This is an optimization exercise on Yosys and OpenROAD, whose aim is small area and a short achievable clock period, not a production implementation.
Not every run is shown, and edits may drop behaviour that the tests do not exercise.
No run shown here included a check of the RTL's function; only the layout flow was run.
Power figures rest on the tool's default switching activity, not on a simulated workload.

--- flow/design.v: outline only ---
// module and64: 7 lines
// module or64: 7 lines
// module xnor64: 7 lines
// module xor64_by_1: 7 lines
// module comp_sign_extend: 7 lines
// module set_lsb: 6 lines
// module vadder64: 15 lines
// module shift64: 18 lines
// module lt65: 7 lines
// module gt65: 7 lines
// module mux8_to_1_x64: 38 lines
// module alu64: 999 lines
// module alu64_sync: 43 lines
module alu64_sync(
    input clk,
    input en,
    input MD,
    input [2:0] OP,
    input [63:0] R1,
    input [63:0] R2,
    output reg EQ,
    output reg GT,
    output reg LT,
    output reg OVR,
    output reg [63:0] Q
    );
  // ...
==> flow/run.sh <==
#!/bin/bash
# synth_recipe.tcl (not shown) runs the flow's synth.tcl, then flattens the netlist and writes it again
# the make line also repeats each setting of config.mk as NAME=value (left out here)
make -C /OpenROAD-flow-scripts/flow DESIGN_CONFIG=/design/flow/config.mk WORK_HOME=/design/flow/orfs CLKGATE_MAP_FILE= SYNTH_SCRIPT=/design/flow/synth_recipe.tcl finish
==> flow/config.mk <==
export PLATFORM = sky130hd
export DESIGN_NAME = alu64_sync
export DESIGN_NICKNAME = alu64_sync
export VERILOG_FILES = /design/flow/design.v
export SDC_FILE = /design/flow/constraint.sdc
export NUM_CORES = 4
export LEC_CHECK = 0
export ABC_AREA = 1
export CAP_MARGIN = 20
export CORE_MARGIN = 2
export CORE_UTILIZATION = 40
export SETUP_SLACK_MARGIN = 1.5
export SLEW_MARGIN = 20
==> flow/constraint.sdc <==
create_clock -name core_clock -period 4.0 [get_ports {clk}]
set_input_delay 0.8000 -clock core_clock [delete_from_list [all_inputs] [get_ports {clk}]]
set_output_delay 0.8000 -clock core_clock [all_outputs]
set_load 0.01 [all_outputs]
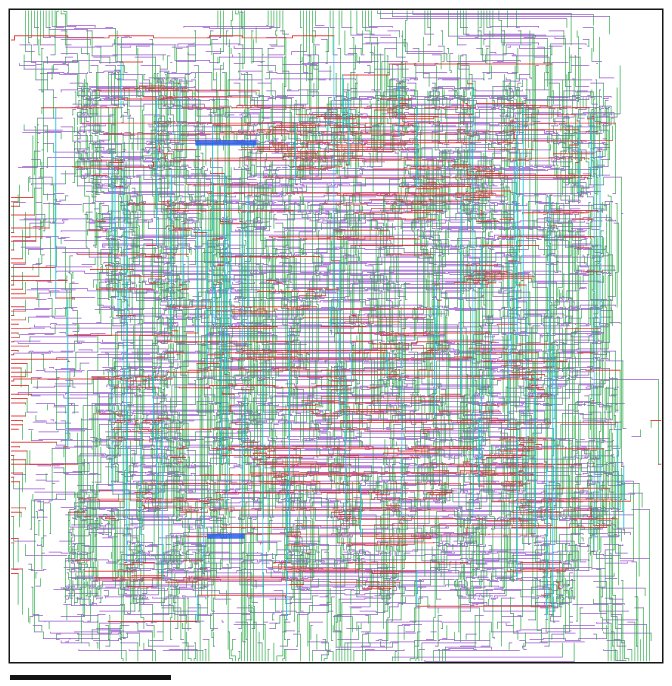
*Wiring by layer, run 1*
The bar under the picture is 50 microns long.
Blue stands for met5, wire length 27.6 microns. Purple stands for met1, wire length 30.5 mm. Green stands for met2, wire length 32.0 mm. Cyan stands for met4, wire length 3140 microns. Red stands for met3, wire length 7060 microns.
aggregate global-route resource usage: 0.329
vias: 19300
final wirelength: 72600 microns
average wire per cell in the routed design: 22.1 microns

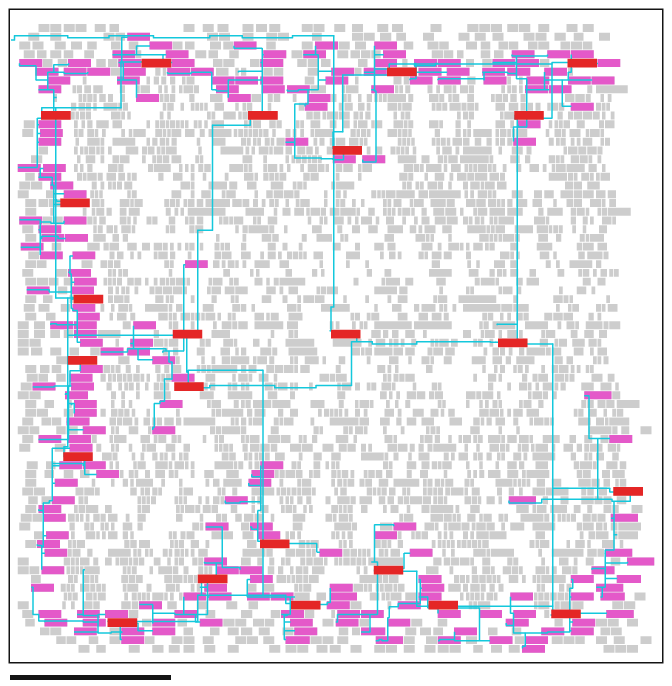
*Clock distribution, run 1*
The bar under the picture is 50 microns long.
Cyan stands for clock wires, length 2780 microns. Red stands for cells driving clock nets, count 23. Magenta stands for flip-flops, count 201.
Position of the flops: widely spread.
Max Clock Skew: 0.0204 ns
P_clk: 0.00203 W
part of the power in the clock network: 0.253

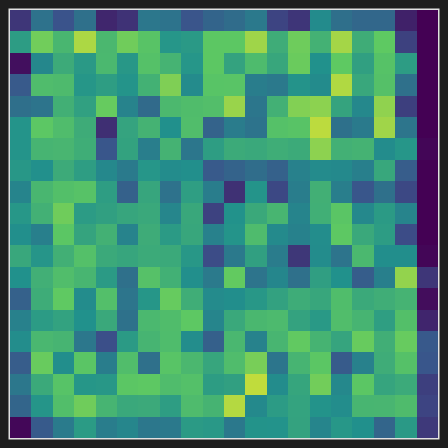
*Placement density heat map, run 1*
20 x 20 tiles, from dark purple (low) to yellow (high), 0 to 100% covered.
The mean over all tiles is 52%. 3.3% of the tiles are nearly empty. The fullest tile reaches 90%.
utilization of the core after routing: 0.569
Initial Util: 0.407

==> impl_metrics.json, run 1 <==
{
  "critical_path.startpoint_type": "flip-flop",
  "critical_path_class": "reg -> reg",
  "syn-instance-count": 2513,
  "critPathTopFamily": "simple AND/OR/NAND/NOR gates",
  "place.port_buffers": 201,
  "relSlewSlack": 0.323,
  "tritoncts": "done",
  "fin_hold_ws_ns": 0.523,
  "final_layout_size_suffix_gt1_frac": 0.222,
  "synth_nets": 2648,
  "cts.sink_count": 201,
  "area_delta_synth_final_pct": 39.9,
  "number_of_core_rows": 72,
  "antenna_violations_before_repair": 2,
  "holdBufCountCts": 0,
  "ir_drop_v": 0.000330,
  "worst_path_most_repeated_cell": "sky130_fd_sc_hd__buf_4",
  "min-delay-path-class": "reg -> reg",
  "yosysWarningCount": 1,
  "final_design_area_no_fill_sq_um": 22100,
  "grt_overflow_total": 0,
  "run_status": "timing/DRC/antenna clean",
  "dpl.hpwl_microns": 50800,
  "worst_setup_hold_path_clk_slew_ns": 0.06,
  "synth_cell_type_count": 55
}
==> run 1: report_power, final <==
part | internal (W) | switching [W] | leakage, nW
logic | 0.00144 | 0.00199 | 7.36
registers | 0.00227 | 0.000295 | 1.70
clock network | 0.00118 | 0.000854 | 0.349
total | 0.00490 | 0.00314 | 9.41
==> run 1: metrics by stage <==
| stage | power (W) | utilization | setup slack, ns |
|---|---|---|---|
| 2_1_floorplan | 0.00416 | - | 1.78 |
| 4_1_cts | 0.00763 | 0.526 | 1.20 |
| 6_report | 0.00804 | 0.569 | 1.20 |
| 3_5_place_dp | 0.00528 | 0.472 | 0.577 |
| 3_3_place_gp | 0.00527 | 0.472 | 0.584 |
| 5_1_grt | 0.00843 | 0.569 | 1.04 |
==> run 1: kinds of logic after synthesis <==
kind of cell,after synthesis,synth area share
DFF,201,0.255
buffers and inverters,378,0.0965
muxes,41,0.0260
adders and majority gates,1,0.000791
and+or+nand+nor,1076,0.291
xor gates and xnor gates,175,0.0969
AOI/OAI and AO/OA,641,0.234
==> run 1: layout by cell type, fill, tap and decap left out, drive strengths merged, types with 74 or more instances in the layout <==
| cell type | n |
|---|---|
| buf | 158 |
| nand2 | 689 |
| nor2 | 147 |
| o21ai | 371 |
| clkdlybuf4s50 | 201 |
| a21oi | 90 |
| nand3 | 153 |
| xnor2 | 101 |
| dfxtp | 201 |
| inv | 225 |
| xor2 | 74 |
==> run 1: routing by layer <==
layer	share of wire	routed length, microns	global-route usage
met3	0.097	7060	0.0507
met1	0.42	30500	0.461
met2	0.44	32000	0.508
met4	0.043	3140	0.123
met5	0.00037	27	0
==> run 1: area by class of cell <==
class | count | area (sq um) | area share
multi-input cells | 1934 | 11900 | 0.538
flip-flops and latches | 201 | 4060 | 0.184
repair buffers | 372 | 3910 | 0.177
inverters | 227 | 876 | 0.0396
well taps | 518 | 648 | 0.0293
clock buffers | 33 | 643 | 0.0291
clock inverters | 6 | 72.6 | 0.00328
==> run 1: timing repair <==
action                     4_1_cts  5_1_grt
setup endpoints to repair       68       68
cloned                           5       11
setup buffers                   64       35
pin swaps                       41       89
gates resized for setup        253      439
### Port wiring, run 1

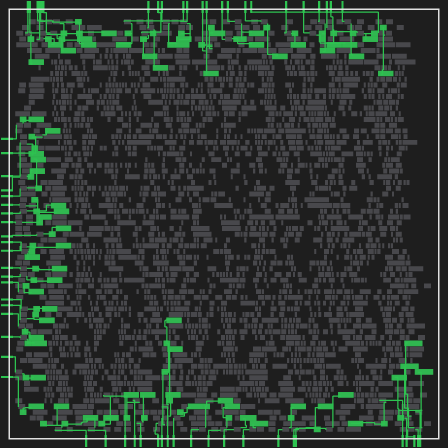

==> run 2, diff against run 1 <==
--- a/flow/config.mk
+++ b/flow/config.mk
@@ -10,4 +10,3 @@
 export CORE_MARGIN = 2
 export CORE_UTILIZATION = 40
-export SETUP_SLACK_MARGIN = 1.5
 export SLEW_MARGIN = 20
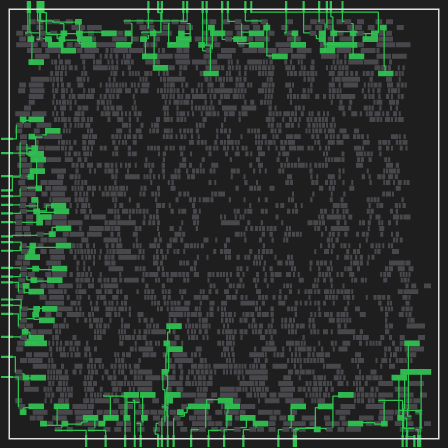
*Port wiring, run 2*
Green stands for `R1`, bits 64, direction input, edge 23 top, 21 bottom, 20 left, end cells 122, buffers 64, wire 1810 microns.

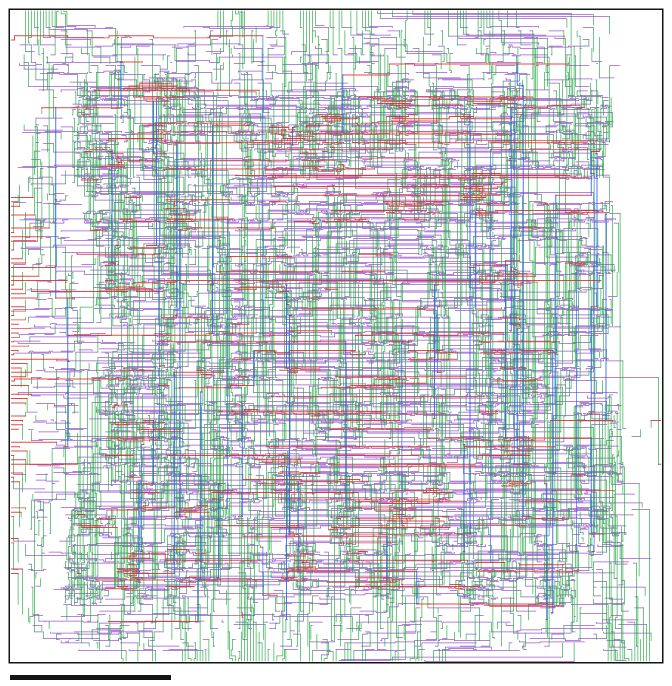
*Wiring by layer, run 2*
The bar under the picture is 50 microns long.
Purple stands for met1, wire length 29.6 mm. Green stands for met2, wire length 28.3 mm. Blue stands for met4, wire length 2700 microns. Red stands for met3, wire length 5380 microns.

==> impl_metrics.json, run 2 <==
{
  "internal-power_w": 0.00453,
  "critical_path.startpoint_type": "flip-flop",
  "met1_usage": 0.441,
  "dpl.hpwl_microns": 50800,
  "critical_path_class": "reg -> reg",
  "sequentialPowerShare": 0.350,
  "fin_hold_ws_ns": 0.528,
  "ctsResizeCount": 0,
  "tritoncts": "done",
  "holdBufCountCts": 0,
  "yosysWarningCount": 1,
  "part_of_the_power_in_the_clock_network": 0.277,
  "relSlewSlack": 0.346,
  "syn-instance-count": 2513,
  "postLayoutCoreUtil": 0.491,
  "vias": 18200,
  "gr-usage-all-layers": 0.313,
  "ir_drop_v": 0.000330,
  "commonest_cells_after_routing_fill_and_taps_aside": "sky130_fd_sc_hd__nand2_1, sky130_fd_sc_hd__o21ai_0, sky130_fd_sc_hd__inv_1",
  "final_layout_size_suffix_gt1_frac": 0.0658,
  "area_delta_synth_final_pct": 20.5,
  "met2_usage": 0.477,
  "number_of_core_rows": 72,
  "place.port_buffers": 201,
  "postCtsSetupBuffers": 0,
  "grt_overflow_total": 0,
  "run_status": "timing/DRC/antenna clean",
  "totalWireLength_microns": 65900,
  "antenna_violations_before_repair": 1,
  "final_design_area_no_fill_sq_um": 19100,
  "worst_setup_hold_path_clk_slew_ns": 0.06,
  "min-delay-path-class": "reg -> reg"
}
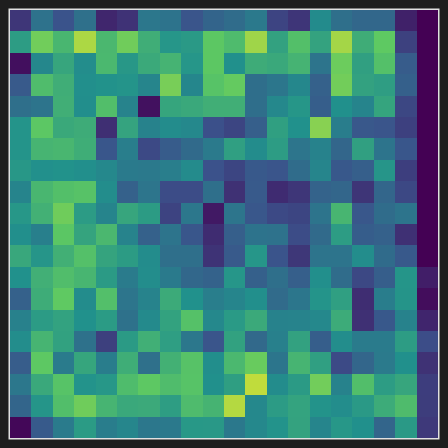
*Placement density heat map, run 2*
20 x 20 tiles, from dark purple (low) to yellow (high), 0 to 100% covered.
The fullest tile reaches 90%. 4.5% of the tiles are over 75% full. The mean over all tiles is 45%. 3.3% of the tiles are nearly empty.

run 2: changes by cell type in the layout (fill, tap and decap cells not counted), sizes merged:
cell and change:
buf -102, clkbuf -8, bufbuf -5, clkinvlp -1, inv +1
run 2: layout make-up:
type	count	area (sq um)
clock buffers	33	643
clock inverters	6	72.6
fillers	4009	19800
inverters	227	855
multi-input cells	1934	10300
flip-flops and latches	201	4040
well taps	518	648
repair buffers	257	2510
run 2: logic make-up after synthesis:
logic type / synth area share
flops: 0.255
simple gates: 0.291
buf+inv: 0.0965
mux: 0.0260
fa+ha+maj: 0.000791
compound gates: 0.234
xor+xnor: 0.0969
run 2: metal layers:
layer,vias up,part of all wire
li1,8706,-
met1,8499,0.45
met2,860,0.43
met3,124,0.082
met4,0,0.041
met5,-,0
run 2: power by group through the flow:
stage	Sequential, W	Combinational [W]	Clock [W]
after CTS	0.00256	0.00270	0.00207
after floorplan	0.00253	0.00163	0
final	0.00256	0.00274	0.00203
after global placement	0.00260	0.00267	0
after detailed placement	0.00260	0.00268	0
after global routing	0.00260	0.00299	0.00215
run 2: metrics by stage:
stage | instances | total power (W) | setup WS, ns
final | 3176 | 0.00733 | 0.399
after global routing | 3176 | 0.00774 | 0.0955
after CTS | 3176 | 0.00733 | 0.553
after detailed placement | 3137 | 0.00528 | 0.577
after global placement | 3137 | 0.00527 | 0.584
after floorplan | 2513 | 0.00416 | 1.78
run 2: worst max-delay path, stage by stage, from the launching register on:
cell	delay, ns
sky130_fd_sc_hd__dfxtp_4	0.81
sky130_fd_sc_hd__buf_4	0.40
sky130_fd_sc_hd__nand2_1	0.09
sky130_fd_sc_hd__o21ai_0	0.12
sky130_fd_sc_hd__o21ai_0	0.15
sky130_fd_sc_hd__nand2_1	0.08
sky130_fd_sc_hd__nand2_1	0.09
sky130_fd_sc_hd__o21ai_0	0.28
sky130_fd_sc_hd__nand2_1	0.13
sky130_fd_sc_hd__o21ai_0	0.16
sky130_fd_sc_hd__o21ai_0	0.17
sky130_fd_sc_hd__buf_4	0.20
sky130_fd_sc_hd__o21ai_0	0.49
sky130_fd_sc_hd__a21oi_1	0.13
sky130_fd_sc_hd__o221ai_1	0.11
### Clock distribution, run 2

The bar under the picture is 50 microns long.
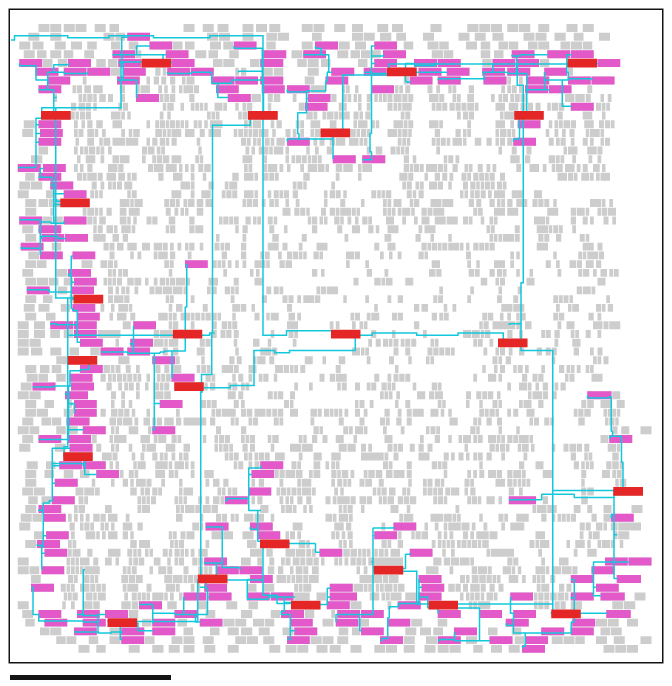

==> run 3, diff against run 2 <==
--- a/flow/design.v
+++ b/flow/design.v
@@ -151,5 +151,4 @@
     assign p[63:6] = h[63:6];
     assign p[5:0] = a[5:0] ^ h[5:0] ^ {6{MD}};
-    wire [63:0] x = p ^ {64{MD}};    
     wire [63:0] g = a & ~p;          
     wire g0c = g[0] | (p[0] & MD);
@@ -464,7 +463,7 @@
     wire [63:0] lg;   
     wire [63:0] le;   
-    assign lg[62:0] = ~a[62:0] & x[62:0];
-    assign lg[63] = MD ? (~a[63] & x[63]) : (a[63] & x[63]);
-    assign le = ~x;
+    assign lg[62:0] = ~a[62:0] & p[62:0];
+    assign lg[63] = a[63] & p[63];
+    assign le = ~p;
     wire CL0_0 = lg[1] | (le[1] & lg[0]);
     wire CE0_0 = le[1] & le[0];
@@ -593,6 +592,9 @@
     wire CL5_0 = CL4_1 | (CE4_1 & CL4_0);
     wire CE5_0 = CE4_1 & CE4_0;
-    assign LT = CL5_0;
-    assign EQ = CE5_0;
+    wire lt0 = CL5_0;
+    wire eq0 = CE5_0;
+    wire eq1 = &p;
+    assign LT = MD ? ~c[64] : lt0;
+    assign EQ = MD ? eq1 : eq0;
     assign GT = ~(LT | EQ);
     wire left = ~OP[2];               
--- a/flow/config.mk
+++ b/flow/config.mk
@@ -10,3 +10,4 @@
 export CORE_MARGIN = 2
 export CORE_UTILIZATION = 40
+export SETUP_SLACK_MARGIN = 1.5
 export SLEW_MARGIN = 20
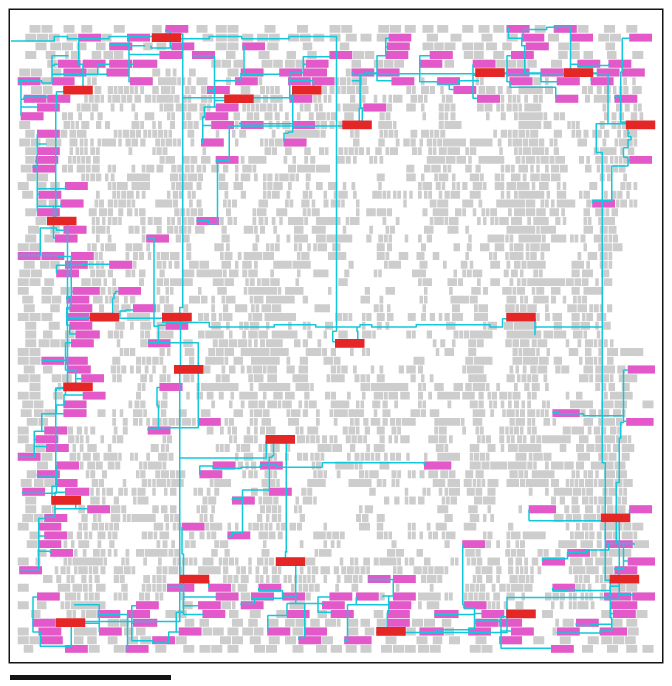
*Clock distribution, run 3*
The bar under the picture is 50 microns long.
Cyan stands for clock wires, length 3240 microns. Magenta stands for flip-flops, count 201. Red stands for cells driving clock nets, count 24.
There are 25 routed clock nets. Position of the flops: widely spread.

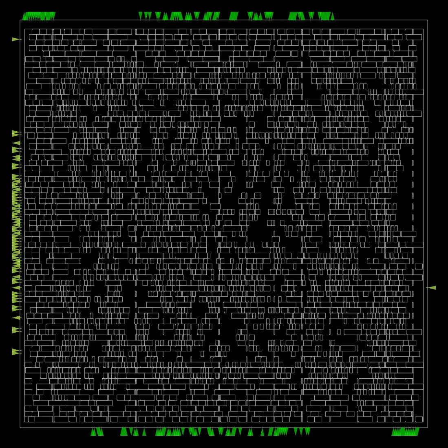
*Cell placement, run 3*
Core Area: 38900 sq um
register share of the cell area: 0.184

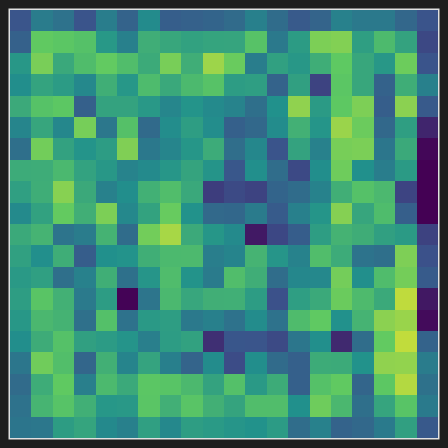
*Placement density heat map, run 3*
20 x 20 tiles, from dark purple (low) to yellow (high), 0 to 100% covered.
The fullest tile reaches 91%. 11% of the tiles are over 75% full. 1.3% of the tiles are nearly empty. The mean over all tiles is 52%.

==> impl_metrics.json, run 3 <==
{
  "totalWireLength_microns": 78300,
  "cp_cell_sequence": "buf_12, buf_8, buf_16, nand2_2, o21ai_2, o21ai_2, nand2_1, o21ai_2, nand2_1, o21ai_1, inv_1, nand2_1, o21ai_1, nand2_1, o21ai_4, nor2_1, a31oi_1, buf_4, nand2_2, nand4_1",
  "number_of_core_rows": 72,
  "cpMaxStageDelayCell": "sky130_fd_sc_hd__dfxtp_4",
  "gr-usage-all-layers": 0.355,
  "place_worst_setup_slack_ns": 0.748,
  "vias": 20000,
  "grt_overflow_total": 0,
  "worst_setup_hold_path_clk_slew_ns": 0.07,
  "sequential_cell_area_sq_um": 4080,
  "multi_input_area_sq_um": 12100,
  "holdBufCountCts": 0,
  "syn-instance-count": 2594,
  "timing.final.ws_setup_ns": 1.28,
  "critical_path.n_buffers_inverters": 5,
  "design_power_total_w": 0.00820,
  "path_length_in_cells_of_the_critical_path": 20,
  "final_design_area_no_fill_sq_um": 22200,
  "antenna_violations_before_repair": 1,
  "commonest_cells_after_routing_fill_and_taps_aside": "sky130_fd_sc_hd__nand2_1, sky130_fd_sc_hd__clkdlybuf4s50_1, sky130_fd_sc_hd__dfxtp_1",
  "yosysWarningCount": 1,
  "critical_path_class": "reg -> reg",
  "final_layout_size_suffix_gt1_frac": 0.224,
  "ir_drop_v": 0.000359,
  "critPathMaxStageDelay_ns": 0.36,
  "critPathTopFamily": "buffers and inverters",
  "run_status": "timing/DRC/antenna clean"
}
-- run 3: cell types whose count changed in the layout (fill, tap and decap cells not counted), moves of 20 or more --
cell,change
sky130_fd_sc_hd__o21ai_2,+142
sky130_fd_sc_hd__o21ai_1,+77
sky130_fd_sc_hd__o21ai_4,+20
sky130_fd_sc_hd__inv_1,-37
sky130_fd_sc_hd__buf_4,+47
sky130_fd_sc_hd__o22ai_1,-20
sky130_fd_sc_hd__o21ai_0,-211
sky130_fd_sc_hd__nand3_2,+25
sky130_fd_sc_hd__mux2i_1,-26
sky130_fd_sc_hd__a32oi_1,-27
sky130_fd_sc_hd__xnor2_1,-43
sky130_fd_sc_hd__nand2_2,+33
sky130_fd_sc_hd__a21oi_2,+21
-- run 3: power by group through the flow --
| stage | Combinational, W | Clock (W) | Sequential, W |
|---|---|---|---|
| 6_report | 0.00332 | 0.00231 | 0.00257 |
| 5_1_grt | 0.00354 | 0.00240 | 0.00260 |
| 4_1_cts | 0.00291 | 0.00233 | 0.00256 |
| 3_5_place_dp | 0.00260 | 0 | 0.00259 |
| 3_3_place_gp | 0.00260 | 0 | 0.00259 |
| 2_1_floorplan | 0.00158 | 0 | 0.00251 |
-- run 3: per-layer routing --
metal | global-route usage | share of wire
met1 | 0.498 | 0.43
met2 | 0.539 | 0.42
met3 | 0.0632 | 0.098
met4 | 0.136 | 0.051
met5 | 0 | 0.00015
-- run 3: layout make-up --
type | instances | area share
clock buffer | 33 | 0.0308
clock inverter | 10 | 0.00631
inverter | 204 | 0.0378
multi-input combinational | 2027 | 0.546
sequential | 201 | 0.184
tap | 518 | 0.0292
timing repair buffer | 348 | 0.165
timing repair inverter | 2 | 0.000733
-- run 3: logic make-up (layout without fill, tap and decap cells) --
family,count (synthesis),in the layout,share of synthesized area
DFF,201,201,0.254
buffers and inverters,366,597,0.0923
and+or+nand+nor,1181,1181,0.316
muxes,33,33,0.0208
AOI/OAI and AO/OA,693,693,0.250
xor gates and xnor gates,120,120,0.0663
-- run 3: repair_timing --
action	CTS	global route
setup endpoints to repair	68	68
resized for setup	351	371
gates cloned	6	11
pin swaps	42	83
hold endpoints to repair	0	0
setup buffers	55	30
-- run 3: stage by stage --
stage | utilization | hold slack, ns
after floorplan | - | 0.496
after global placement | 0.470 | 0.536
after global routing | 0.570 | 0.578
after CTS | 0.531 | 0.555
after detailed placement | 0.470 | 0.551
final | 0.570 | 0.553
### Port wiring, run 3

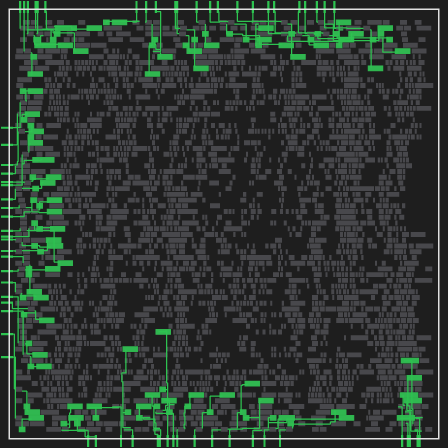

==> run 4, diff against run 3 <==
==> flow/flow/run.sh (new file) <==
#!/bin/bash
# Standard ORFS layout (standard.sh), with the port buffers made from the
# smallest buffer cell instead of the one buffer_ports picks by default.
set -euo pipefail
bash standard.sh BUFFER_PORTS_ARGS="-buffer_cell sky130_fd_sc_hd__buf_1" finish > standard.log 2>&1
==> flow/standard.sh (new file) <==
#!/bin/bash
# synth_recipe.tcl (not shown) runs the flow's synth.tcl, then flattens the netlist and writes it again
# the make line also repeats each setting of config.mk as NAME=value (left out here)
make -C /OpenROAD-flow-scripts/flow DESIGN_CONFIG=/design/flow/config.mk WORK_HOME=/design/flow/orfs CLKGATE_MAP_FILE= SYNTH_SCRIPT=/design/flow/synth_recipe.tcl "${@:-finish}"
removed: flow/run.sh
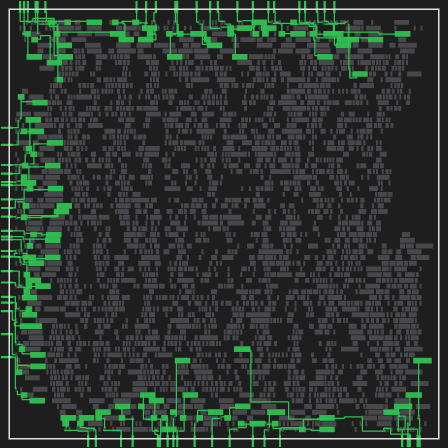
*Port wiring, run 4*
Green stands for `R1`, bits 64, direction input, edge 23 top, 21 left, 20 bottom, end cells 122, buffers 64, wire 1790 microns.

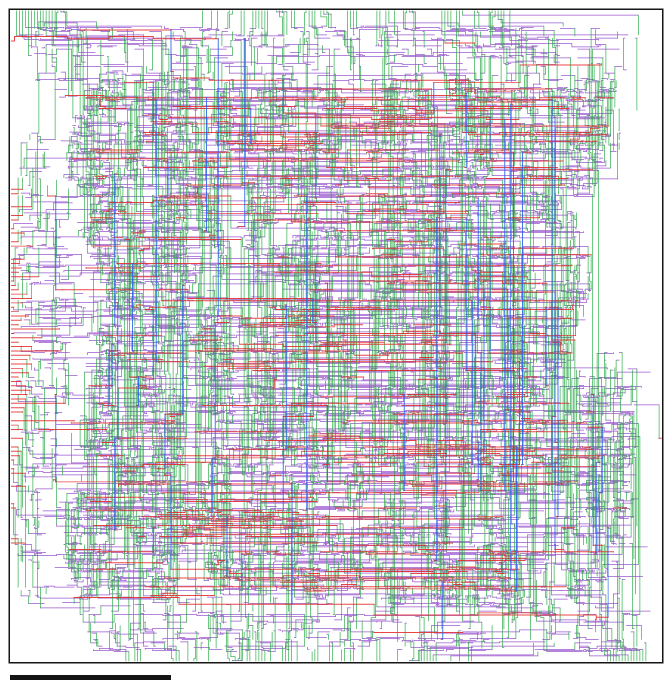
*Wiring by layer, run 4*
The bar under the picture is 50 microns long.
Green stands for met2, wire length 31.8 mm. Blue stands for met4, wire length 2900 microns. Purple stands for met1, wire length 31.8 mm. Red stands for met3, wire length 8300 microns.

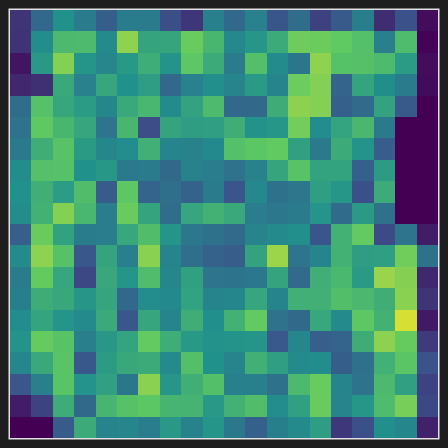
*Placement density heat map, run 4*
20 x 20 tiles, from dark purple (low) to yellow (high), 0 to 100% covered.
The fullest tile reaches 94%. The mean over all tiles is 49%. 3.5% of the tiles are nearly empty. 9.0% of the tiles are over 75% full.

==> impl_metrics.json, run 4 <==
{
  "fp.dieArea_sq_um": 41200,
  "fin_hold_ws_ns": 0.364,
  "vias": 19600,
  "routedWlPerCell_microns": 22.4,
  "drt-pass1-iter-count": 6,
  "num_cts_buffers": 23,
  "clock_tree.buffer_depth": 3,
  "gr-usage-all-layers": 0.343,
  "power.density_cell_area_nw_per_um2": 375,
  "cpMaxStageDelayCell": "sky130_fd_sc_hd__dfxtp_4",
  "yosysWarningCount": 1,
  "tritoncts": "done",
  "final_layout_size_suffix_gt1_frac": 0.226,
  "critical_path.n_buffers_inverters": 4,
  "commonest_cells_after_routing_fill_and_taps_aside": "sky130_fd_sc_hd__nand2_1, sky130_fd_sc_hd__buf_1, sky130_fd_sc_hd__dfxtp_1",
  "postLayoutCoreUtil": 0.537,
  "totalWireLength_microns": 74800,
  "place_congestion": 1.04,
  "antenna_violations_before_repair": 1,
  "floorplan.core_area_sq_um": 38900,
  "worst_setup_hold_path_clk_slew_ns": 0.07,
  "critPathMaxStageDelay_ns": 0.44,
  "cp_data_arrival_time_ns": 3.12,
  "antenna_cells": 0,
  "cp_cell_sequence": "buf_12, buf_12, clkbuf_16, o21ai_2, nand2_2, o21ai_4, o21ai_2, nor2_2, a31oi_4, buf_6, a21oi_2, a22oi_2, nand2_2, a31oi_2, nand4_1",
  "grt_overflow_total": 0,
  "critical_path_class": "reg -> reg",
  "max_clock_skew_ns": 0.0181,
  "worst_case_reg_to_reg_path_depth": 15,
  "place_worst_setup_slack_ns": 0.617,
  "run_status": "timing/DRC/antenna clean",
  "detail_route.vias_per_cell": 5.86,
  "timing.final.ws_setup_ns": 1.27,
  "syn-instance-count": 2594,
  "die_w_microns": 203,
  "io_pins": 202,
  "yosys_most_used_dff": "sky130_fd_sc_hd__dfxtp_1",
  "holdBufCountCts": 0,
  "hold_viol_final": 0,
  "number_of_core_rows": 72,
  "ir_drop_v": 0.000299,
  "path_length_in_cells_of_the_critical_path": 15,
  "critPathTopFamily": "compound AO/OA/AOI/OAI gates"
}
-- run 4: changes by cell type in the layout (fill, tap and decap cells not counted), moves of 5 or more --
cell                              delta
sky130_fd_sc_hd__buf_1             +201
sky130_fd_sc_hd__clkdlybuf4s50_1   -201
sky130_fd_sc_hd__dfxtp_2             +7
sky130_fd_sc_hd__nand2_2             -6
sky130_fd_sc_hd__nand2_4             +6
sky130_fd_sc_hd__dfxtp_1             -5
-- run 4: report_power, final --
part | switching [W] | total (W) | internal, W
sequential | 0.000298 | 0.00256 | 0.00227
clock | 0.000892 | 0.00222 | 0.00132
combinational | 0.00197 | 0.00306 | 0.00109
total | 0.00316 | 0.00784 | 0.00468
-- run 4: metal layers --
metal / GRT usage / vias to the layer above / share of wire / routed length, microns
li1: - / 9239 / - / -
met1: 0.482 / 9110 / 0.43 / 31800
met2: 0.528 / 1057 / 0.42 / 31800
met3: 0.0594 / 162 / 0.11 / 8300
met4: 0.122 / 0 / 0.039 / 2900
met5: 0 / - / 0 / 0
-- run 4: repair_timing --
item | 4_1_cts | 5_1_grt
setup endpoints to repair | 68 | 67
setup buffers | 49 | 39
pin swaps | 44 | 112
resized for setup | 326 | 405
endpoints found under the hold margin | 0 | 0
cloned | 7 | 5
-- run 4: cells by family (layout without fill, tap and decap cells) --
group | after synthesis | in the layout | synth area share
AOI/OAI and AO/OA | 693 | 693 | 0.250
xor gates and xnor gates | 120 | 120 | 0.0663
buffers and inverters | 366 | 594 | 0.0923
DFF | 201 | 201 | 0.254
muxes | 33 | 33 | 0.0208
and+or+nand+nor | 1181 | 1181 | 0.316
-- run 4: area by class of cell --
type                    instances  area (sq um)
clock inverters                10           121
inverters                     204           827
multi-input cells            2027         12200
well taps                     518           648
repair buffers                347          2360
flip-flops and latches        201          4080
fillers                      4020         18000
repair inverters                2          13.8
clock buffers                  31           676
-- run 4: metrics by stage --
step	power [W]	instance area (sq um)
CTS	0.00744	19200
global route	0.00822	20900
finish	0.00784	20900
floorplan	0.00409	15900
detailed placement	0.00493	17000
global placement	0.00492	17000
### Clock distribution, run 4

The bar under the picture is 50 microns long.
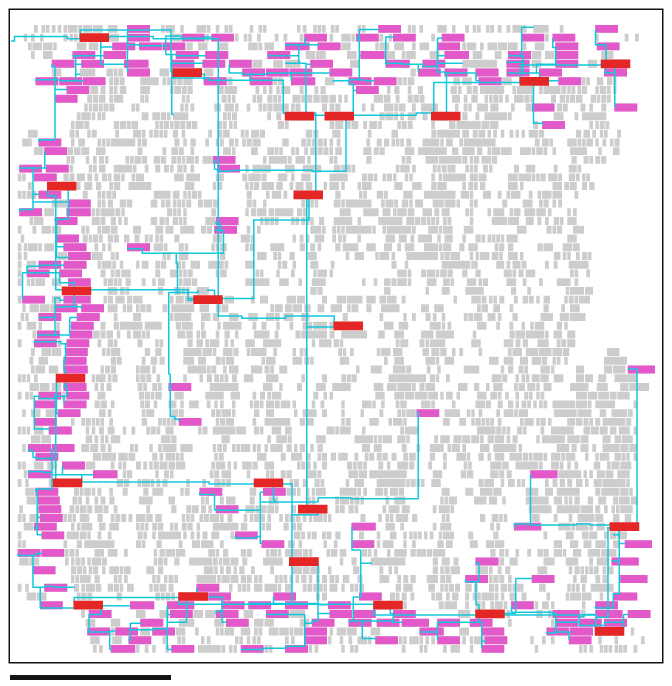

==> run 5, diff against run 4 <==
--- a/flow/config.mk
+++ b/flow/config.mk
@@ -10,4 +10,4 @@
 export CORE_MARGIN = 2
 export CORE_UTILIZATION = 40
-export SETUP_SLACK_MARGIN = 1.5
+export SETUP_SLACK_MARGIN = 2.0
 export SLEW_MARGIN = 20
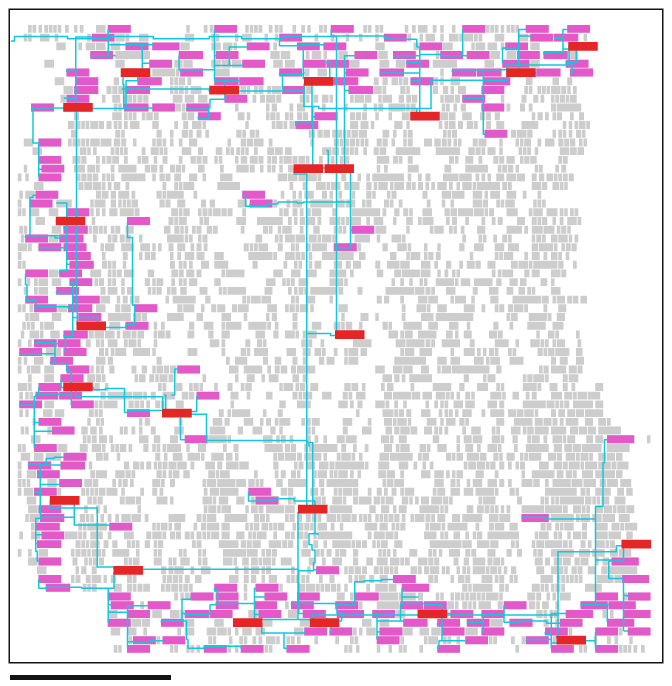
*Clock distribution, run 5*
The bar under the picture is 50 microns long.
Red stands for cells driving clock nets, count 22. Magenta stands for flip-flops, count 201. Cyan stands for clock wires, length 2780 microns.
There are 23 routed clock nets.

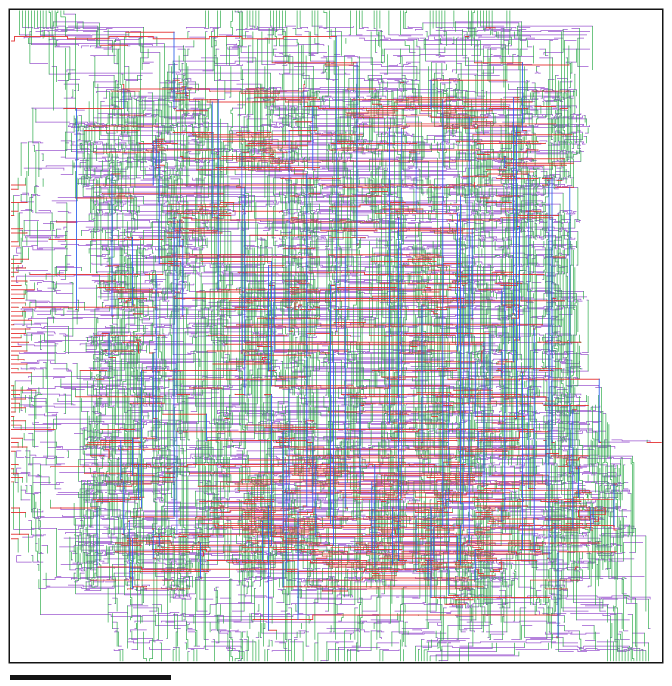
*Wiring by layer, run 5*
The bar under the picture is 50 microns long.
Blue stands for met4, wire length 4020 microns. Purple stands for met1, wire length 30.6 mm. Red stands for met3, wire length 9130 microns. Green stands for met2, wire length 32.0 mm.

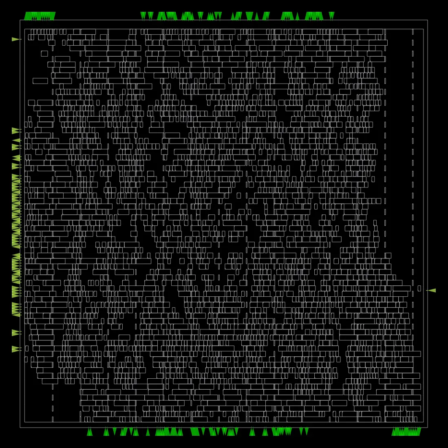
*Cell placement, run 5*
Well Taps: 518
number of core rows: 72
Cell Count, Final, Fillers Out: 3351
number of sequential cells in the layout: 201

==> impl_metrics.json, run 5 <==
{
  "run_status": "timing/DRC/antenna clean",
  "synth_cell_type_count": 54,
  "fin_hold_ws_ns": 0.336,
  "cpMaxStageDelayCell": "sky130_fd_sc_hd__o211ai_1",
  "gr-usage-all-layers": 0.348,
  "worst_case_reg_to_reg_path_depth": 15,
  "tritoncts": "done",
  "dominant_combinational_cell_family_by_area_after_synthesis": "simple AND/OR/NAND/NOR gates",
  "synth_top_area_cell": "sky130_fd_sc_hd__dfxtp_1",
  "number_of_synthesized_flops_with_an_enable_pin": 0,
  "area_after_dpl_sq_um": 17000,
  "critPathTopFamily": "compound AO/OA/AOI/OAI gates",
  "final_design_area_no_fill_sq_um": 21200,
  "totalWireLength_microns": 75700,
  "routedWlPerCell_microns": 22.6,
  "die_w_microns": 203,
  "antenna_cells": 0,
  "compound_gate_fraction_of_synth_area": 0.250,
  "critPathMaxStageDelay_ns": 0.51,
  "holdBufCountCts": 0,
  "synthSimpleGateAreaFrac": 0.316,
  "final_layout_size_suffix_gt1_frac": 0.251,
  "critical_path_class": "reg -> reg",
  "drt-pass1-iter-count": 6,
  "commonest_cells_after_routing_fill_and_taps_aside": "sky130_fd_sc_hd__nand2_1, sky130_fd_sc_hd__buf_1, sky130_fd_sc_hd__inv_1",
  "yosysWarningCount": 1,
  "synthAdderAreaFrac": 0,
  "fp.dieArea_sq_um": 41200,
  "cp_cell_sequence": "buf_12, buf_8, nand2_2, o21ai_2, nand2_1, o21ai_2, buf_4, mux2i_4, o21ai_2, o21ai_2, o211ai_1, o21ai_4, buf_4, nand2_1, nand4_1",
  "postLayoutCoreUtil": 0.545,
  "num_cts_buffers": 22,
  "power.density_cell_area_nw_per_um2": 370,
  "fmax_ghz": 0.351,
  "grt_overflow_total": 0,
  "hold_viol_final": 0,
  "async_set_reset_flop_share_out_of_synthesis": 0,
  "mux_share_of_post_synthesis_cell_area": 0.0208,
  "worst_setup_hold_path_clk_slew_ns": 0.07,
  "detail_route.vias_per_cell": 6.00,
  "io_pins": 202,
  "syn-instance-count": 2594,
  "synth_xor_xnor_area_share": 0.0663,
  "clock_tree.buffer_depth": 3,
  "floorplan.core_area_sq_um": 38900,
  "critical_path.n_buffers_inverters": 4,
  "max_clock_skew_ns": 0.0366,
  "vias": 20100,
  "antenna_violations_before_repair": 0
}
run 5: logic make-up (layout without fill, tap and decap cells):
group | Yosys count | in the layout
AOI/OAI and AO/OA | 693 | 693
xor gates and xnor gates | 120 | 120
buffers and inverters | 366 | 605
DFF | 201 | 201
muxes | 33 | 33
and+or+nand+nor | 1181 | 1181
run 5: repair_timing:
item	CTS	global route
pin swaps	78	79
gates resized for setup	504	255
cloned	11	4
setup endpoints to repair	68	68
setup buffers	69	40
run 5: layer usage:
layer	GRT usage	up-vias	wire (microns)
li1	-	9261	-
met1	0.476	9348	30600
met2	0.515	1264	32000
met3	0.0796	242	9130
met4	0.162	0	4020
met5	0	-	0
run 5: power breakdown:
part / internal (W) / switching, W / total (W)
logic: 0.00110 / 0.00200 / 0.00310
registers: 0.00227 / 0.000318 / 0.00259
clock network: 0.00129 / 0.000876 / 0.00217
run 5: area by class of cell:
class / instances / area, sq um
clock inverter: 11 / 121
sequential: 201 / 4120
tap: 518 / 648
inverter: 204 / 833
fill: 3885 / 17700
multi-input combinational: 2027 / 12400
timing repair buffer: 359 / 2440
clock buffer: 28 / 656
timing repair inverter: 3 / 21.3
run 5: worst register-to-register path, delay by kind of cell (launching register included):
| family | cells | cell delay (ns) |
|---|---|---|
| flops | 1 | 0.43 |
| compound gates | 6 | 1.22 |
| mux | 1 | 0.08 |
| buf+inv | 4 | 0.66 |
| simple gates | 4 | 0.32 |
run 5: metrics by stage:
stage | worst slack [ns] | instances | total power, W
after floorplan | 1.83 | 2594 | 0.00412
after global placement | 0.636 | 3188 | 0.00492
after detailed placement | 0.642 | 3188 | 0.00494
after CTS | 1.31 | 3307 | 0.00754
after global routing | 1.16 | 3351 | 0.00823
final | 1.15 | 3351 | 0.00786
### Port wiring, run 5

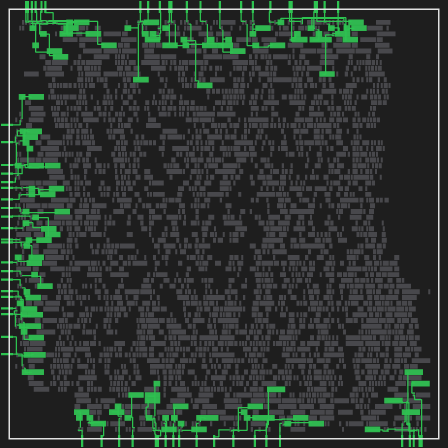

==> run 6, diff against run 5 <==
--- a/flow/config.mk
+++ b/flow/config.mk
@@ -10,4 +10,4 @@
 export CORE_MARGIN = 2
 export CORE_UTILIZATION = 40
-export SETUP_SLACK_MARGIN = 2.0
+export SETUP_SLACK_MARGIN = 1.0
 export SLEW_MARGIN = 20
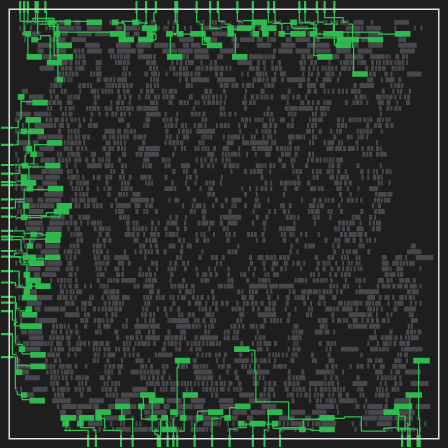
*Port wiring, run 6*
Green stands for `R1`, bits 64, direction input, edge 23 top, 21 left, 20 bottom, end cells 122, buffers 64, wire 1790 microns.
number of ports placed on the die boundary: 202
number of input and output port buffers inserted: 201

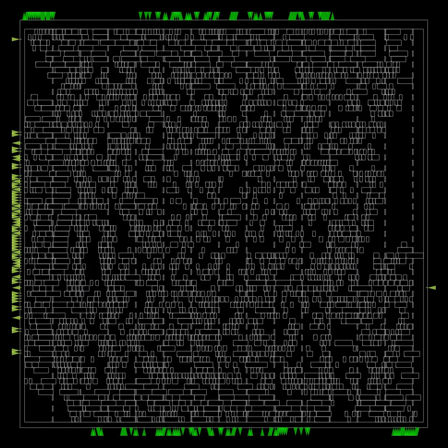
*Cell placement, run 6*
Cell Count, Final, Fillers Out: 3257
fill count: 4240
register share of the cell area: 0.221
utilization of the core after routing: 0.470

==> impl_metrics.json, run 6 <==
{
  "fp.dieArea_sq_um": 41200,
  "use_met3": 0.0469,
  "hold_viol_final": 0,
  "holdBufCountCts": 0,
  "dp.cells": 3199,
  "timing.final.ws_setup_ns": 0.976,
  "relSlewSlack": 0.224,
  "sequential_cell_area_sq_um": 4050,
  "power.density_cell_area_nw_per_um2": 398,
  "synth_top_area_cell": "sky130_fd_sc_hd__dfxtp_1",
  "postCtsSetupBuffers": 2,
  "commonest_cells_after_routing_fill_and_taps_aside": "sky130_fd_sc_hd__nand2_1, sky130_fd_sc_hd__o21ai_0, sky130_fd_sc_hd__buf_1",
  "detail_route.vias_per_cell": 5.81,
  "fin_hold_ws_ns": 0.354,
  "syn-instance-count": 2594,
  "antenna_cells": 0,
  "multi_input_area_sq_um": 10600,
  "grt.busiest_layer": "met2",
  "worst_setup_hold_path_clk_slew_ns": 0.07,
  "grt_overflow_total": 0,
  "antenna_violations_before_repair": 3,
  "number_of_synthesized_flops_with_an_enable_pin": 0,
  "floorplan.core_area_sq_um": 38900,
  "place_worst_setup_slack_ns": 0.617,
  "run_status": "timing/DRC/antenna clean",
  "number_of_core_rows": 72,
  "clock_tree.buffer_depth": 3,
  "final_layout_size_suffix_gt1_frac": 0.0876,
  "num_cts_buffers": 23,
  "async_set_reset_flop_share_out_of_synthesis": 0,
  "fmax_ghz": 0.331,
  "area_after_dpl_sq_um": 17000,
  "met1_usage": 0.472,
  "final_design_area_no_fill_sq_um": 18300,
  "critical_path_class": "reg -> reg",
  "tritoncts": "done",
  "routedWlPerCell_microns": 21.8,
  "worst_case_reg_to_reg_path_depth": 15
}
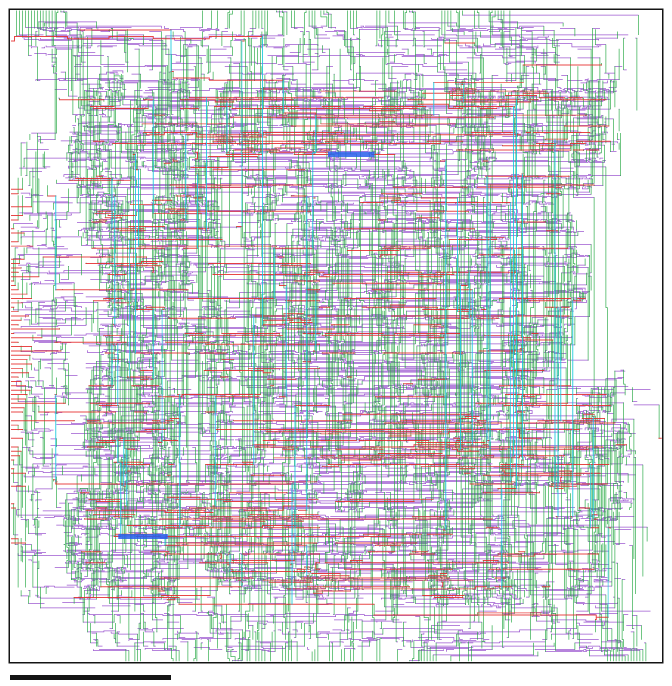
*Wiring by layer, run 6*
The bar under the picture is 50 microns long.
Red stands for met3, wire length 7110 microns. Blue stands for met5, wire length 26.7 microns. Green stands for met2, wire length 30.1 mm. Purple stands for met1, wire length 31.5 mm. Cyan stands for met4, wire length 2390 microns.
final wirelength: 71100 microns
aggregate global-route resource usage: 0.329

run 6: changes by cell type in the layout (fill, tap and decap cells not counted), sizes merged:
| cell | change |
|---|---|
| clkinvlp | -7 |
| buf | -91 |
| bufinv | -1 |
| bufbuf | -2 |
| clkbuf | +2 |
| inv | +7 |
| clkinv | -2 |
run 6: cell families (layout without fill, tap and decap cells):
group,after synthesis,in the layout,share of synthesized area
DFF,201,201,0.254
muxes,33,33,0.0208
and+or+nand+nor,1181,1181,0.316
AOI/OAI and AO/OA,693,693,0.250
xor gates and xnor gates,120,120,0.0663
buffers and inverters,366,511,0.0923
run 6: per-layer routing:
metal | up-vias | part of all wire
li1 | 9039 | -
met1 | 8747 | 0.44
met2 | 1024 | 0.42
met3 | 122 | 0.10
met4 | 4 | 0.034
met5 | - | 0.00037
run 6: report_power, final:
part	internal [W]	switching (W)	total, W
logic	0.000819	0.00171	0.00253
clock network	0.00132	0.000889	0.00221
registers	0.00226	0.000284	0.00255
total	0.00440	0.00289	0.00729
run 6: per-stage QoR:
| step | utilization | total power, W |
|---|---|---|
| after global placement | 0.437 | 0.00492 |
| final | 0.470 | 0.00729 |
| after floorplan | - | 0.00409 |
| after CTS | 0.459 | 0.00717 |
| after global routing | 0.470 | 0.00767 |
| after detailed placement | 0.437 | 0.00493 |
run 6: worst max-delay path: stages (launching register included):
cell	delay [ns]
sky130_fd_sc_hd__dfxtp_4	0.41
sky130_fd_sc_hd__buf_4	0.16
sky130_fd_sc_hd__buf_8	0.15
sky130_fd_sc_hd__nand2_1	0.07
sky130_fd_sc_hd__o21ai_0	0.10
sky130_fd_sc_hd__nand2_1	0.08
sky130_fd_sc_hd__o21ai_0	0.12
sky130_fd_sc_hd__mux2i_1	0.53
sky130_fd_sc_hd__o21ai_1	0.17
sky130_fd_sc_hd__nor2_1	0.20
sky130_fd_sc_hd__a31oi_1	0.07
sky130_fd_sc_hd__o211ai_1	0.35
sky130_fd_sc_hd__o21ai_1	0.25
sky130_fd_sc_hd__nor2_1	0.15
sky130_fd_sc_hd__nor2_1	0.05
sky130_fd_sc_hd__nand3_1	0.09
run 6: cell type report:
class | instances | share of cell area
Tap cell | 518 | 0.0354
Clock inverter | 10 | 0.00663
Multi-Input combinational cell | 2027 | 0.581
Timing Repair Buffer | 265 | 0.0755
Clock buffer | 31 | 0.0369
Timing Repair inverter | 1 | 0.000478
Inverter | 204 | 0.0432
Sequential cell | 201 | 0.221
### Clock distribution, run 6

The bar under the picture is 50 microns long.
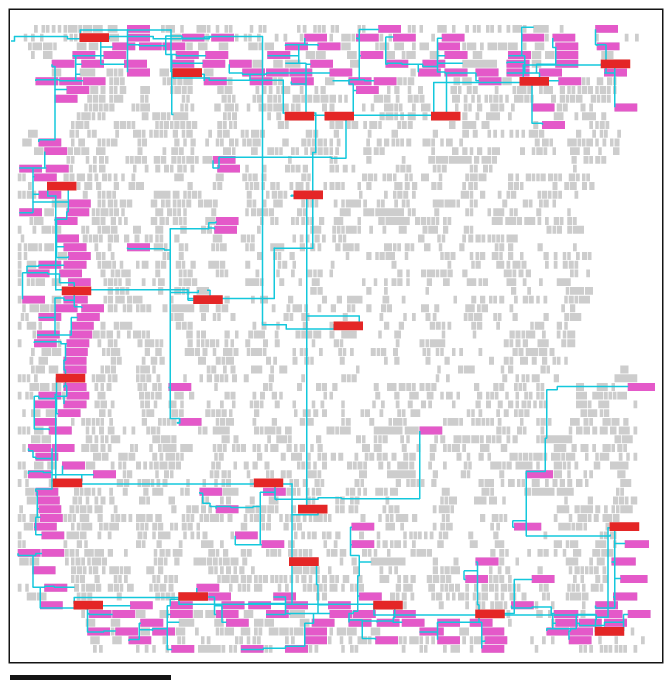

==> run 7: too many edits to list; what changed since run 6 <==
flow/design.v: 1183 -> 1327 lines; modules unchanged: 12
  alu64: edited, 1001 -> 1145 lines
--- a/flow/config.mk
+++ b/flow/config.mk
@@ -10,4 +10,4 @@
 export CORE_MARGIN = 2
 export CORE_UTILIZATION = 40
-export SETUP_SLACK_MARGIN = 1.0
+export SETUP_SLACK_MARGIN = 1.5
 export SLEW_MARGIN = 20
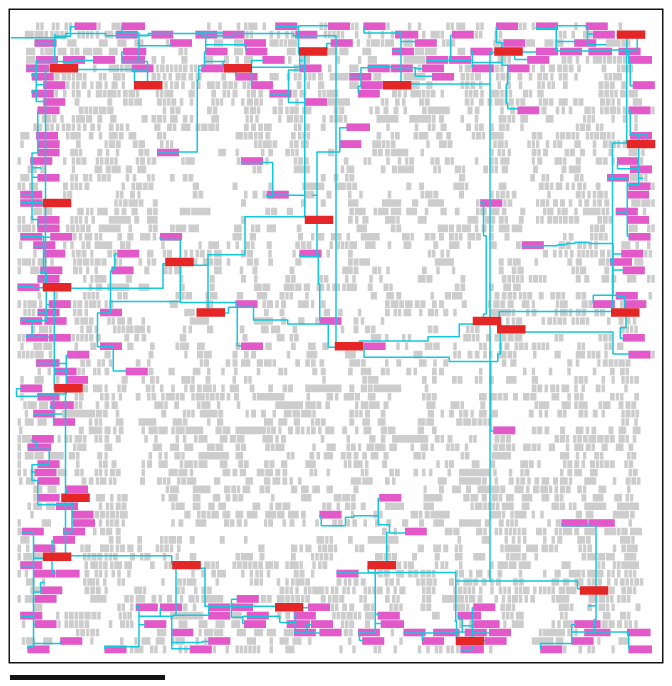
*Clock distribution, run 7*
The bar under the picture is 50 microns long.
Red stands for cells driving clock nets, count 25. Magenta stands for flip-flops, count 201. Cyan stands for clock wires, length 3260 microns.
Position of the flops: widely spread. There are 26 routed clock nets.
later-pin clock latency in the skew report: 0.59 ns
P_clk: 0.00233 W
Max Clock Skew: 0.0214 ns
part of the power in the clock network: 0.292

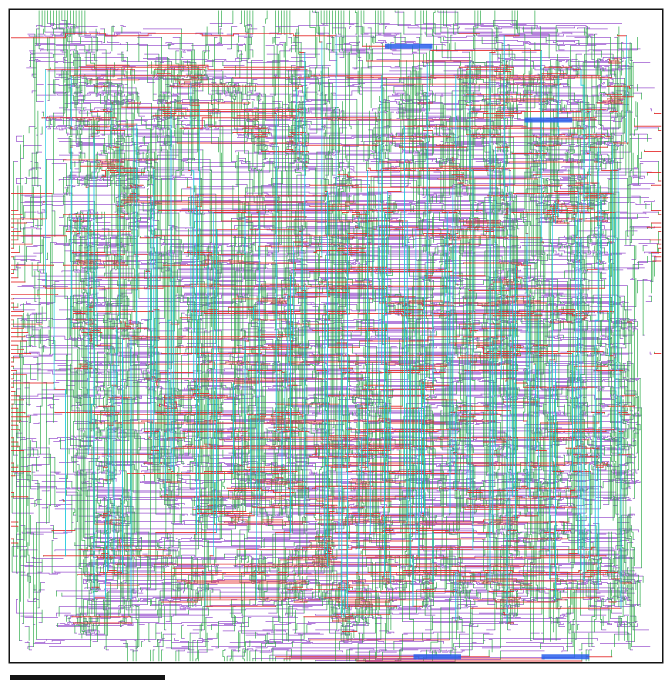
*Wiring by layer, run 7*
The bar under the picture is 50 microns long.
Cyan stands for met4, wire length 7710 microns. Purple stands for met1, wire length 38.3 mm. Blue stands for met5, wire length 55.2 microns. Red stands for met3, wire length 10200 microns. Green stands for met2, wire length 38.5 mm.
vias: 22100
final wirelength: 94700 microns
average wire per cell in the routed design: 26.5 microns

==> impl_metrics.json, run 7 <==
{
  "run_status": "timing/DRC/antenna clean",
  "gr-usage-all-layers": 0.410,
  "critPathMaxStageDelay_ns": 0.40,
  "area_after_dpl_sq_um": 18200,
  "worst_case_reg_to_reg_path_depth": 15,
  "first_global_vias": 19800,
  "synthSimpleGateAreaFrac": 0.415,
  "fmax_ghz": 0.382,
  "relSlewSlack": 0.326,
  "critical_path_class": "reg -> reg",
  "antenna_violations_before_repair": 6,
  "syn-instance-count": 2889,
  "antenna_cells": 0,
  "number_of_synthesized_flops_with_an_enable_pin": 0,
  "critical_path.n_buffers_inverters": 2,
  "mux_share_of_post_synthesis_cell_area": 0.000586,
  "detail_route.vias_per_cell": 6.18,
  "hold_viol_final": 0,
  "synth_xor_xnor_area_share": 0.0595,
  "final_layout_size_suffix_gt1_frac": 0.140,
  "compound_gate_fraction_of_synth_area": 0.194,
  "cpMaxStageDelayCell": "sky130_fd_sc_hd__dfxtp_4",
  "synthAdderAreaFrac": 0,
  "worst_setup_hold_path_clk_slew_ns": 0.06,
  "n_fill_cell": 4506,
  "sequential_cell_area_sq_um": 4070,
  "io_pins": 202,
  "power.density_cell_area_nw_per_um2": 387,
  "critPathTopFamily": "simple AND/OR/NAND/NOR gates",
  "synth_area_sq_um": 17100,
  "floorplan.core_area_sq_um": 42000,
  "drt-pass1-iter-count": 6,
  "place_worst_setup_slack_ns": 0.711,
  "grt_overflow_total": 0,
  "num_cts_buffers": 25,
  "dominant_combinational_cell_family_by_area_after_synthesis": "simple AND/OR/NAND/NOR gates",
  "worst-endpoint-required_ns": 4.47,
  "syn_area_per_cell_sq_um": 5.91,
  "cp_data_arrival_time_ns": 3.09,
  "tritoncts": "done",
  "multi_input_area_sq_um": 12500,
  "clock_tree.buffer_depth": 3,
  "place.port_buffers": 201,
  "async_set_reset_flop_share_out_of_synthesis": 0,
  "final_design_area_no_fill_sq_um": 20600,
  "dpl.hpwl_microns": 70700,
  "drtAntennaViolNets": 0,
  "cap_viol_max_count": 0,
  "path_length_in_cells_of_the_critical_path": 15,
  "cp_cell_sequence": "buf_12, clkbuf_16, o21ai_1, nand2_1, o21ai_4, or2_2, nand3_1, nand3_1, nand2_1, nand2_1, nand3_4, nand3_1, nand3_1, nor2_1, nand2_1",
  "synth_top_area_cell": "sky130_fd_sc_hd__dfxtp_1",
  "holdBufCountCts": 0,
  "timing.final.ws_setup_ns": 1.38
}
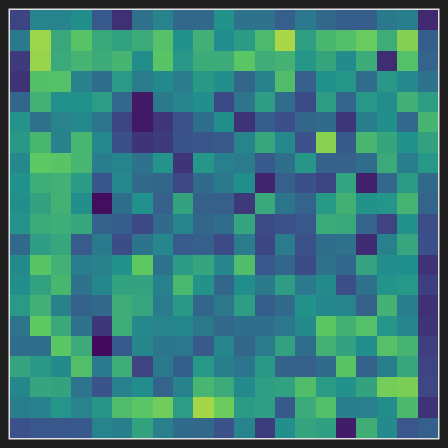
*Placement density heat map, run 7*
21 x 21 tiles, from dark purple (low) to yellow (high), 0 to 100% covered.
The fullest tile reaches 87%. The mean over all tiles is 45%. 2.5% of the tiles are over 75% full.
Initial Util: 0.406
utilization of the core after routing: 0.491

## run 7: cell types whose count changed in the layout (fill, tap and decap cells not counted), sizes merged, moves of 10 or more
cell     before  now
buf         262  282
o21ai       399  268
nand3       186  527
o211ai       30   85
mux2i        33    1
a21oi       105  117
or2          26   44
nand2       747  800
nand4        31   41
o2111ai      20    2
## run 7: final cells by class
type                            count  area share
Multi-Input combinational cell   2294       0.604
Sequential cell                   201       0.197
Timing Repair inverter              1    0.000303
Clock inverter                     15     0.00765
Tap cell                          539      0.0327
Timing Repair Buffer              287      0.0861
Inverter                          211      0.0398
Clock buffer                       30      0.0322
## run 7: what timing repair did
| item | in CTS | in global routing |
|---|---|---|
| gates resized for setup | 159 | 192 |
| buffers inserted | 19 | 10 |
| hold endpoints to repair | 0 | 0 |
| setup endpoints to repair | 67 | 67 |
| gates cloned | 7 | 3 |
| pin swaps | 13 | 53 |
## run 7: metal layers
layer	vias up	global-route usage	wire, microns
li1	10100	-	-
met1	10200	0.544	38300
met2	1459	0.607	38500
met3	322	0.0816	10200
met4	8	0.263	7710
met5	-	0	55
## run 7: through the flow
step	hold WS, ns	util	instances	total power, W
after floorplan	0.474	-	2889	0.00426
after global placement	0.550	0.433	3494	0.00523
after detailed placement	0.547	0.433	3494	0.00524
after CTS	0.306	0.472	3565	0.00776
after global routing	0.315	0.491	3578	0.00831
final	0.311	0.491	3578	0.00797
## run 7: where the power goes
part	internal, W	total [W]	leakage [nW]	switching, W
clock network	0.00133	0.00233	0.409	0.00100
logic	0.000953	0.00302	6.76	0.00207
registers	0.00227	0.00262	1.70	0.000352
## run 7: kinds of logic (layout without fill, tap and decap cells)
kind of cell,Yosys count,after routing
flip-flops,201,201
XOR/XNOR,116,116
multiplexers,1,1
AO/OA/AOI/OAI,572,572
buffers and inverters,396,544
AND/OR/NAND/NOR,1603,1605
### Cell placement, run 7

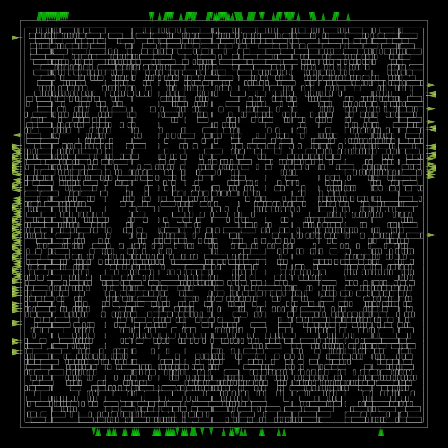

==> run 8, diff against run 7 <==
--- a/flow/config.mk
+++ b/flow/config.mk
@@ -10,4 +10,4 @@
 export CORE_MARGIN = 2
 export CORE_UTILIZATION = 40
-export SETUP_SLACK_MARGIN = 1.5
+export SETUP_SLACK_MARGIN = 1.0
 export SLEW_MARGIN = 20
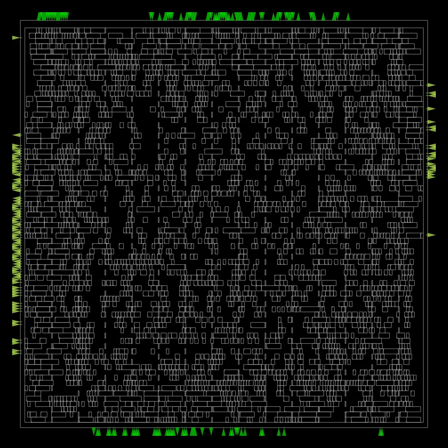
*Cell placement, run 8*
utilization of the core after routing: 0.456
Cell Count, Final, Fillers Out: 3543

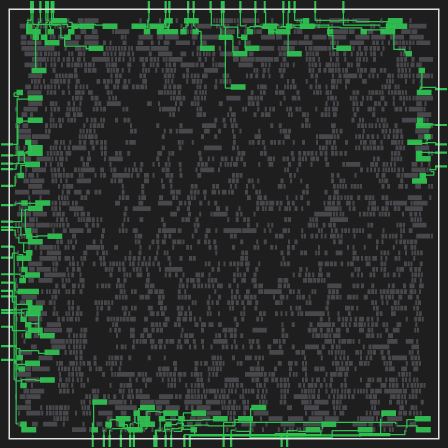
*Port wiring, run 8*
Green stands for `R1`, bits 64, direction input, edge 23 top, 20 left, 16 bottom, 5 right, end cells 122, buffers 64, wire 2020 microns.

==> impl_metrics.json, run 8 <==
{
  "worst_case_reg_to_reg_path_depth": 11,
  "synth_area_sq_um": 17100,
  "fmax_ghz": 0.338,
  "num_cts_buffers": 25,
  "worst-endpoint-required_ns": 4.49,
  "io_pins": 202,
  "synth_cell_type_count": 52,
  "power.density_cell_area_nw_per_um2": 400,
  "n_fill_cell": 4620,
  "worst_setup_hold_path_clk_slew_ns": 0.06,
  "grt_overflow_total": 0,
  "p_sw_w": 0.00325,
  "tritoncts": "done",
  "holdBufCountCts": 0,
  "multi_input_area_sq_um": 11500,
  "syn-instance-count": 2889,
  "worst_skew_pair.late_latency_ns": 0.59,
  "number_of_synthesized_flops_with_an_enable_pin": 0,
  "part_of_the_power_in_the_clock_network": 0.303,
  "fin_hold_ws_ns": 0.314,
  "sequentialPowerShare": 0.341,
  "floorplan.core_area_sq_um": 42000,
  "chipHeight_microns": 211,
  "design_power_total_w": 0.00766,
  "sequential_cell_area_sq_um": 4040,
  "run_status": "timing/DRC/antenna clean",
  "max_clock_skew_ns": 0.0162,
  "synth_top_area_cell": "sky130_fd_sc_hd__dfxtp_1",
  "antenna_cells": 0,
  "clock_tree.buffer_depth": 3,
  "final_design_area_no_fill_sq_um": 19200,
  "place.port_buffers": 201,
  "cap_viol_max_count": 0,
  "syn_area_per_cell_sq_um": 5.91,
  "initial_core_util": 0.406,
  "internal-power_w": 0.00441,
  "power.switching_fraction": 0.424,
  "ir_drop_v": 0.000346,
  "combPwrFrac": 0.355,
  "relSlewSlack": 0.311,
  "drtAntennaViolNets": 0,
  "first_global_vias": 19300,
  "dpl.hpwl_microns": 70700,
  "worst-slew-pin-transition_ns": 1.03,
  "final_layout_size_suffix_gt1_frac": 0.0662,
  "cp_data_arrival_time_ns": 3.45,
  "area_after_dpl_sq_um": 18200,
  "async_set_reset_flop_share_out_of_synthesis": 0,
  "critical_path_class": "reg -> reg",
  "detail_route.vias_per_cell": 6.10,
  "hold_viol_final": 0,
  "drt-pass1-iter-count": 8,
  "antenna_violations_before_repair": 5
}
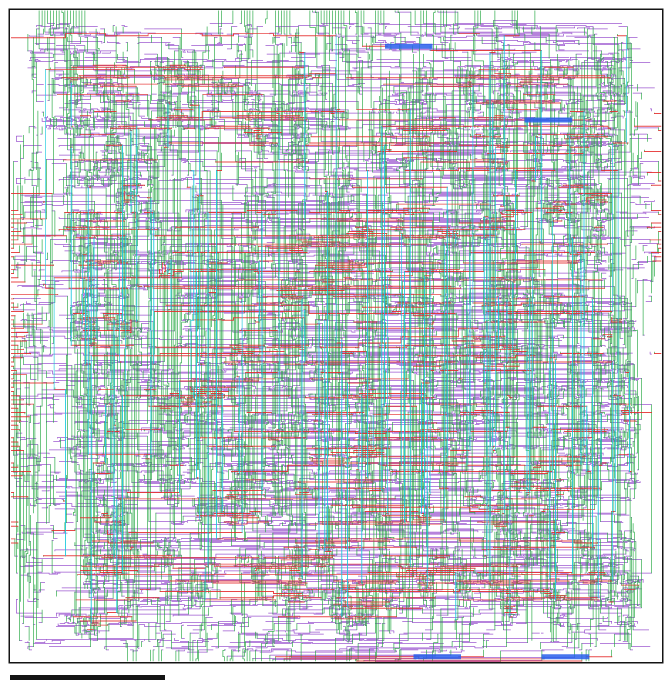
*Wiring by layer, run 8*
The bar under the picture is 50 microns long.
Red stands for met3, wire length 9140 microns. Cyan stands for met4, wire length 6210 microns. Blue stands for met5, wire length 55.2 microns. Purple stands for met1, wire length 37.5 mm. Green stands for met2, wire length 38.6 mm.
aggregate global-route resource usage: 0.398
final wirelength: 91500 microns
vias: 21600
average wire per cell in the routed design: 25.8 microns

## run 8: cell counts after synthesis
No cell type changed its count.
## run 8: stage by stage
step	worst slack, ns	utilization	cells
final	1.04	0.456	3543
after global routing	1.01	0.456	3543
after CTS	1.01	0.453	3540
after detailed placement	0.711	0.433	3494
after global placement	0.710	0.433	3494
after floorplan	1.98	-	2889
## run 8: power by group through the flow
stage                     logic, W  registers (W)  clock network [W]
final                      0.00272        0.00261            0.00232
after global routing       0.00294        0.00264            0.00242
after CTS                  0.00262        0.00260            0.00236
after detailed placement   0.00259        0.00264                  0
after global placement     0.00259        0.00265                  0
after floorplan            0.00175        0.00250                  0
## run 8: cell families after synthesis
family / synth area share
and+or+nand+nor: 0.415
DFF: 0.236
AOI/OAI and AO/OA: 0.194
xor gates and xnor gates: 0.0595
muxes: 0.000586
buffers and inverters: 0.0952
## run 8: repair_timing
| action | CTS | global route |
|---|---|---|
| setup endpoints to repair | 27 | 46 |
| resized for setup | 6 | 33 |
| gates cloned | 0 | 2 |
| endpoints found under the hold margin | 0 | 0 |
| buffers inserted | 1 | 1 |
## run 8: cell type report
type	instances	area share
clock buffer	30	0.0347
sequential	201	0.211
clock inverter	15	0.00822
inverter	211	0.0422
multi-input combinational	2292	0.601
tap	539	0.0352
timing repair buffer	255	0.0679
## run 8: worst max-delay path: stages, from the launching register on
cell and delay [ns]:
sky130_fd_sc_hd__dfxtp_1 0.75, sky130_fd_sc_hd__o21ai_0 0.24, sky130_fd_sc_hd__nand2_1 0.09, sky130_fd_sc_hd__o21ai_0 0.18, sky130_fd_sc_hd__or2_2 0.34, sky130_fd_sc_hd__nand3_1 0.09, sky130_fd_sc_hd__nand3_1 0.18, sky130_fd_sc_hd__nand2_1 0.12
sky130_fd_sc_hd__nand2_1 0.08, sky130_fd_sc_hd__nand3_1 0.29, sky130_fd_sc_hd__nand3_1 0.23, sky130_fd_sc_hd__nand4_1 0.27
## run 8: per-layer routing
layer | GRT usage | vias to the layer above | part of all wire
met1 | 0.526 | 10100 | 0.41
li1 | - | 9995 | -
met5 | 0 | - | 0.00060
met3 | 0.0760 | 240 | 0.10
met4 | 0.224 | 8 | 0.068
met2 | 0.607 | 1327 | 0.42
### Clock distribution, run 8

The bar under the picture is 50 microns long.
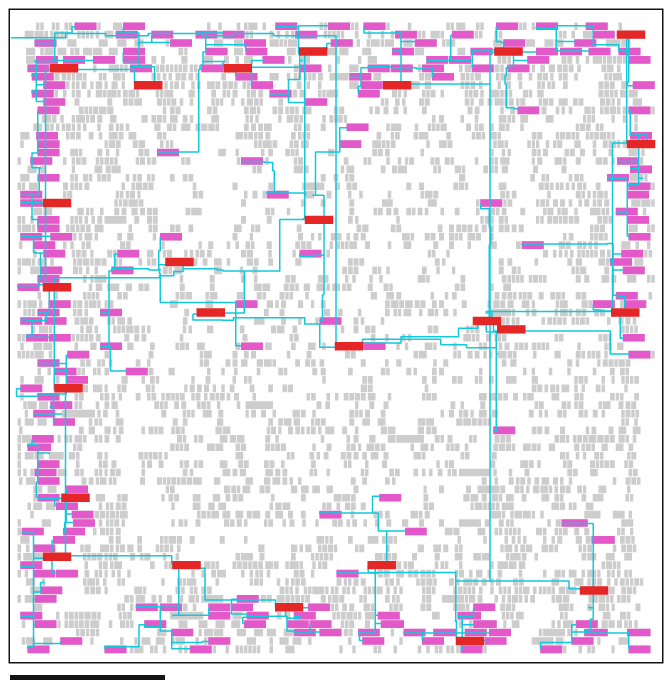

==> run 9, diff against run 8 <==
==> flow/flow/run.sh (replaced) <==
#!/bin/bash
# Layout flow: standard.sh throughout, with two changes.
#  1. Synthesis runs with a copy of the ORFS scripts whose ABC area script is
#     replaced by flow/abc_area.script (area-oriented mapping with amap);
#     everything else in synthesis (synth_recipe.tcl, synth.tcl) is unchanged.
#  2. The port buffers use the smallest buffer cell (buf_1).
set -euo pipefail
rm -rf scripts_mod
cp -r "$FLOW_HOME/scripts" scripts_mod
cp flow/abc_area.script scripts_mod/abc_area.script
bash standard.sh SCRIPTS_DIR="$PWD/scripts_mod" ABC_AREA=1 synth > synth.log 2>&1
bash standard.sh BUFFER_PORTS_ARGS="-buffer_cell sky130_fd_sc_hd__buf_1" finish > standard.log 2>&1
==> flow/flow/abc_area.script (new file) <==
strash
dch
amap
topo
--- a/flow/config.mk
+++ b/flow/config.mk
@@ -10,4 +10,4 @@
 export CORE_MARGIN = 2
 export CORE_UTILIZATION = 40
-export SETUP_SLACK_MARGIN = 1.0
+export SETUP_SLACK_MARGIN = 1.5
 export SLEW_MARGIN = 20
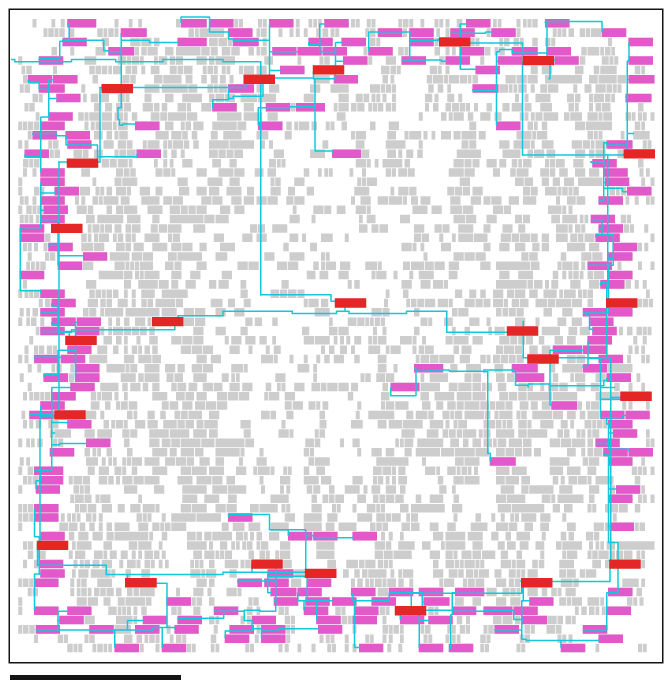
*Clock distribution, run 9*
The bar under the picture is 50 microns long.
Red stands for cells driving clock nets, count 23. Magenta stands for flip-flops, count 201. Cyan stands for clock wires, length 2670 microns.
Position of the flops: widely spread.
later-pin clock latency in the skew report: 0.54 ns
P_clk: 0.00211 W

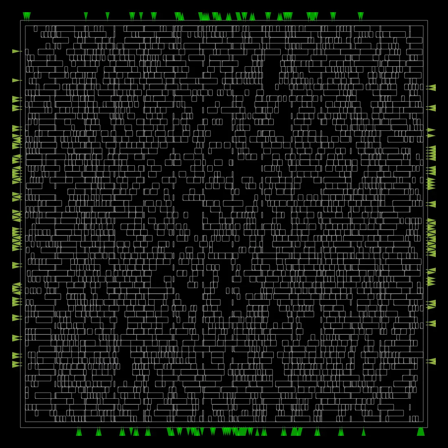
*Cell placement, run 9*
fill count: 3271
Well Taps: 455

==> impl_metrics.json, run 9 <==
{
  "run_status": "timing/DRC/antenna clean",
  "synthAdderAreaFrac": 0,
  "synth_area_sq_um": 13900,
  "first_global_vias": 16600,
  "relSlewSlack": 0.402,
  "clock_tree.buffer_depth": 3,
  "antenna_violations_before_repair": 3,
  "comb.multi_input.count": 1625,
  "compound_gate_fraction_of_synth_area": 0.474,
  "layout.sequential_cells": 201,
  "totalWireLength_microns": 69900,
  "nClkBuffers": 30,
  "num_cts_buffers": 23,
  "initial_core_util": 0.403,
  "buffers": 444,
  "synth_cell_type_count": 48,
  "chipHeight_microns": 190,
  "detail_route.vias_per_cell": 6.53,
  "place_worst_setup_slack_ns": -0.344,
  "number_of_synthesized_flops_with_an_enable_pin": 0,
  "io_pins": 202,
  "multi_input_logic_portion_of_the_cell_area": 0.552,
  "syn-instance-count": 1961,
  "sequential_cell_area_sq_um": 4090,
  "worst-endpoint-required_ns": 4.38,
  "met2_usage": 0.574,
  "inverters_excl_clock": 136,
  "design_power_total_w": 0.00730,
  "worst_setup_hold_path_clk_slew_ns": 0.07,
  "critical_path_class": "reg -> reg",
  "ir_drop_v": 0.000327,
  "mux_share_of_post_synthesis_cell_area": 0,
  "syn_area_per_cell_sq_um": 7.07,
  "final_layout_size_suffix_gt1_frac": 0.246,
  "part_of_the_power_in_the_clock_network": 0.288
}
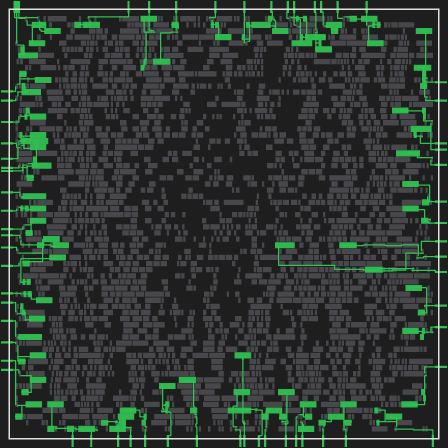
*Port wiring, run 9*
Green stands for `R1`, bits 64, direction input, edge 19 left, 17 bottom, 15 top, 13 right, end cells 180, buffers 64, wire 1620 microns.

[run 9: changes by cell type after synthesis, moves of 115 or more]
cell,before,now
sky130_fd_sc_hd__o22ai_1,11,199
sky130_fd_sc_hd__nand3_1,522,25
sky130_fd_sc_hd__inv_1,196,0
sky130_fd_sc_hd__nor2_1,151,303
sky130_fd_sc_hd__nand2_1,780,187
sky130_fd_sc_hd__clkinv_1,3,135
sky130_fd_sc_hd__o22a_1,0,142
sky130_fd_sc_hd__clkbuf_1,115,0
[run 9: worst max-delay path, cell delays in order, from the launching register on]
cell and delay (ns):
sky130_fd_sc_hd__dfxtp_4 0.41, sky130_fd_sc_hd__clkinv_8 0.06, sky130_fd_sc_hd__o22ai_4 0.13, sky130_fd_sc_hd__nor2_2 0.07, sky130_fd_sc_hd__a21oi_4 0.15, sky130_fd_sc_hd__inv_4 0.07
sky130_fd_sc_hd__buf_6 0.12, sky130_fd_sc_hd__o21ai_4 0.12, sky130_fd_sc_hd__a222oi_1 0.08, sky130_fd_sc_hd__buf_4 0.17, sky130_fd_sc_hd__o221ai_4 0.17, sky130_fd_sc_hd__a31oi_4 0.16
sky130_fd_sc_hd__buf_4 0.18, sky130_fd_sc_hd__buf_6 0.12, sky130_fd_sc_hd__o21ai_4 0.16, sky130_fd_sc_hd__buf_6 0.12, sky130_fd_sc_hd__inv_2 0.03, sky130_fd_sc_hd__o21ai_2 0.16
sky130_fd_sc_hd__nor2b_4 0.19, sky130_fd_sc_hd__nor2_2 0.06, sky130_fd_sc_hd__nor2_2 0.12, sky130_fd_sc_hd__a211oi_2 0.07, sky130_fd_sc_hd__a2111oi_4 0.44, sky130_fd_sc_hd__o221ai_1 0.20
[run 9: power by group through the flow]
stage | combinational [W] | clock (W) | sequential [W]
2_1_floorplan | 0.00123 | 0 | 0.00249
3_3_place_gp | 0.00217 | 0 | 0.00244
3_5_place_dp | 0.00217 | 0 | 0.00244
4_1_cts | 0.00238 | 0.00216 | 0.00241
5_1_grt | 0.00293 | 0.00224 | 0.00245
6_report | 0.00277 | 0.00211 | 0.00242
[run 9: what timing repair did]
item / CTS / global route
pin swaps: 70 / 101
endpoints found under the setup margin: 68 / 68
cloned: 1 / 2
gates resized for setup: 174 / 267
buffers inserted: 36 / 63
### Wiring by layer, run 9

The bar under the picture is 50 microns long.
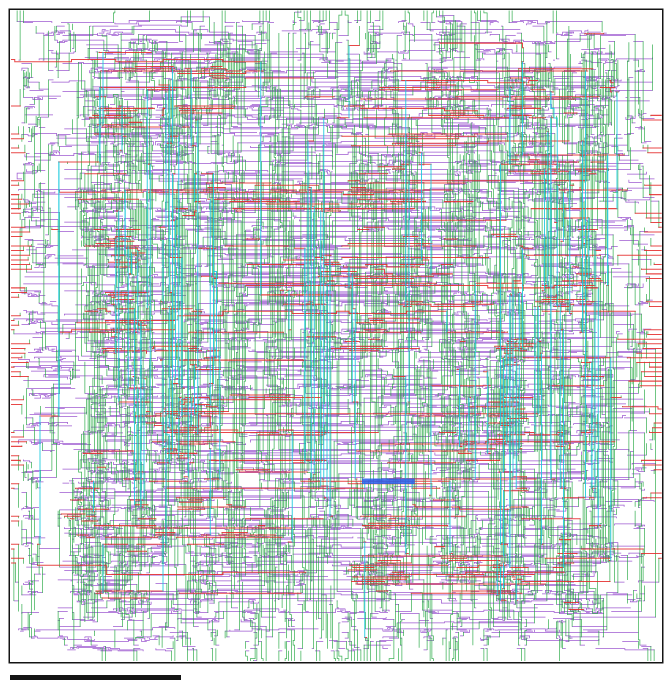

==> run 10, diff against run 9 <==
--- a/flow/config.mk
+++ b/flow/config.mk
@@ -10,4 +10,4 @@
 export CORE_MARGIN = 2
 export CORE_UTILIZATION = 40
-export SETUP_SLACK_MARGIN = 1.5
+export SETUP_SLACK_MARGIN = 1.0
 export SLEW_MARGIN = 20
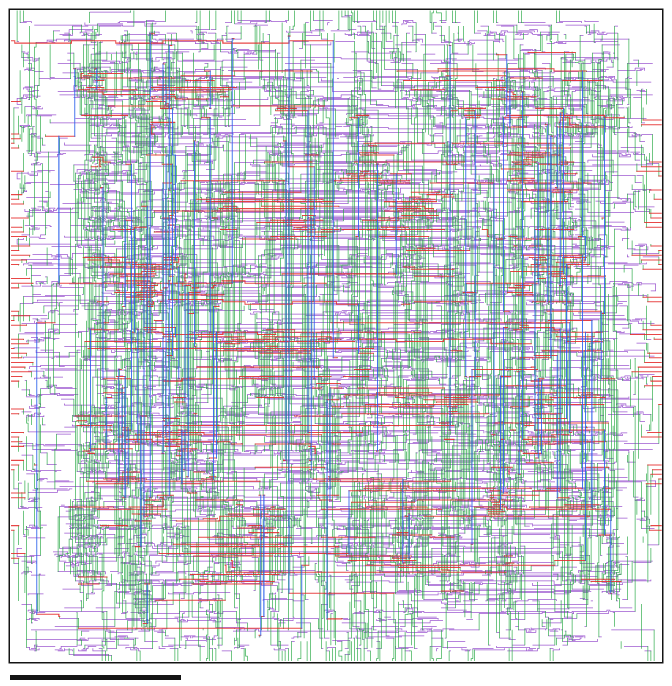
*Wiring by layer, run 10*
The bar under the picture is 50 microns long.
Purple stands for met1, wire length 28.0 mm. Blue stands for met4, wire length 4240 microns. Red stands for met3, wire length 5720 microns. Green stands for met2, wire length 29.9 mm.

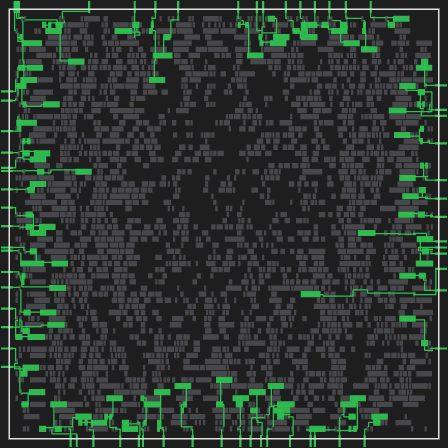
*Port wiring, run 10*
Green stands for `R1`, bits 64, direction input, edge 18 bottom, 17 left, 16 top, 13 right, end cells 180, buffers 64, wire 1600 microns.

==> impl_metrics.json, run 10 <==
{
  "ir_drop_v": 0.000325,
  "initial_core_util": 0.403,
  "clock_tree.buffer_depth": 3,
  "chipHeight_microns": 190,
  "cp-end-kind": "flip-flop",
  "run_status": "timing/DRC/antenna clean",
  "critical_path_class": "reg -> reg",
  "worst-endpoint-required_ns": 4.39,
  "area_after_dpl_sq_um": 16200,
  "syn-instance-count": 1961,
  "antenna_violations_before_repair": 2,
  "time_the_worst_path_needs_with_i_o_delays_and_setup_ns": 3.75,
  "place_congestion": 1.04,
  "dp.cells": 2715,
  "critPathMaxStageDelay_ns": 0.43,
  "worst_path_most_repeated_cell": "sky130_fd_sc_hd__buf_4",
  "worst_setup_hold_path_clk_slew_ns": 0.07,
  "yosysWarningCount": 1,
  "fin_crit_sh": 0.937,
  "detail_route.vias_per_cell": 6.52,
  "routedWlPerCell_microns": 24.1,
  "yosysMostFrequentCell": "sky130_fd_sc_hd__nor2_1",
  "cp_cell_sequence": "clkinv_1, nor2_2, o22ai_1, o31ai_1, buf_4, a31oi_4, o21a_1, o311ai_2, buf_4, a21oi_4, or3_4, nand2_4, clkinv_8, buf_4, buf_6, nor4_4, buf_4, nor4_1, nor2_1, o221ai_1",
  "layout.cells.non_filler": 2814,
  "synth_cell_type_count": 48,
  "totalWireLength_microns": 67800,
  "syn_area_per_cell_sq_um": 7.07,
  "netlist.area_leader.share": 0.290,
  "n_fill_cell": 3450,
  "synth_area_sq_um": 13900,
  "cts-root-buf": "sky130_fd_sc_hd__clkbuf_16",
  "holdBufCountCts": 0,
  "first_global_vias": 16200,
  "num_cts_buffers": 23,
  "relSlewSlack": 0.253,
  "worst_skew_pair.late_latency_ns": 0.54,
  "floorplan.core_area_sq_um": 34400,
  "combPwrFrac": 0.359,
  "number_of_synthesized_flops_with_an_enable_pin": 0,
  "io_pins": 202,
  "place_worst_setup_slack_ns": 0.177,
  "final_layout_size_suffix_gt1_frac": 0.179,
  "cpMaxStageDelayCell": "sky130_fd_sc_hd__or3_4",
  "hold_viol_final": 0
}
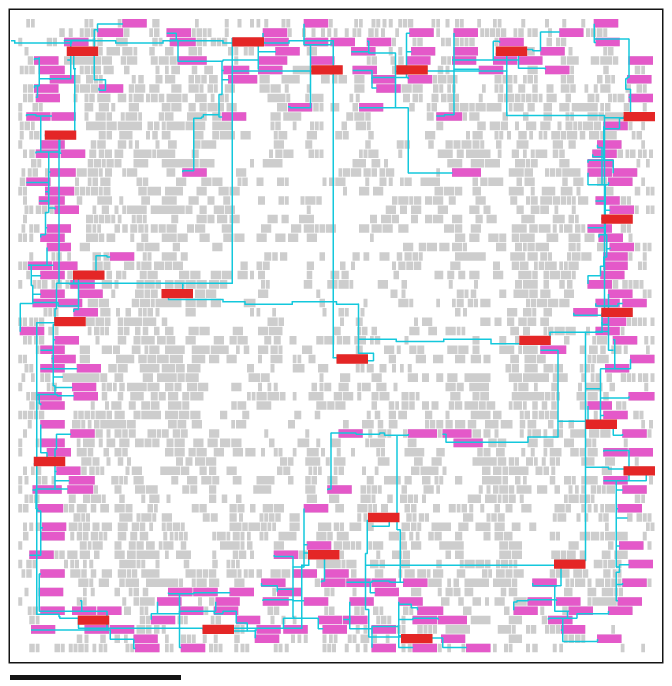
*Clock distribution, run 10*
The bar under the picture is 50 microns long.
Cyan stands for clock wires, length 2870 microns. Magenta stands for flip-flops, count 201. Red stands for cells driving clock nets, count 23.
Position of the flops: widely spread.
part of the power in the clock network: 0.295
Max Clock Skew: 0.0176 ns
P_clk: 0.00207 W

-- run 10: kinds of logic (layout without fill, tap and decap cells) --
family / count (synthesis) / count (layout) / synth area share
compound gates: 974 / 974 / 0.474
simple gates: 651 / 651 / 0.199
flops: 201 / 201 / 0.290
buf+inv: 135 / 533 / 0.0365
-- run 10: worst max-delay path: cells and delay by family (launching register included) --
kind	cells	cell delay [ns]
AND/OR/NAND/NOR	6	1.23
flip-flops	1	0.40
AO/OA/AOI/OAI	7	1.03
buffers and inverters	7	0.95
-- run 10: per-stage QoR --
step	power, W	util	hold WS, ns
6_report	0.00703	0.539	0.348
2_1_floorplan	0.00371	-	0.523
3_5_place_dp	0.00455	0.470	0.631
5_1_grt	0.00733	0.539	0.345
3_3_place_gp	0.00454	0.470	0.637
4_1_cts	0.00679	0.513	0.344
-- run 10: power groups by stage --
stage	clock [W]	combinational, W	sequential, W
floorplan	0	0.00123	0.00249
global placement	0	0.00210	0.00245
detailed placement	0	0.00210	0.00245
CTS	0.00210	0.00227	0.00241
global route	0.00219	0.00269	0.00245
finish	0.00207	0.00253	0.00243
-- run 10: area by class of cell --
class,count,area (sq um),area share
timing repair inverter,1,11.3,0.000608
multi-input combinational,1625,10400,0.560
sequential,201,4080,0.220
clock buffer,32,619,0.0334
clock inverter,9,104,0.00561
inverter,135,637,0.0344
timing repair buffer,356,2120,0.115
tap,455,569,0.0307
-- run 10: routing by layer --
layer / track usage / routed length, microns / vias to the layer above / part of all wire
met5: 0 / 0 / - / 0
met4: 0.190 / 4240 / 0 / 0.062
met3: 0.0520 / 5710 / 216 / 0.084
met2: 0.560 / 29900 / 1016 / 0.44
met1: 0.459 / 28000 / 8542 / 0.41
li1: - / - / 8574 / -
-- run 10: what timing repair did --
| item | in CTS | in global routing |
|---|---|---|
| resized for setup | 149 | 149 |
| pin swaps | 81 | 83 |
| cloned | 0 | 2 |
| buffers inserted | 29 | 27 |
| endpoints found under the setup margin | 61 | 67 |
### Cell placement, run 10

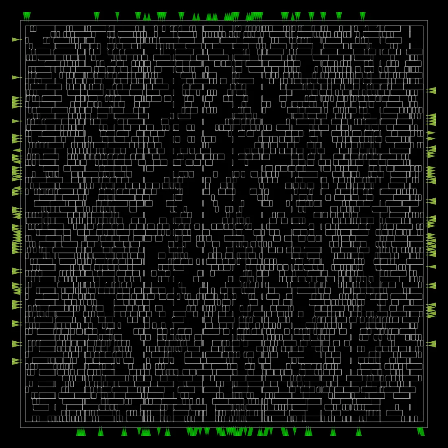

==> run 11: too many edits to list; what changed since run 10 <==
flow/design.v: 1327 -> 1239 lines; modules unchanged: 10
  shift64: edited, 18 -> 529 lines
  alu64: edited, 1145 -> 540 lines
  alu64_sync: edited, 43 -> 49 lines
==> module alu64_sync as of run 11 <==
module alu64_sync(
    input clk,
    input en,
    input MD,
    input [2:0] OP,
    input [63:0] R1,
    input [63:0] R2,
    output reg EQ,
    output reg GT,
    output reg LT,
    output reg OVR,
    output reg [63:0] Q
    );
	reg [63:0] D_r;
	reg [5:0] V_r;
	reg FILL_r, REV_r, ADD_r, SLT_r, SGT_r, LT_r, EQ_r, OVR_r;
	reg [7:1] BC_r;
	wire [63:0] D_w, S_w;
	wire [5:0] V_w;
	wire FILL_w, REV_w, ADD_w, SLT_w, SGT_w, LT_w, EQ_w, OVR_w;
	wire [7:1] BC_w;
	wire GT_1 = ~(LT_r | EQ_r);
	always @(posedge clk)
	begin
		D_r <= D_w;
		V_r <= V_w;
		FILL_r <= FILL_w;
		REV_r <= REV_w;
		ADD_r <= ADD_w;
		BC_r <= BC_w;
		SLT_r <= SLT_w;
		SGT_r <= SGT_w;
		LT_r <= LT_w;
		EQ_r <= EQ_w;
		OVR_r <= OVR_w;
		EQ <= EQ_r;
		GT <= GT_1;
		LT <= LT_r;
		OVR <= OVR_r;
		Q <= {S_w[63:1], S_w[0] | (SLT_r & LT_r) | (SGT_r & GT_1)};
	end
	alu64 u_front (
		.en(en), .MD(MD), .OP(OP), .R1(R1), .R2(R2),
		.D(D_w), .V(V_w), .FILL(FILL_w), .REV(REV_w), .ADD(ADD_w), .BC(BC_w),
		.SLT(SLT_w), .SGT(SGT_w), .LT(LT_w), .EQ(EQ_w), .OVR(OVR_w));
	shift64 u_back (
		.D(D_r), .V(V_r), .FILL(FILL_r), .REV(REV_r), .ADD(ADD_r), .BC(BC_r),
		.S(S_w));
endmodule
==> flow/flow/run.sh (replaced) <==
#!/bin/bash
# Standard ORFS layout (standard.sh), with the port buffers made from the
# smallest buffer cell instead of the one buffer_ports picks by default.
set -euo pipefail
bash standard.sh BUFFER_PORTS_ARGS="-buffer_cell sky130_fd_sc_hd__buf_1" finish > standard.log 2>&1
removed: flow/flow/abc_area.script
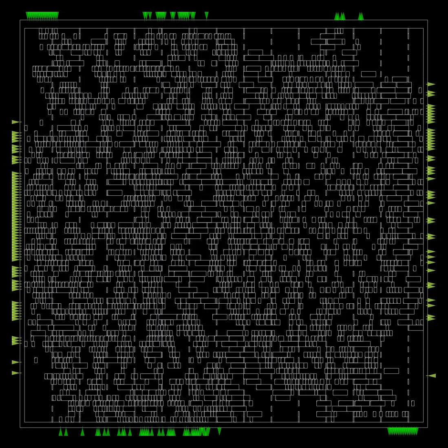
*Cell placement, run 11*
Cell Count, Final, Fillers Out: 3667
fill count: 4447
number of core rows: 73

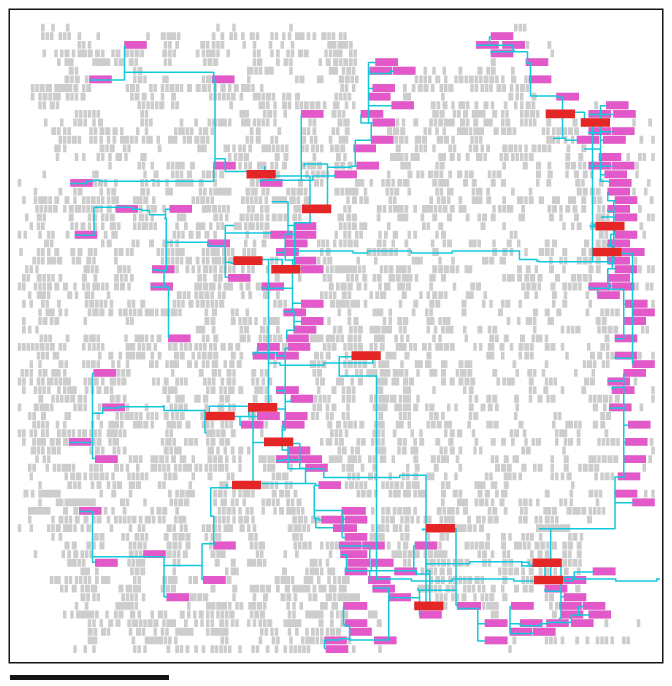
*Clock distribution, run 11*
The bar under the picture is 50 microns long.
Cyan stands for clock wires, length 2360 microns. Red stands for cells driving clock nets, count 17. Magenta stands for flip-flops, count 153.
There are 18 routed clock nets. Position of the flops: widely spread.
part of the power in the clock network: 0.278
later-pin clock latency in the skew report: 0.47 ns
P_clk: 0.00160 W
Max Clock Skew: 0.0190 ns

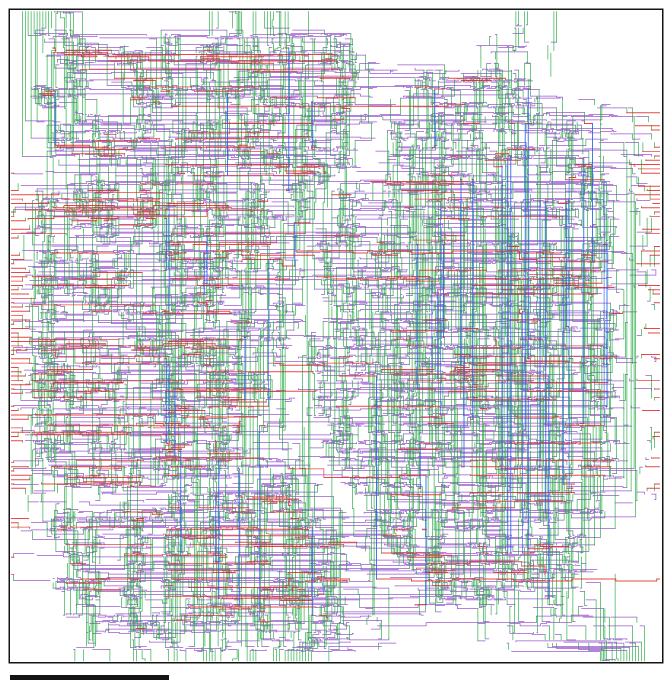
*Wiring by layer, run 11*
The bar under the picture is 50 microns long.
Green stands for met2, wire length 28.9 mm. Red stands for met3, wire length 5920 microns. Purple stands for met1, wire length 30.7 mm. Blue stands for met4, wire length 2430 microns.
average wire per cell in the routed design: 18.5 microns
final wirelength: 67900 microns
vias: 20500

==> impl_metrics.json, run 11 <==
{
  "synth_cell_type_count": 50,
  "post-route-drc-count": 0,
  "yosysWarningCount": 1,
  "cp-end-kind": "flip-flop",
  "number_of_synthesized_flops_with_an_enable_pin": 0,
  "grt_max_degree": 69,
  "netlist.area_leader.share": 0.267,
  "io_pins": 202,
  "hold_viol_final": 0,
  "die_w_microns": 205,
  "clock_tree.buffer_depth": 2,
  "power.static_leakage_nw": 8.89,
  "rsz0062_at_grt": "false",
  "num_cts_buffers": 17,
  "ir_drop_v": 0.000193,
  "syn_area_per_cell_sq_um": 5.38,
  "holdBufCountCts": 0,
  "run_status": "timing/DRC/antenna clean",
  "tritoncts": "done",
  "floorplan.core_area_sq_um": 39900,
  "fin_crit_sh": 0.712,
  "worst_setup_hold_path_clk_slew_ns": 0.06,
  "worst-endpoint-required_ns": 4.25,
  "synth.top_cells.by_area": "sky130_fd_sc_hd__nand2_1, sky130_fd_sc_hd__dfxtp_1, sky130_fd_sc_hd__nand3_1",
  "final_design_area_no_fill_sq_um": 17900,
  "relSlewSlack": 0.332,
  "timing_max_transition_violations_final": 0,
  "postLayoutCoreUtil": 0.449,
  "syn-instance-count": 3018,
  "synth_nets": 3159,
  "area_delta_synth_final_pct": 10.4,
  "critical_path_class": "in -> reg",
  "initial_core_util": 0.407,
  "first_global_vias": 18000,
  "final_layout_size_suffix_gt1_frac": 0.0420,
  "detail_route.vias_per_cell": 5.60,
  "async_set_reset_flop_share_out_of_synthesis": 0,
  "area_after_dpl_sq_um": 17300,
  "time_the_worst_path_needs_with_i_o_delays_and_setup_ns": 2.85,
  "cts-root-buf": "sky130_fd_sc_hd__clkbuf_16",
  "place_congestion": 1.01,
  "synth_area_sq_um": 16200,
  "grt_overflow_total": 0,
  "dp.cells": 3634,
  "antenna_violations_before_repair": 0,
  "chipHeight_microns": 205,
  "yosysMostFrequentCell": "sky130_fd_sc_hd__nand2_1",
  "gr-usage-all-layers": 0.317
}
## run 11: cell type report
type / instances / area, sq um
clock buffer: 19 / 453
multi-input combinational: 2401 / 11300
sequential: 153 / 3070
clock inverter: 13 / 119
timing repair buffer: 238 / 1090
fill: 4447 / 22000
tap: 525 / 657
inverter: 318 / 1190
## run 11: worst max-delay path, stage by stage
cell and delay [ns]:
sky130_fd_sc_hd__buf_1 0.22, sky130_fd_sc_hd__nor3_1 0.11, sky130_fd_sc_hd__buf_4 0.19, sky130_fd_sc_hd__nor2_2 0.15, sky130_fd_sc_hd__buf_4 0.52, sky130_fd_sc_hd__nor3_1 0.08, sky130_fd_sc_hd__a2111oi_0 0.67, sky130_fd_sc_hd__o21ai_0 0.33
## run 11: layer usage
metal | vias to the layer above | track usage | share of wire
met5 | - | 0 | 0
met4 | 0 | 0.111 | 0.036
met3 | 111 | 0.0404 | 0.087
met2 | 981 | 0.486 | 0.43
met1 | 9319 | 0.454 | 0.45
li1 | 10100 | - | -
## run 11: power breakdown
part           switching [W]  total, W  internal (W)
Sequential          0.000140   0.00188       0.00174
Combinational        0.00159   0.00228      0.000687
Clock               0.000712   0.00160      0.000889
Total                0.00244   0.00576       0.00332
## run 11: repair_timing
action | CTS | global route
buffers inserted | 0 | 1
gates resized for setup | 0 | 1
endpoints found under the hold margin | 0 | 0
endpoints found under the setup margin | 0 | 41
## run 11: stage by stage
| stage | total power, W | worst slack, ns | hold slack [ns] |
|---|---|---|---|
| after global routing | 0.00613 | 1.06 | 0.361 |
| after floorplan | 0.00336 | 1.76 | 0.310 |
| after CTS | 0.00574 | 1.03 | 0.360 |
| after detailed placement | 0.00414 | 0.817 | 0.350 |
| after global placement | 0.00411 | 0.869 | 0.355 |
| final | 0.00576 | 1.15 | 0.356 |
## run 11: cells by family after synthesis
kind of cell,count (synthesis),synth area share
adders and majority gates,7,0.00540
and+or+nand+nor,1816,0.466
DFF,153,0.189
muxes,32,0.0197
buffers and inverters,464,0.115
AOI/OAI and AO/OA,516,0.183
xor gates and xnor gates,30,0.0224
### Placement density heat map, run 11

21 x 21 tiles, from dark purple (low) to yellow (high), 0 to 100% covered.
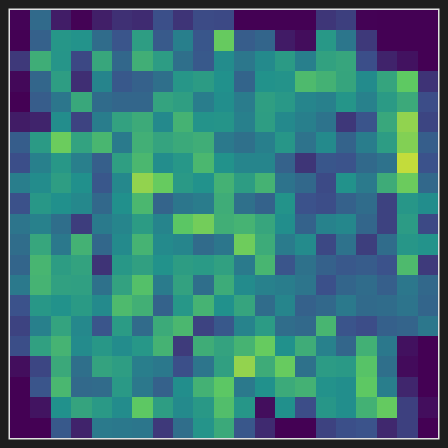

==> run 12, diff against run 11 <==
--- a/flow/config.mk
+++ b/flow/config.mk
@@ -10,4 +10,4 @@
 export CORE_MARGIN = 2
 export CORE_UTILIZATION = 40
-export SETUP_SLACK_MARGIN = 1.0
+export SETUP_SLACK_MARGIN = 1.5
 export SLEW_MARGIN = 20
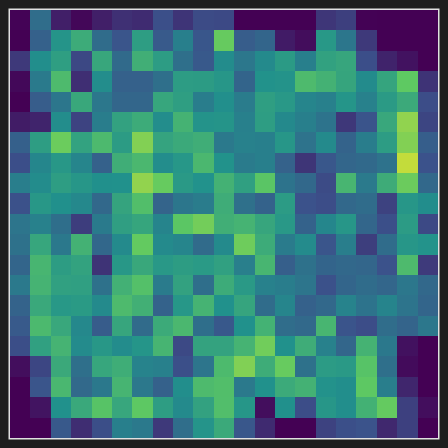
*Placement density heat map, run 12*
21 x 21 tiles, from dark purple (low) to yellow (high), 0 to 100% covered.
3.6% of the tiles are over 75% full. The mean over all tiles is 42%. The fullest tile reaches 91%. 5.9% of the tiles are nearly empty.

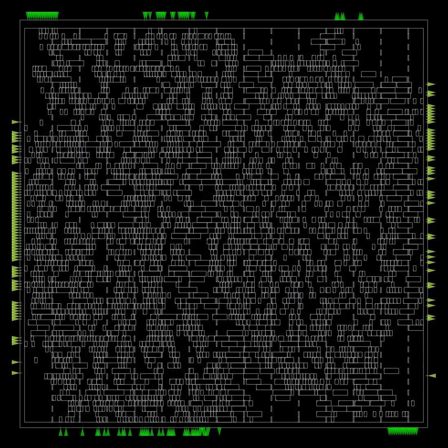
*Cell placement, run 12*
Cell Count, Final, Fillers Out: 3679
Well Taps: 525
fill count: 4414
number of sequential cells in the layout: 153
register share of the cell area: 0.167

==> impl_metrics.json, run 12 <==
{
  "run_status": "timing/DRC/antenna clean",
  "synth_area_sq_um": 16200,
  "worst_path_most_repeated_cell": "sky130_fd_sc_hd__nand2_1",
  "number_of_core_rows": 73,
  "totalWireLength_microns": 69300,
  "final_design_area_no_fill_sq_um": 18400,
  "async_set_reset_flop_share_out_of_synthesis": 0,
  "yosysMostFrequentCell": "sky130_fd_sc_hd__nand2_1",
  "path_length_in_cells_of_the_critical_path": 14,
  "holdBufCountCts": 0,
  "place_congestion": 1.01,
  "syn-instance-count": 3018,
  "critical_path.n_buffers_inverters": 3,
  "synth_nets": 3159,
  "critPathMaxStageDelay_ns": 0.38,
  "grt_overflow_total": 0,
  "vias": 20700,
  "antenna_violations_before_repair": 0,
  "time_the_worst_path_needs_with_i_o_delays_and_setup_ns": 2.43,
  "io_pins": 202,
  "syn_area_per_cell_sq_um": 5.38,
  "place_worst_setup_slack_ns": 0.817,
  "worst-endpoint-required_ns": 4.33,
  "yosysWarningCount": 1,
  "number_of_synthesized_flops_with_an_enable_pin": 0,
  "num_cts_buffers": 17,
  "area_delta_synth_final_pct": 13.0,
  "initial_core_util": 0.407
}
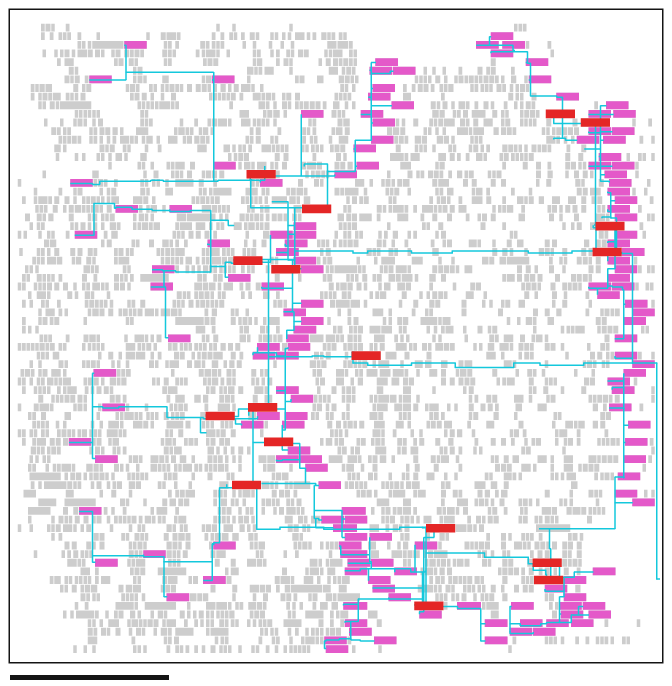
*Clock distribution, run 12*
The bar under the picture is 50 microns long.
Red stands for cells driving clock nets, count 17. Cyan stands for clock wires, length 2330 microns. Magenta stands for flip-flops, count 153.
There are 18 routed clock nets. Position of the flops: widely spread.

run 12: cell families (layout without fill, tap and decap cells):
| family | Yosys count | after routing | synth area share |
|---|---|---|---|
| AND/OR/NAND/NOR | 1816 | 1816 | 0.466 |
| buffers and inverters | 464 | 600 | 0.115 |
| XOR/XNOR | 30 | 30 | 0.0224 |
| adder cells (fa/ha/maj) | 7 | 7 | 0.00540 |
| AO/OA/AOI/OAI | 516 | 516 | 0.183 |
| flip-flops | 153 | 153 | 0.189 |
| multiplexers | 32 | 32 | 0.0197 |
run 12: per-layer routing:
layer / wire length (microns) / up-vias / global-route usage
met5: 0 / - / 0
met1: 30900 / 9414 / 0.453
met4: 2540 / 0 / 0.114
met3: 6270 / 128 / 0.0407
li1: - / 10100 / -
met2: 29600 / 997 / 0.486
run 12: area by class of cell:
cell class	instances	area [sq um]
flip-flops and latches	153	3070
repair buffers	250	1320
fillers	4414	21600
clock inverters	13	119
well taps	525	657
clock buffers	19	453
multi-input cells	2401	11500
inverters	318	1210
run 12: repair_timing:
| item | 4_1_cts | 5_1_grt |
|---|---|---|
| gates resized for setup | 11 | 90 |
| gates cloned | 0 | 5 |
| pin swaps | 0 | 4 |
| endpoints found under the setup margin | 65 | 102 |
| setup buffers | 3 | 5 |
run 12: report_power, final:
| part | internal, W | leakage [nW] | switching [W] |
|---|---|---|---|
| registers | 0.00174 | 1.28 | 0.000140 |
| clock network | 0.000890 | 0.272 | 0.000712 |
| logic | 0.000731 | 7.50 | 0.00163 |
| total | 0.00336 | 9.06 | 0.00248 |
run 12: metrics by stage:
stage,util,total power [W],instances,hold WS [ns]
floorplan,-,0.00336,3018,0.310
global placement,0.434,0.00411,3634,0.355
detailed placement,0.434,0.00414,3634,0.350
CTS,0.450,0.00575,3669,0.360
global route,0.460,0.00621,3679,0.361
finish,0.460,0.00584,3679,0.356
### Wiring by layer, run 12

The bar under the picture is 50 microns long.
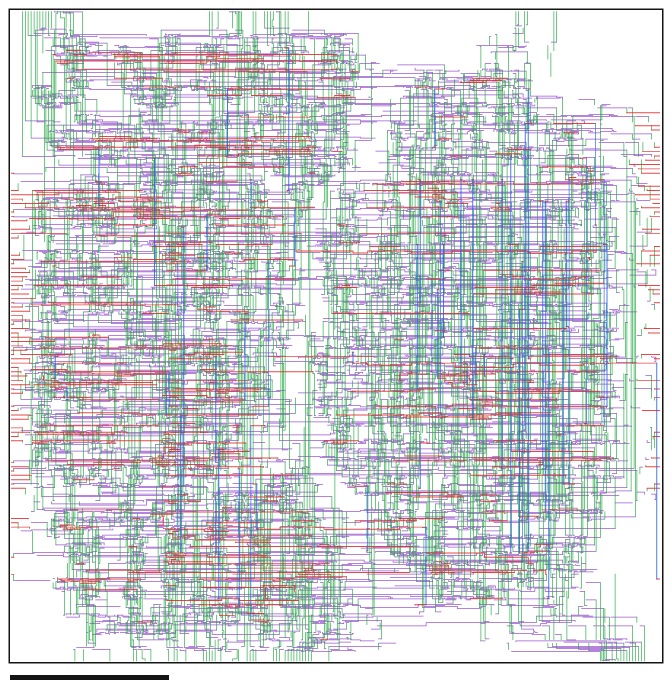

==> run 13, diff against run 12 <==
--- a/flow/config.mk
+++ b/flow/config.mk
@@ -6,5 +6,5 @@
 export NUM_CORES = 4
 export LEC_CHECK = 0
-export ABC_AREA = 1
+export ABC_AREA = 0
 export CAP_MARGIN = 20
 export CORE_MARGIN = 2
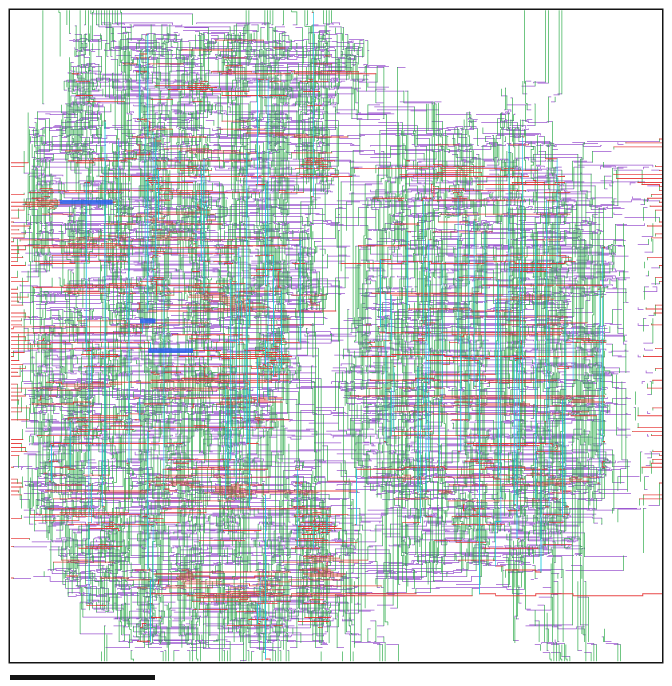
*Wiring by layer, run 13*
The bar under the picture is 50 microns long.
Cyan stands for met4, wire length 3780 microns. Red stands for met3, wire length 7540 microns. Blue stands for met5, wire length 34.0 microns. Green stands for met2, wire length 38.8 mm. Purple stands for met1, wire length 35.2 mm.
average wire per cell in the routed design: 23.6 microns
vias: 23300
aggregate global-route resource usage: 0.321
final wirelength: 85300 microns

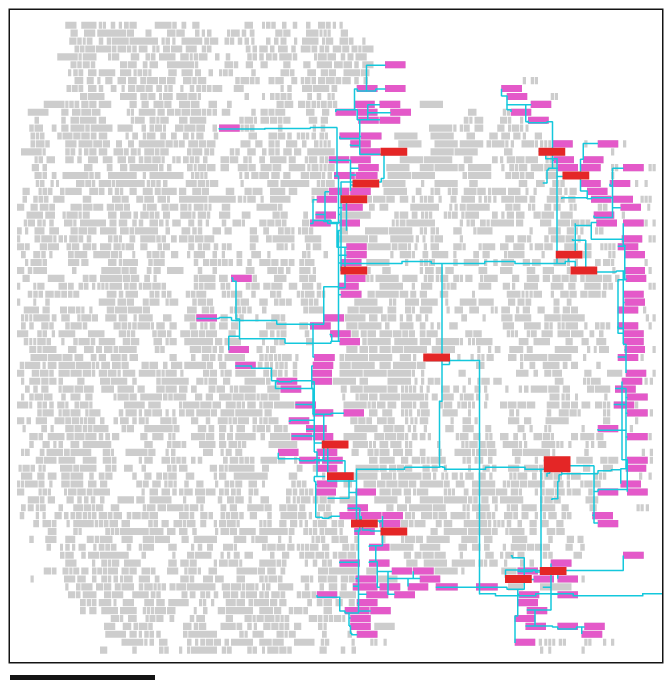
*Clock distribution, run 13*
The bar under the picture is 50 microns long.
Red stands for cells driving clock nets, count 17. Cyan stands for clock wires, length 2180 microns. Magenta stands for flip-flops, count 153.
There are 18 routed clock nets.

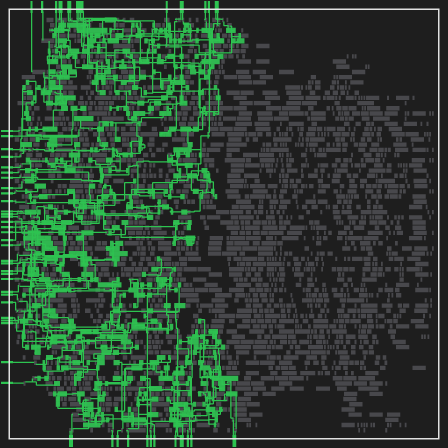
*Port wiring, run 13*
Green stands for `R1`, bits 64, direction input, edge 31 left, 18 top, 15 bottom, end cells 634, buffers 116, wire 7450 microns.

==> impl_metrics.json, run 13 <==
{
  "yosysWarningCount": 1,
  "number_of_synthesized_flops_with_an_enable_pin": 0,
  "worst-endpoint-required_ns": 4.34,
  "critPathMaxStageDelay_ns": 0.57,
  "min-delay-path-class": "reg -> reg",
  "grt_overflow_total": 0,
  "final_layout_size_suffix_gt1_frac": 0.329,
  "rsz0062_at_grt": "true",
  "async_set_reset_flop_share_out_of_synthesis": 0,
  "time_the_worst_path_needs_with_i_o_delays_and_setup_ns": 2.97,
  "synth_area_sq_um": 19400,
  "design_power_total_w": 0.00739,
  "synth_top_area_cell": "sky130_fd_sc_hd__dfxtp_1",
  "n_fill_cell": 4564,
  "critical_path_class": "in -> reg",
  "max_clock_skew_ns": 0.0129,
  "initial_core_util": 0.405,
  "postLayoutCoreUtil": 0.548,
  "yosysMostFrequentCell": "sky130_fd_sc_hd__nand2_1",
  "cts-root-buf": "sky130_fd_sc_hd__clkbuf_16",
  "io_pins": 202,
  "synth_nets": 2896,
  "critPathTopFamily": "compound AO/OA/AOI/OAI gates",
  "run_status": "timing/DRC/antenna clean",
  "syn-instance-count": 2755,
  "holdBufCountCts": 0,
  "antenna_violations_before_repair": 11,
  "place_congestion": 1.02,
  "num_cts_buffers": 17,
  "area_delta_synth_final_pct": 35.3,
  "syn_area_per_cell_sq_um": 7.04,
  "path_length_in_cells_of_the_critical_path": 11,
  "critical_path.n_buffers_inverters": 2,
  "number_of_core_rows": 80
}
==> run 13: cells by family (layout without fill, tap and decap cells) <==
logic type / Yosys count / after routing / synth area share
AOI/OAI and AO/OA: 965 / 965 / 0.316
xor gates and xnor gates: 210 / 210 / 0.0955
adders and majority gates: 73 / 73 / 0.0390
buffers and inverters: 375 / 620 / 0.0861
DFF: 153 / 153 / 0.158
muxes: 137 / 137 / 0.109
other: 0 / 6 / 0
and+or+nand+nor: 842 / 842 / 0.197
==> run 13: what timing repair did <==
item	4_1_cts	5_1_grt
setup buffers	112	50
setup endpoints to repair	100	111
gates cloned	13	3
gates resized for setup	482	331
pin swaps	117	160
==> run 13: per-layer routing <==
metal,vias up,GRT usage,part of all wire
li1,10500,-,-
met4,6,0.139,0.044
met5,-,0,0.00040
met1,11300,0.437,0.41
met2,1315,0.511,0.45
met3,217,0.0449,0.088
==> run 13: layout make-up <==
class,count,area (sq um),share of cell area
antenna,6,15.0,0.000572
clock buffer,19,433,0.0165
clock inverter,13,169,0.00644
inverter,83,338,0.0129
multi-input combinational,2227,17300,0.659
sequential,153,3080,0.117
tap,615,769,0.0293
timing repair buffer,503,4120,0.157
timing repair inverter,2,17.5,0.000668
==> run 13: per-stage QoR <==
step | area, sq um | hold slack, ns | cells | setup WS, ns
floorplan | 20100 | 0.310 | 2755 | 0.784
global placement | 21000 | 0.360 | 3405 | 0.223
detailed placement | 21000 | 0.351 | 3405 | 0.171
CTS | 24500 | 0.363 | 3562 | 1.04
global route | 26200 | 0.366 | 3619 | 0.989
finish | 26200 | 0.366 | 3621 | 1.03
==> run 13: power by group <==
group | internal [W] | switching, W
Clock | 0.000988 | 0.000692
Sequential | 0.00174 | 0.000193
Combinational | 0.00162 | 0.00216
Total | 0.00434 | 0.00304
### Placement density heat map, run 13

22 x 22 tiles, from dark purple (low) to yellow (high), 0 to 100% covered.
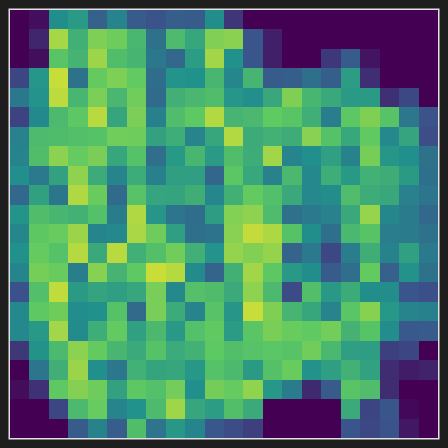

==> run 14, diff against run 13 <==
--- a/flow/config.mk
+++ b/flow/config.mk
@@ -6,8 +6,8 @@
 export NUM_CORES = 4
 export LEC_CHECK = 0
-export ABC_AREA = 0
+export ABC_AREA = 1
 export CAP_MARGIN = 20
 export CORE_MARGIN = 2
 export CORE_UTILIZATION = 40
-export SETUP_SLACK_MARGIN = 1.5
+export SETUP_SLACK_MARGIN = 1.8
 export SLEW_MARGIN = 20
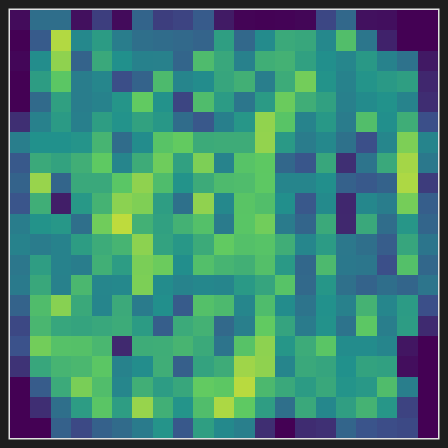
*Placement density heat map, run 14*
21 x 21 tiles, from dark purple (low) to yellow (high), 0 to 100% covered.
The fullest tile reaches 90%. The mean over all tiles is 48%. 5.0% of the tiles are nearly empty.

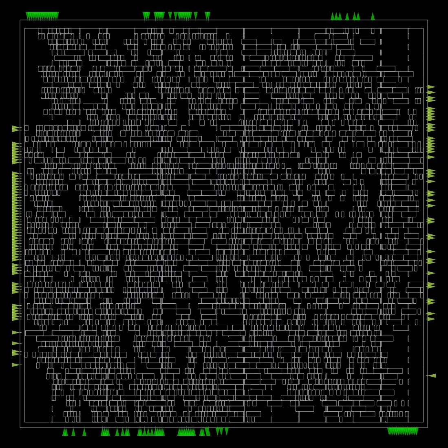
*Cell placement, run 14*
register share of the cell area: 0.147
Core Area: 39900 sq um
fill count: 4221

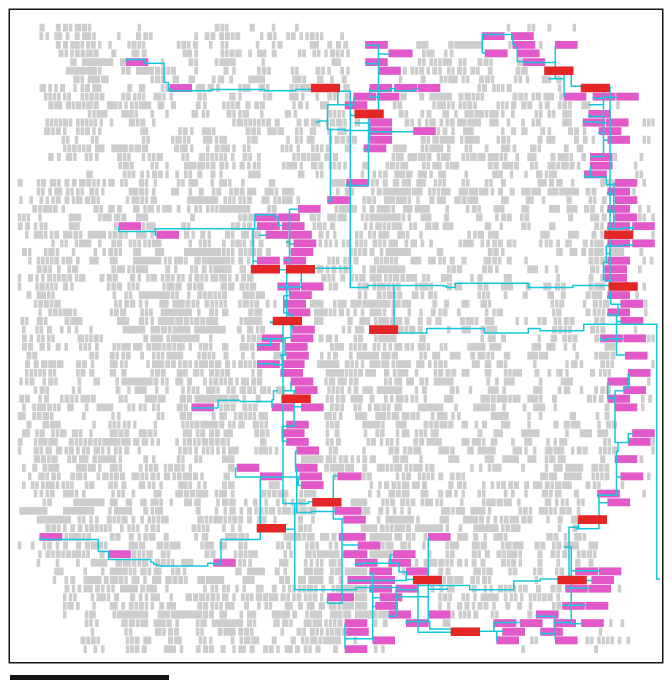
*Clock distribution, run 14*
The bar under the picture is 50 microns long.
Cyan stands for clock wires, length 2120 microns. Red stands for cells driving clock nets, count 17. Magenta stands for flip-flops, count 153.
There are 18 routed clock nets.

==> impl_metrics.json, run 14 <==
{
  "synth_top_area_cell": "sky130_fd_sc_hd__nand2_1",
  "synth_nets": 3159,
  "final_design_area_no_fill_sq_um": 20900,
  "run_status": "timing/DRC/antenna clean",
  "number_of_core_rows": 73,
  "place_congestion": 1.02,
  "time_the_worst_path_needs_with_i_o_delays_and_setup_ns": 2.24,
  "cts-root-buf": "sky130_fd_sc_hd__clkbuf_16",
  "initial_core_util": 0.407,
  "routedWlPerCell_microns": 20.5,
  "yosysWarningCount": 1,
  "syn_area_per_cell_sq_um": 5.38,
  "number_of_synthesized_flops_with_an_enable_pin": 0,
  "antenna_violations_before_repair": 2,
  "worst-endpoint-required_ns": 4.34,
  "gr-usage-all-layers": 0.345,
  "syn-instance-count": 3018,
  "area_after_dpl_sq_um": 17400,
  "async_set_reset_flop_share_out_of_synthesis": 0,
  "area_delta_synth_final_pct": 28.7,
  "totalWireLength_microns": 77200,
  "vias": 21800,
  "critPathMaxStageDelay_ns": 0.44,
  "dp.cells": 3634,
  "synth_area_sq_um": 16200,
  "critical_path.n_buffers_inverters": 2
}
==> run 14: cells by family after synthesis <==
| family | synth area share |
|---|---|
| simple gates | 0.466 |
| compound gates | 0.183 |
| buf+inv | 0.115 |
| flops | 0.189 |
| mux | 0.0197 |
| xor+xnor | 0.0224 |
| fa+ha+maj | 0.00540 |
==> run 14: where the power goes <==
| group | internal [W] | switching (W) | total, W |
|---|---|---|---|
| Sequential | 0.00174 | 0.000128 | 0.00187 |
| Clock | 0.000826 | 0.000688 | 0.00151 |
| Combinational | 0.000962 | 0.00188 | 0.00284 |
==> run 14: repair_timing <==
| action | in CTS | in global routing |
|---|---|---|
| pin swaps | 20 | 115 |
| cloned | 10 | 15 |
| setup endpoints to repair | 136 | 133 |
| resized for setup | 183 | 493 |
| setup buffers | 21 | 51 |
==> run 14: per-stage QoR <==
stage               total power [W]  hold WS [ns]
finish                      0.00622         0.327
global route                0.00658         0.330
CTS                         0.00582         0.329
detailed placement          0.00416         0.316
global placement            0.00414         0.311
floorplan                   0.00338         0.310
==> run 14: layer usage <==
metal	part of all wire	track usage
met2	0.42	0.521
met5	0.00013	0
met4	0.061	0.186
met3	0.10	0.0507
met1	0.41	0.471
==> run 14: area by class of cell <==
cell class,count,area (sq um),area share
diodes,1,2.50,0.000120
clock buffers,19,453,0.0217
clock inverters,13,98.8,0.00473
inverters,318,1260,0.0603
multi-input cells,2401,12900,0.619
flip-flops and latches,153,3080,0.147
well taps,525,657,0.0314
repair buffers,327,2310,0.110
repair inverters,7,105,0.00503

## Gallery

Port wiring.
(a)
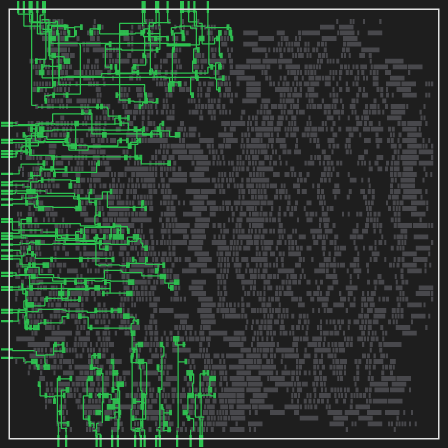
(b)
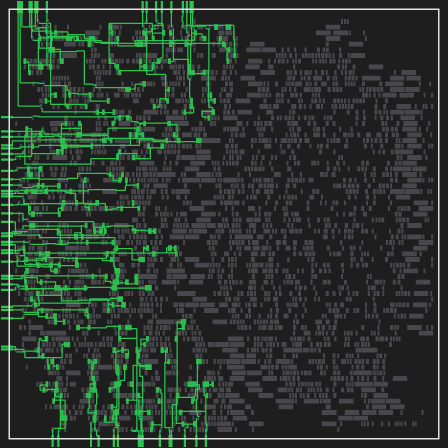
(c)
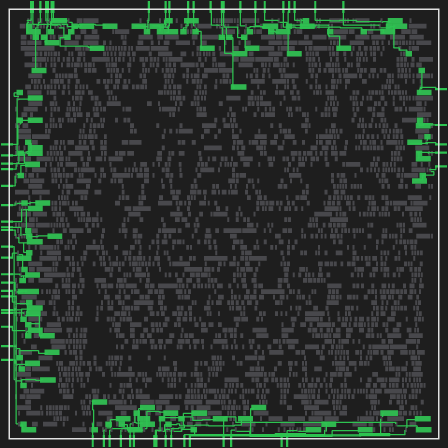
- (a) = run 14
- (b) = run 11
- (c) = run 7

Key to (c):
Green stands for `R1`, bits 64, direction input, edge 23 top, 20 left, 16 bottom, 5 right, end cells 122, buffers 64, wire 2030 microns.


==> screenshots <==
Cell placement.
picture 1
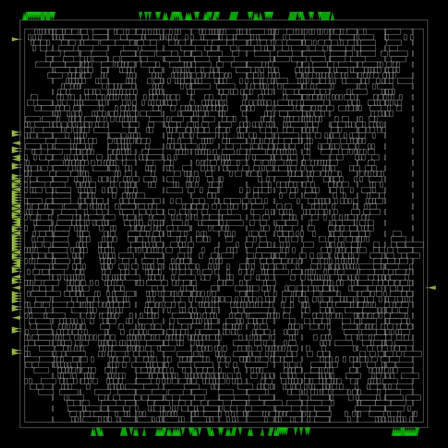
picture 2
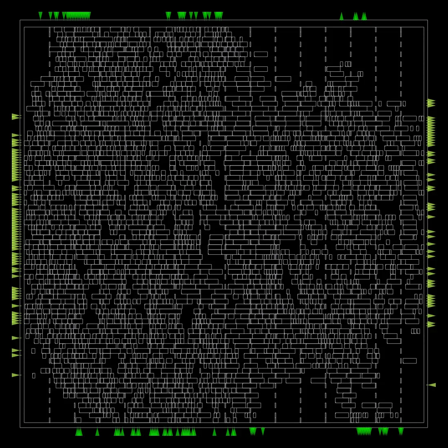
picture 2: run 13
picture 1: run 4
- most sequential cells: picture 1

## afterwards: timing with drivers on the ports
No port has a modelled driver above. Below, the same layouts with a new extraction and two added sets of constraints.
Step 1: set_driving_cell puts a clkbuf_16 on clk and a buf_2 on each other input, an assumption about the parent block.
Step 2 moves the port delays by t, midway between the first and last clock arrival at a register: inputs arrive t later, outputs are due t later. That takes back most of the time a late clock gives input paths.
Three values: no drivers, after step 1, after step 2; two values: the first two.
| run | t (ns) | slack for setup (ns) | hold slack, ns | pins driven straight from the clock port |
|---|---|---|---|---|
| run 1 | 0.607 | 1.204 / 1.204 / 1.204 | 0.523 / 0.523 / 0.523 | 1 |
| run 2 | 0.606 | 0.399 / 0.399 / 0.399 | 0.528 / 0.528 / 0.528 | 1 |
| run 3 | 0.627 | 1.281 / 1.281 / 1.281 | 0.553 / 0.553 / 0.553 | 1 |
| run 4 | 0.590 | 1.273 / 1.273 / 1.273 | 0.364 / 0.331 / 0.544 | 1 |
| run 5 | 0.589 | 1.148 / 1.148 / 1.148 | 0.336 / 0.305 / 0.592 | 1 |
| run 6 | 0.588 | 0.976 / 0.976 / 0.976 | 0.354 / 0.325 / 0.548 | 1 |
| run 7 | 0.640 | 1.381 / 1.381 / 1.381 | 0.311 / 0.276 / 0.572 | 1 |
| run 8 | 0.637 | 1.037 / 1.037 / 1.037 | 0.314 / 0.276 / 0.563 | 1 |
| run 9 | 0.585 | 0.280 / 0.280 / 0.280 | 0.357 / 0.331 / 0.615 | 1 |
| run 10 | 0.591 | 0.252 / 0.252 / 0.252 | 0.348 / 0.319 / 0.645 | 1 |
| run 11 | 0.516 | 1.153 / 1.186 / 0.671 | 0.356 / 0.356 / 0.356 | 1 |
| run 12 | 0.510 | 1.567 / 1.567 / 1.127 | 0.356 / 0.356 / 0.356 | 1 |
| run 13 | 0.493 | 1.030 / 0.959 / 0.466 | 0.366 / 0.366 / 0.366 | 1 |
| run 14 | 0.514 | 1.762 / 1.744 / 1.229 | 0.327 / 0.327 / 0.327 | 1 |
After both steps setup and hold are still met in every run listed. The setup slack of run 13, which loses most, moves by -0.071 ns with the drivers and by -0.564 ns with both steps.
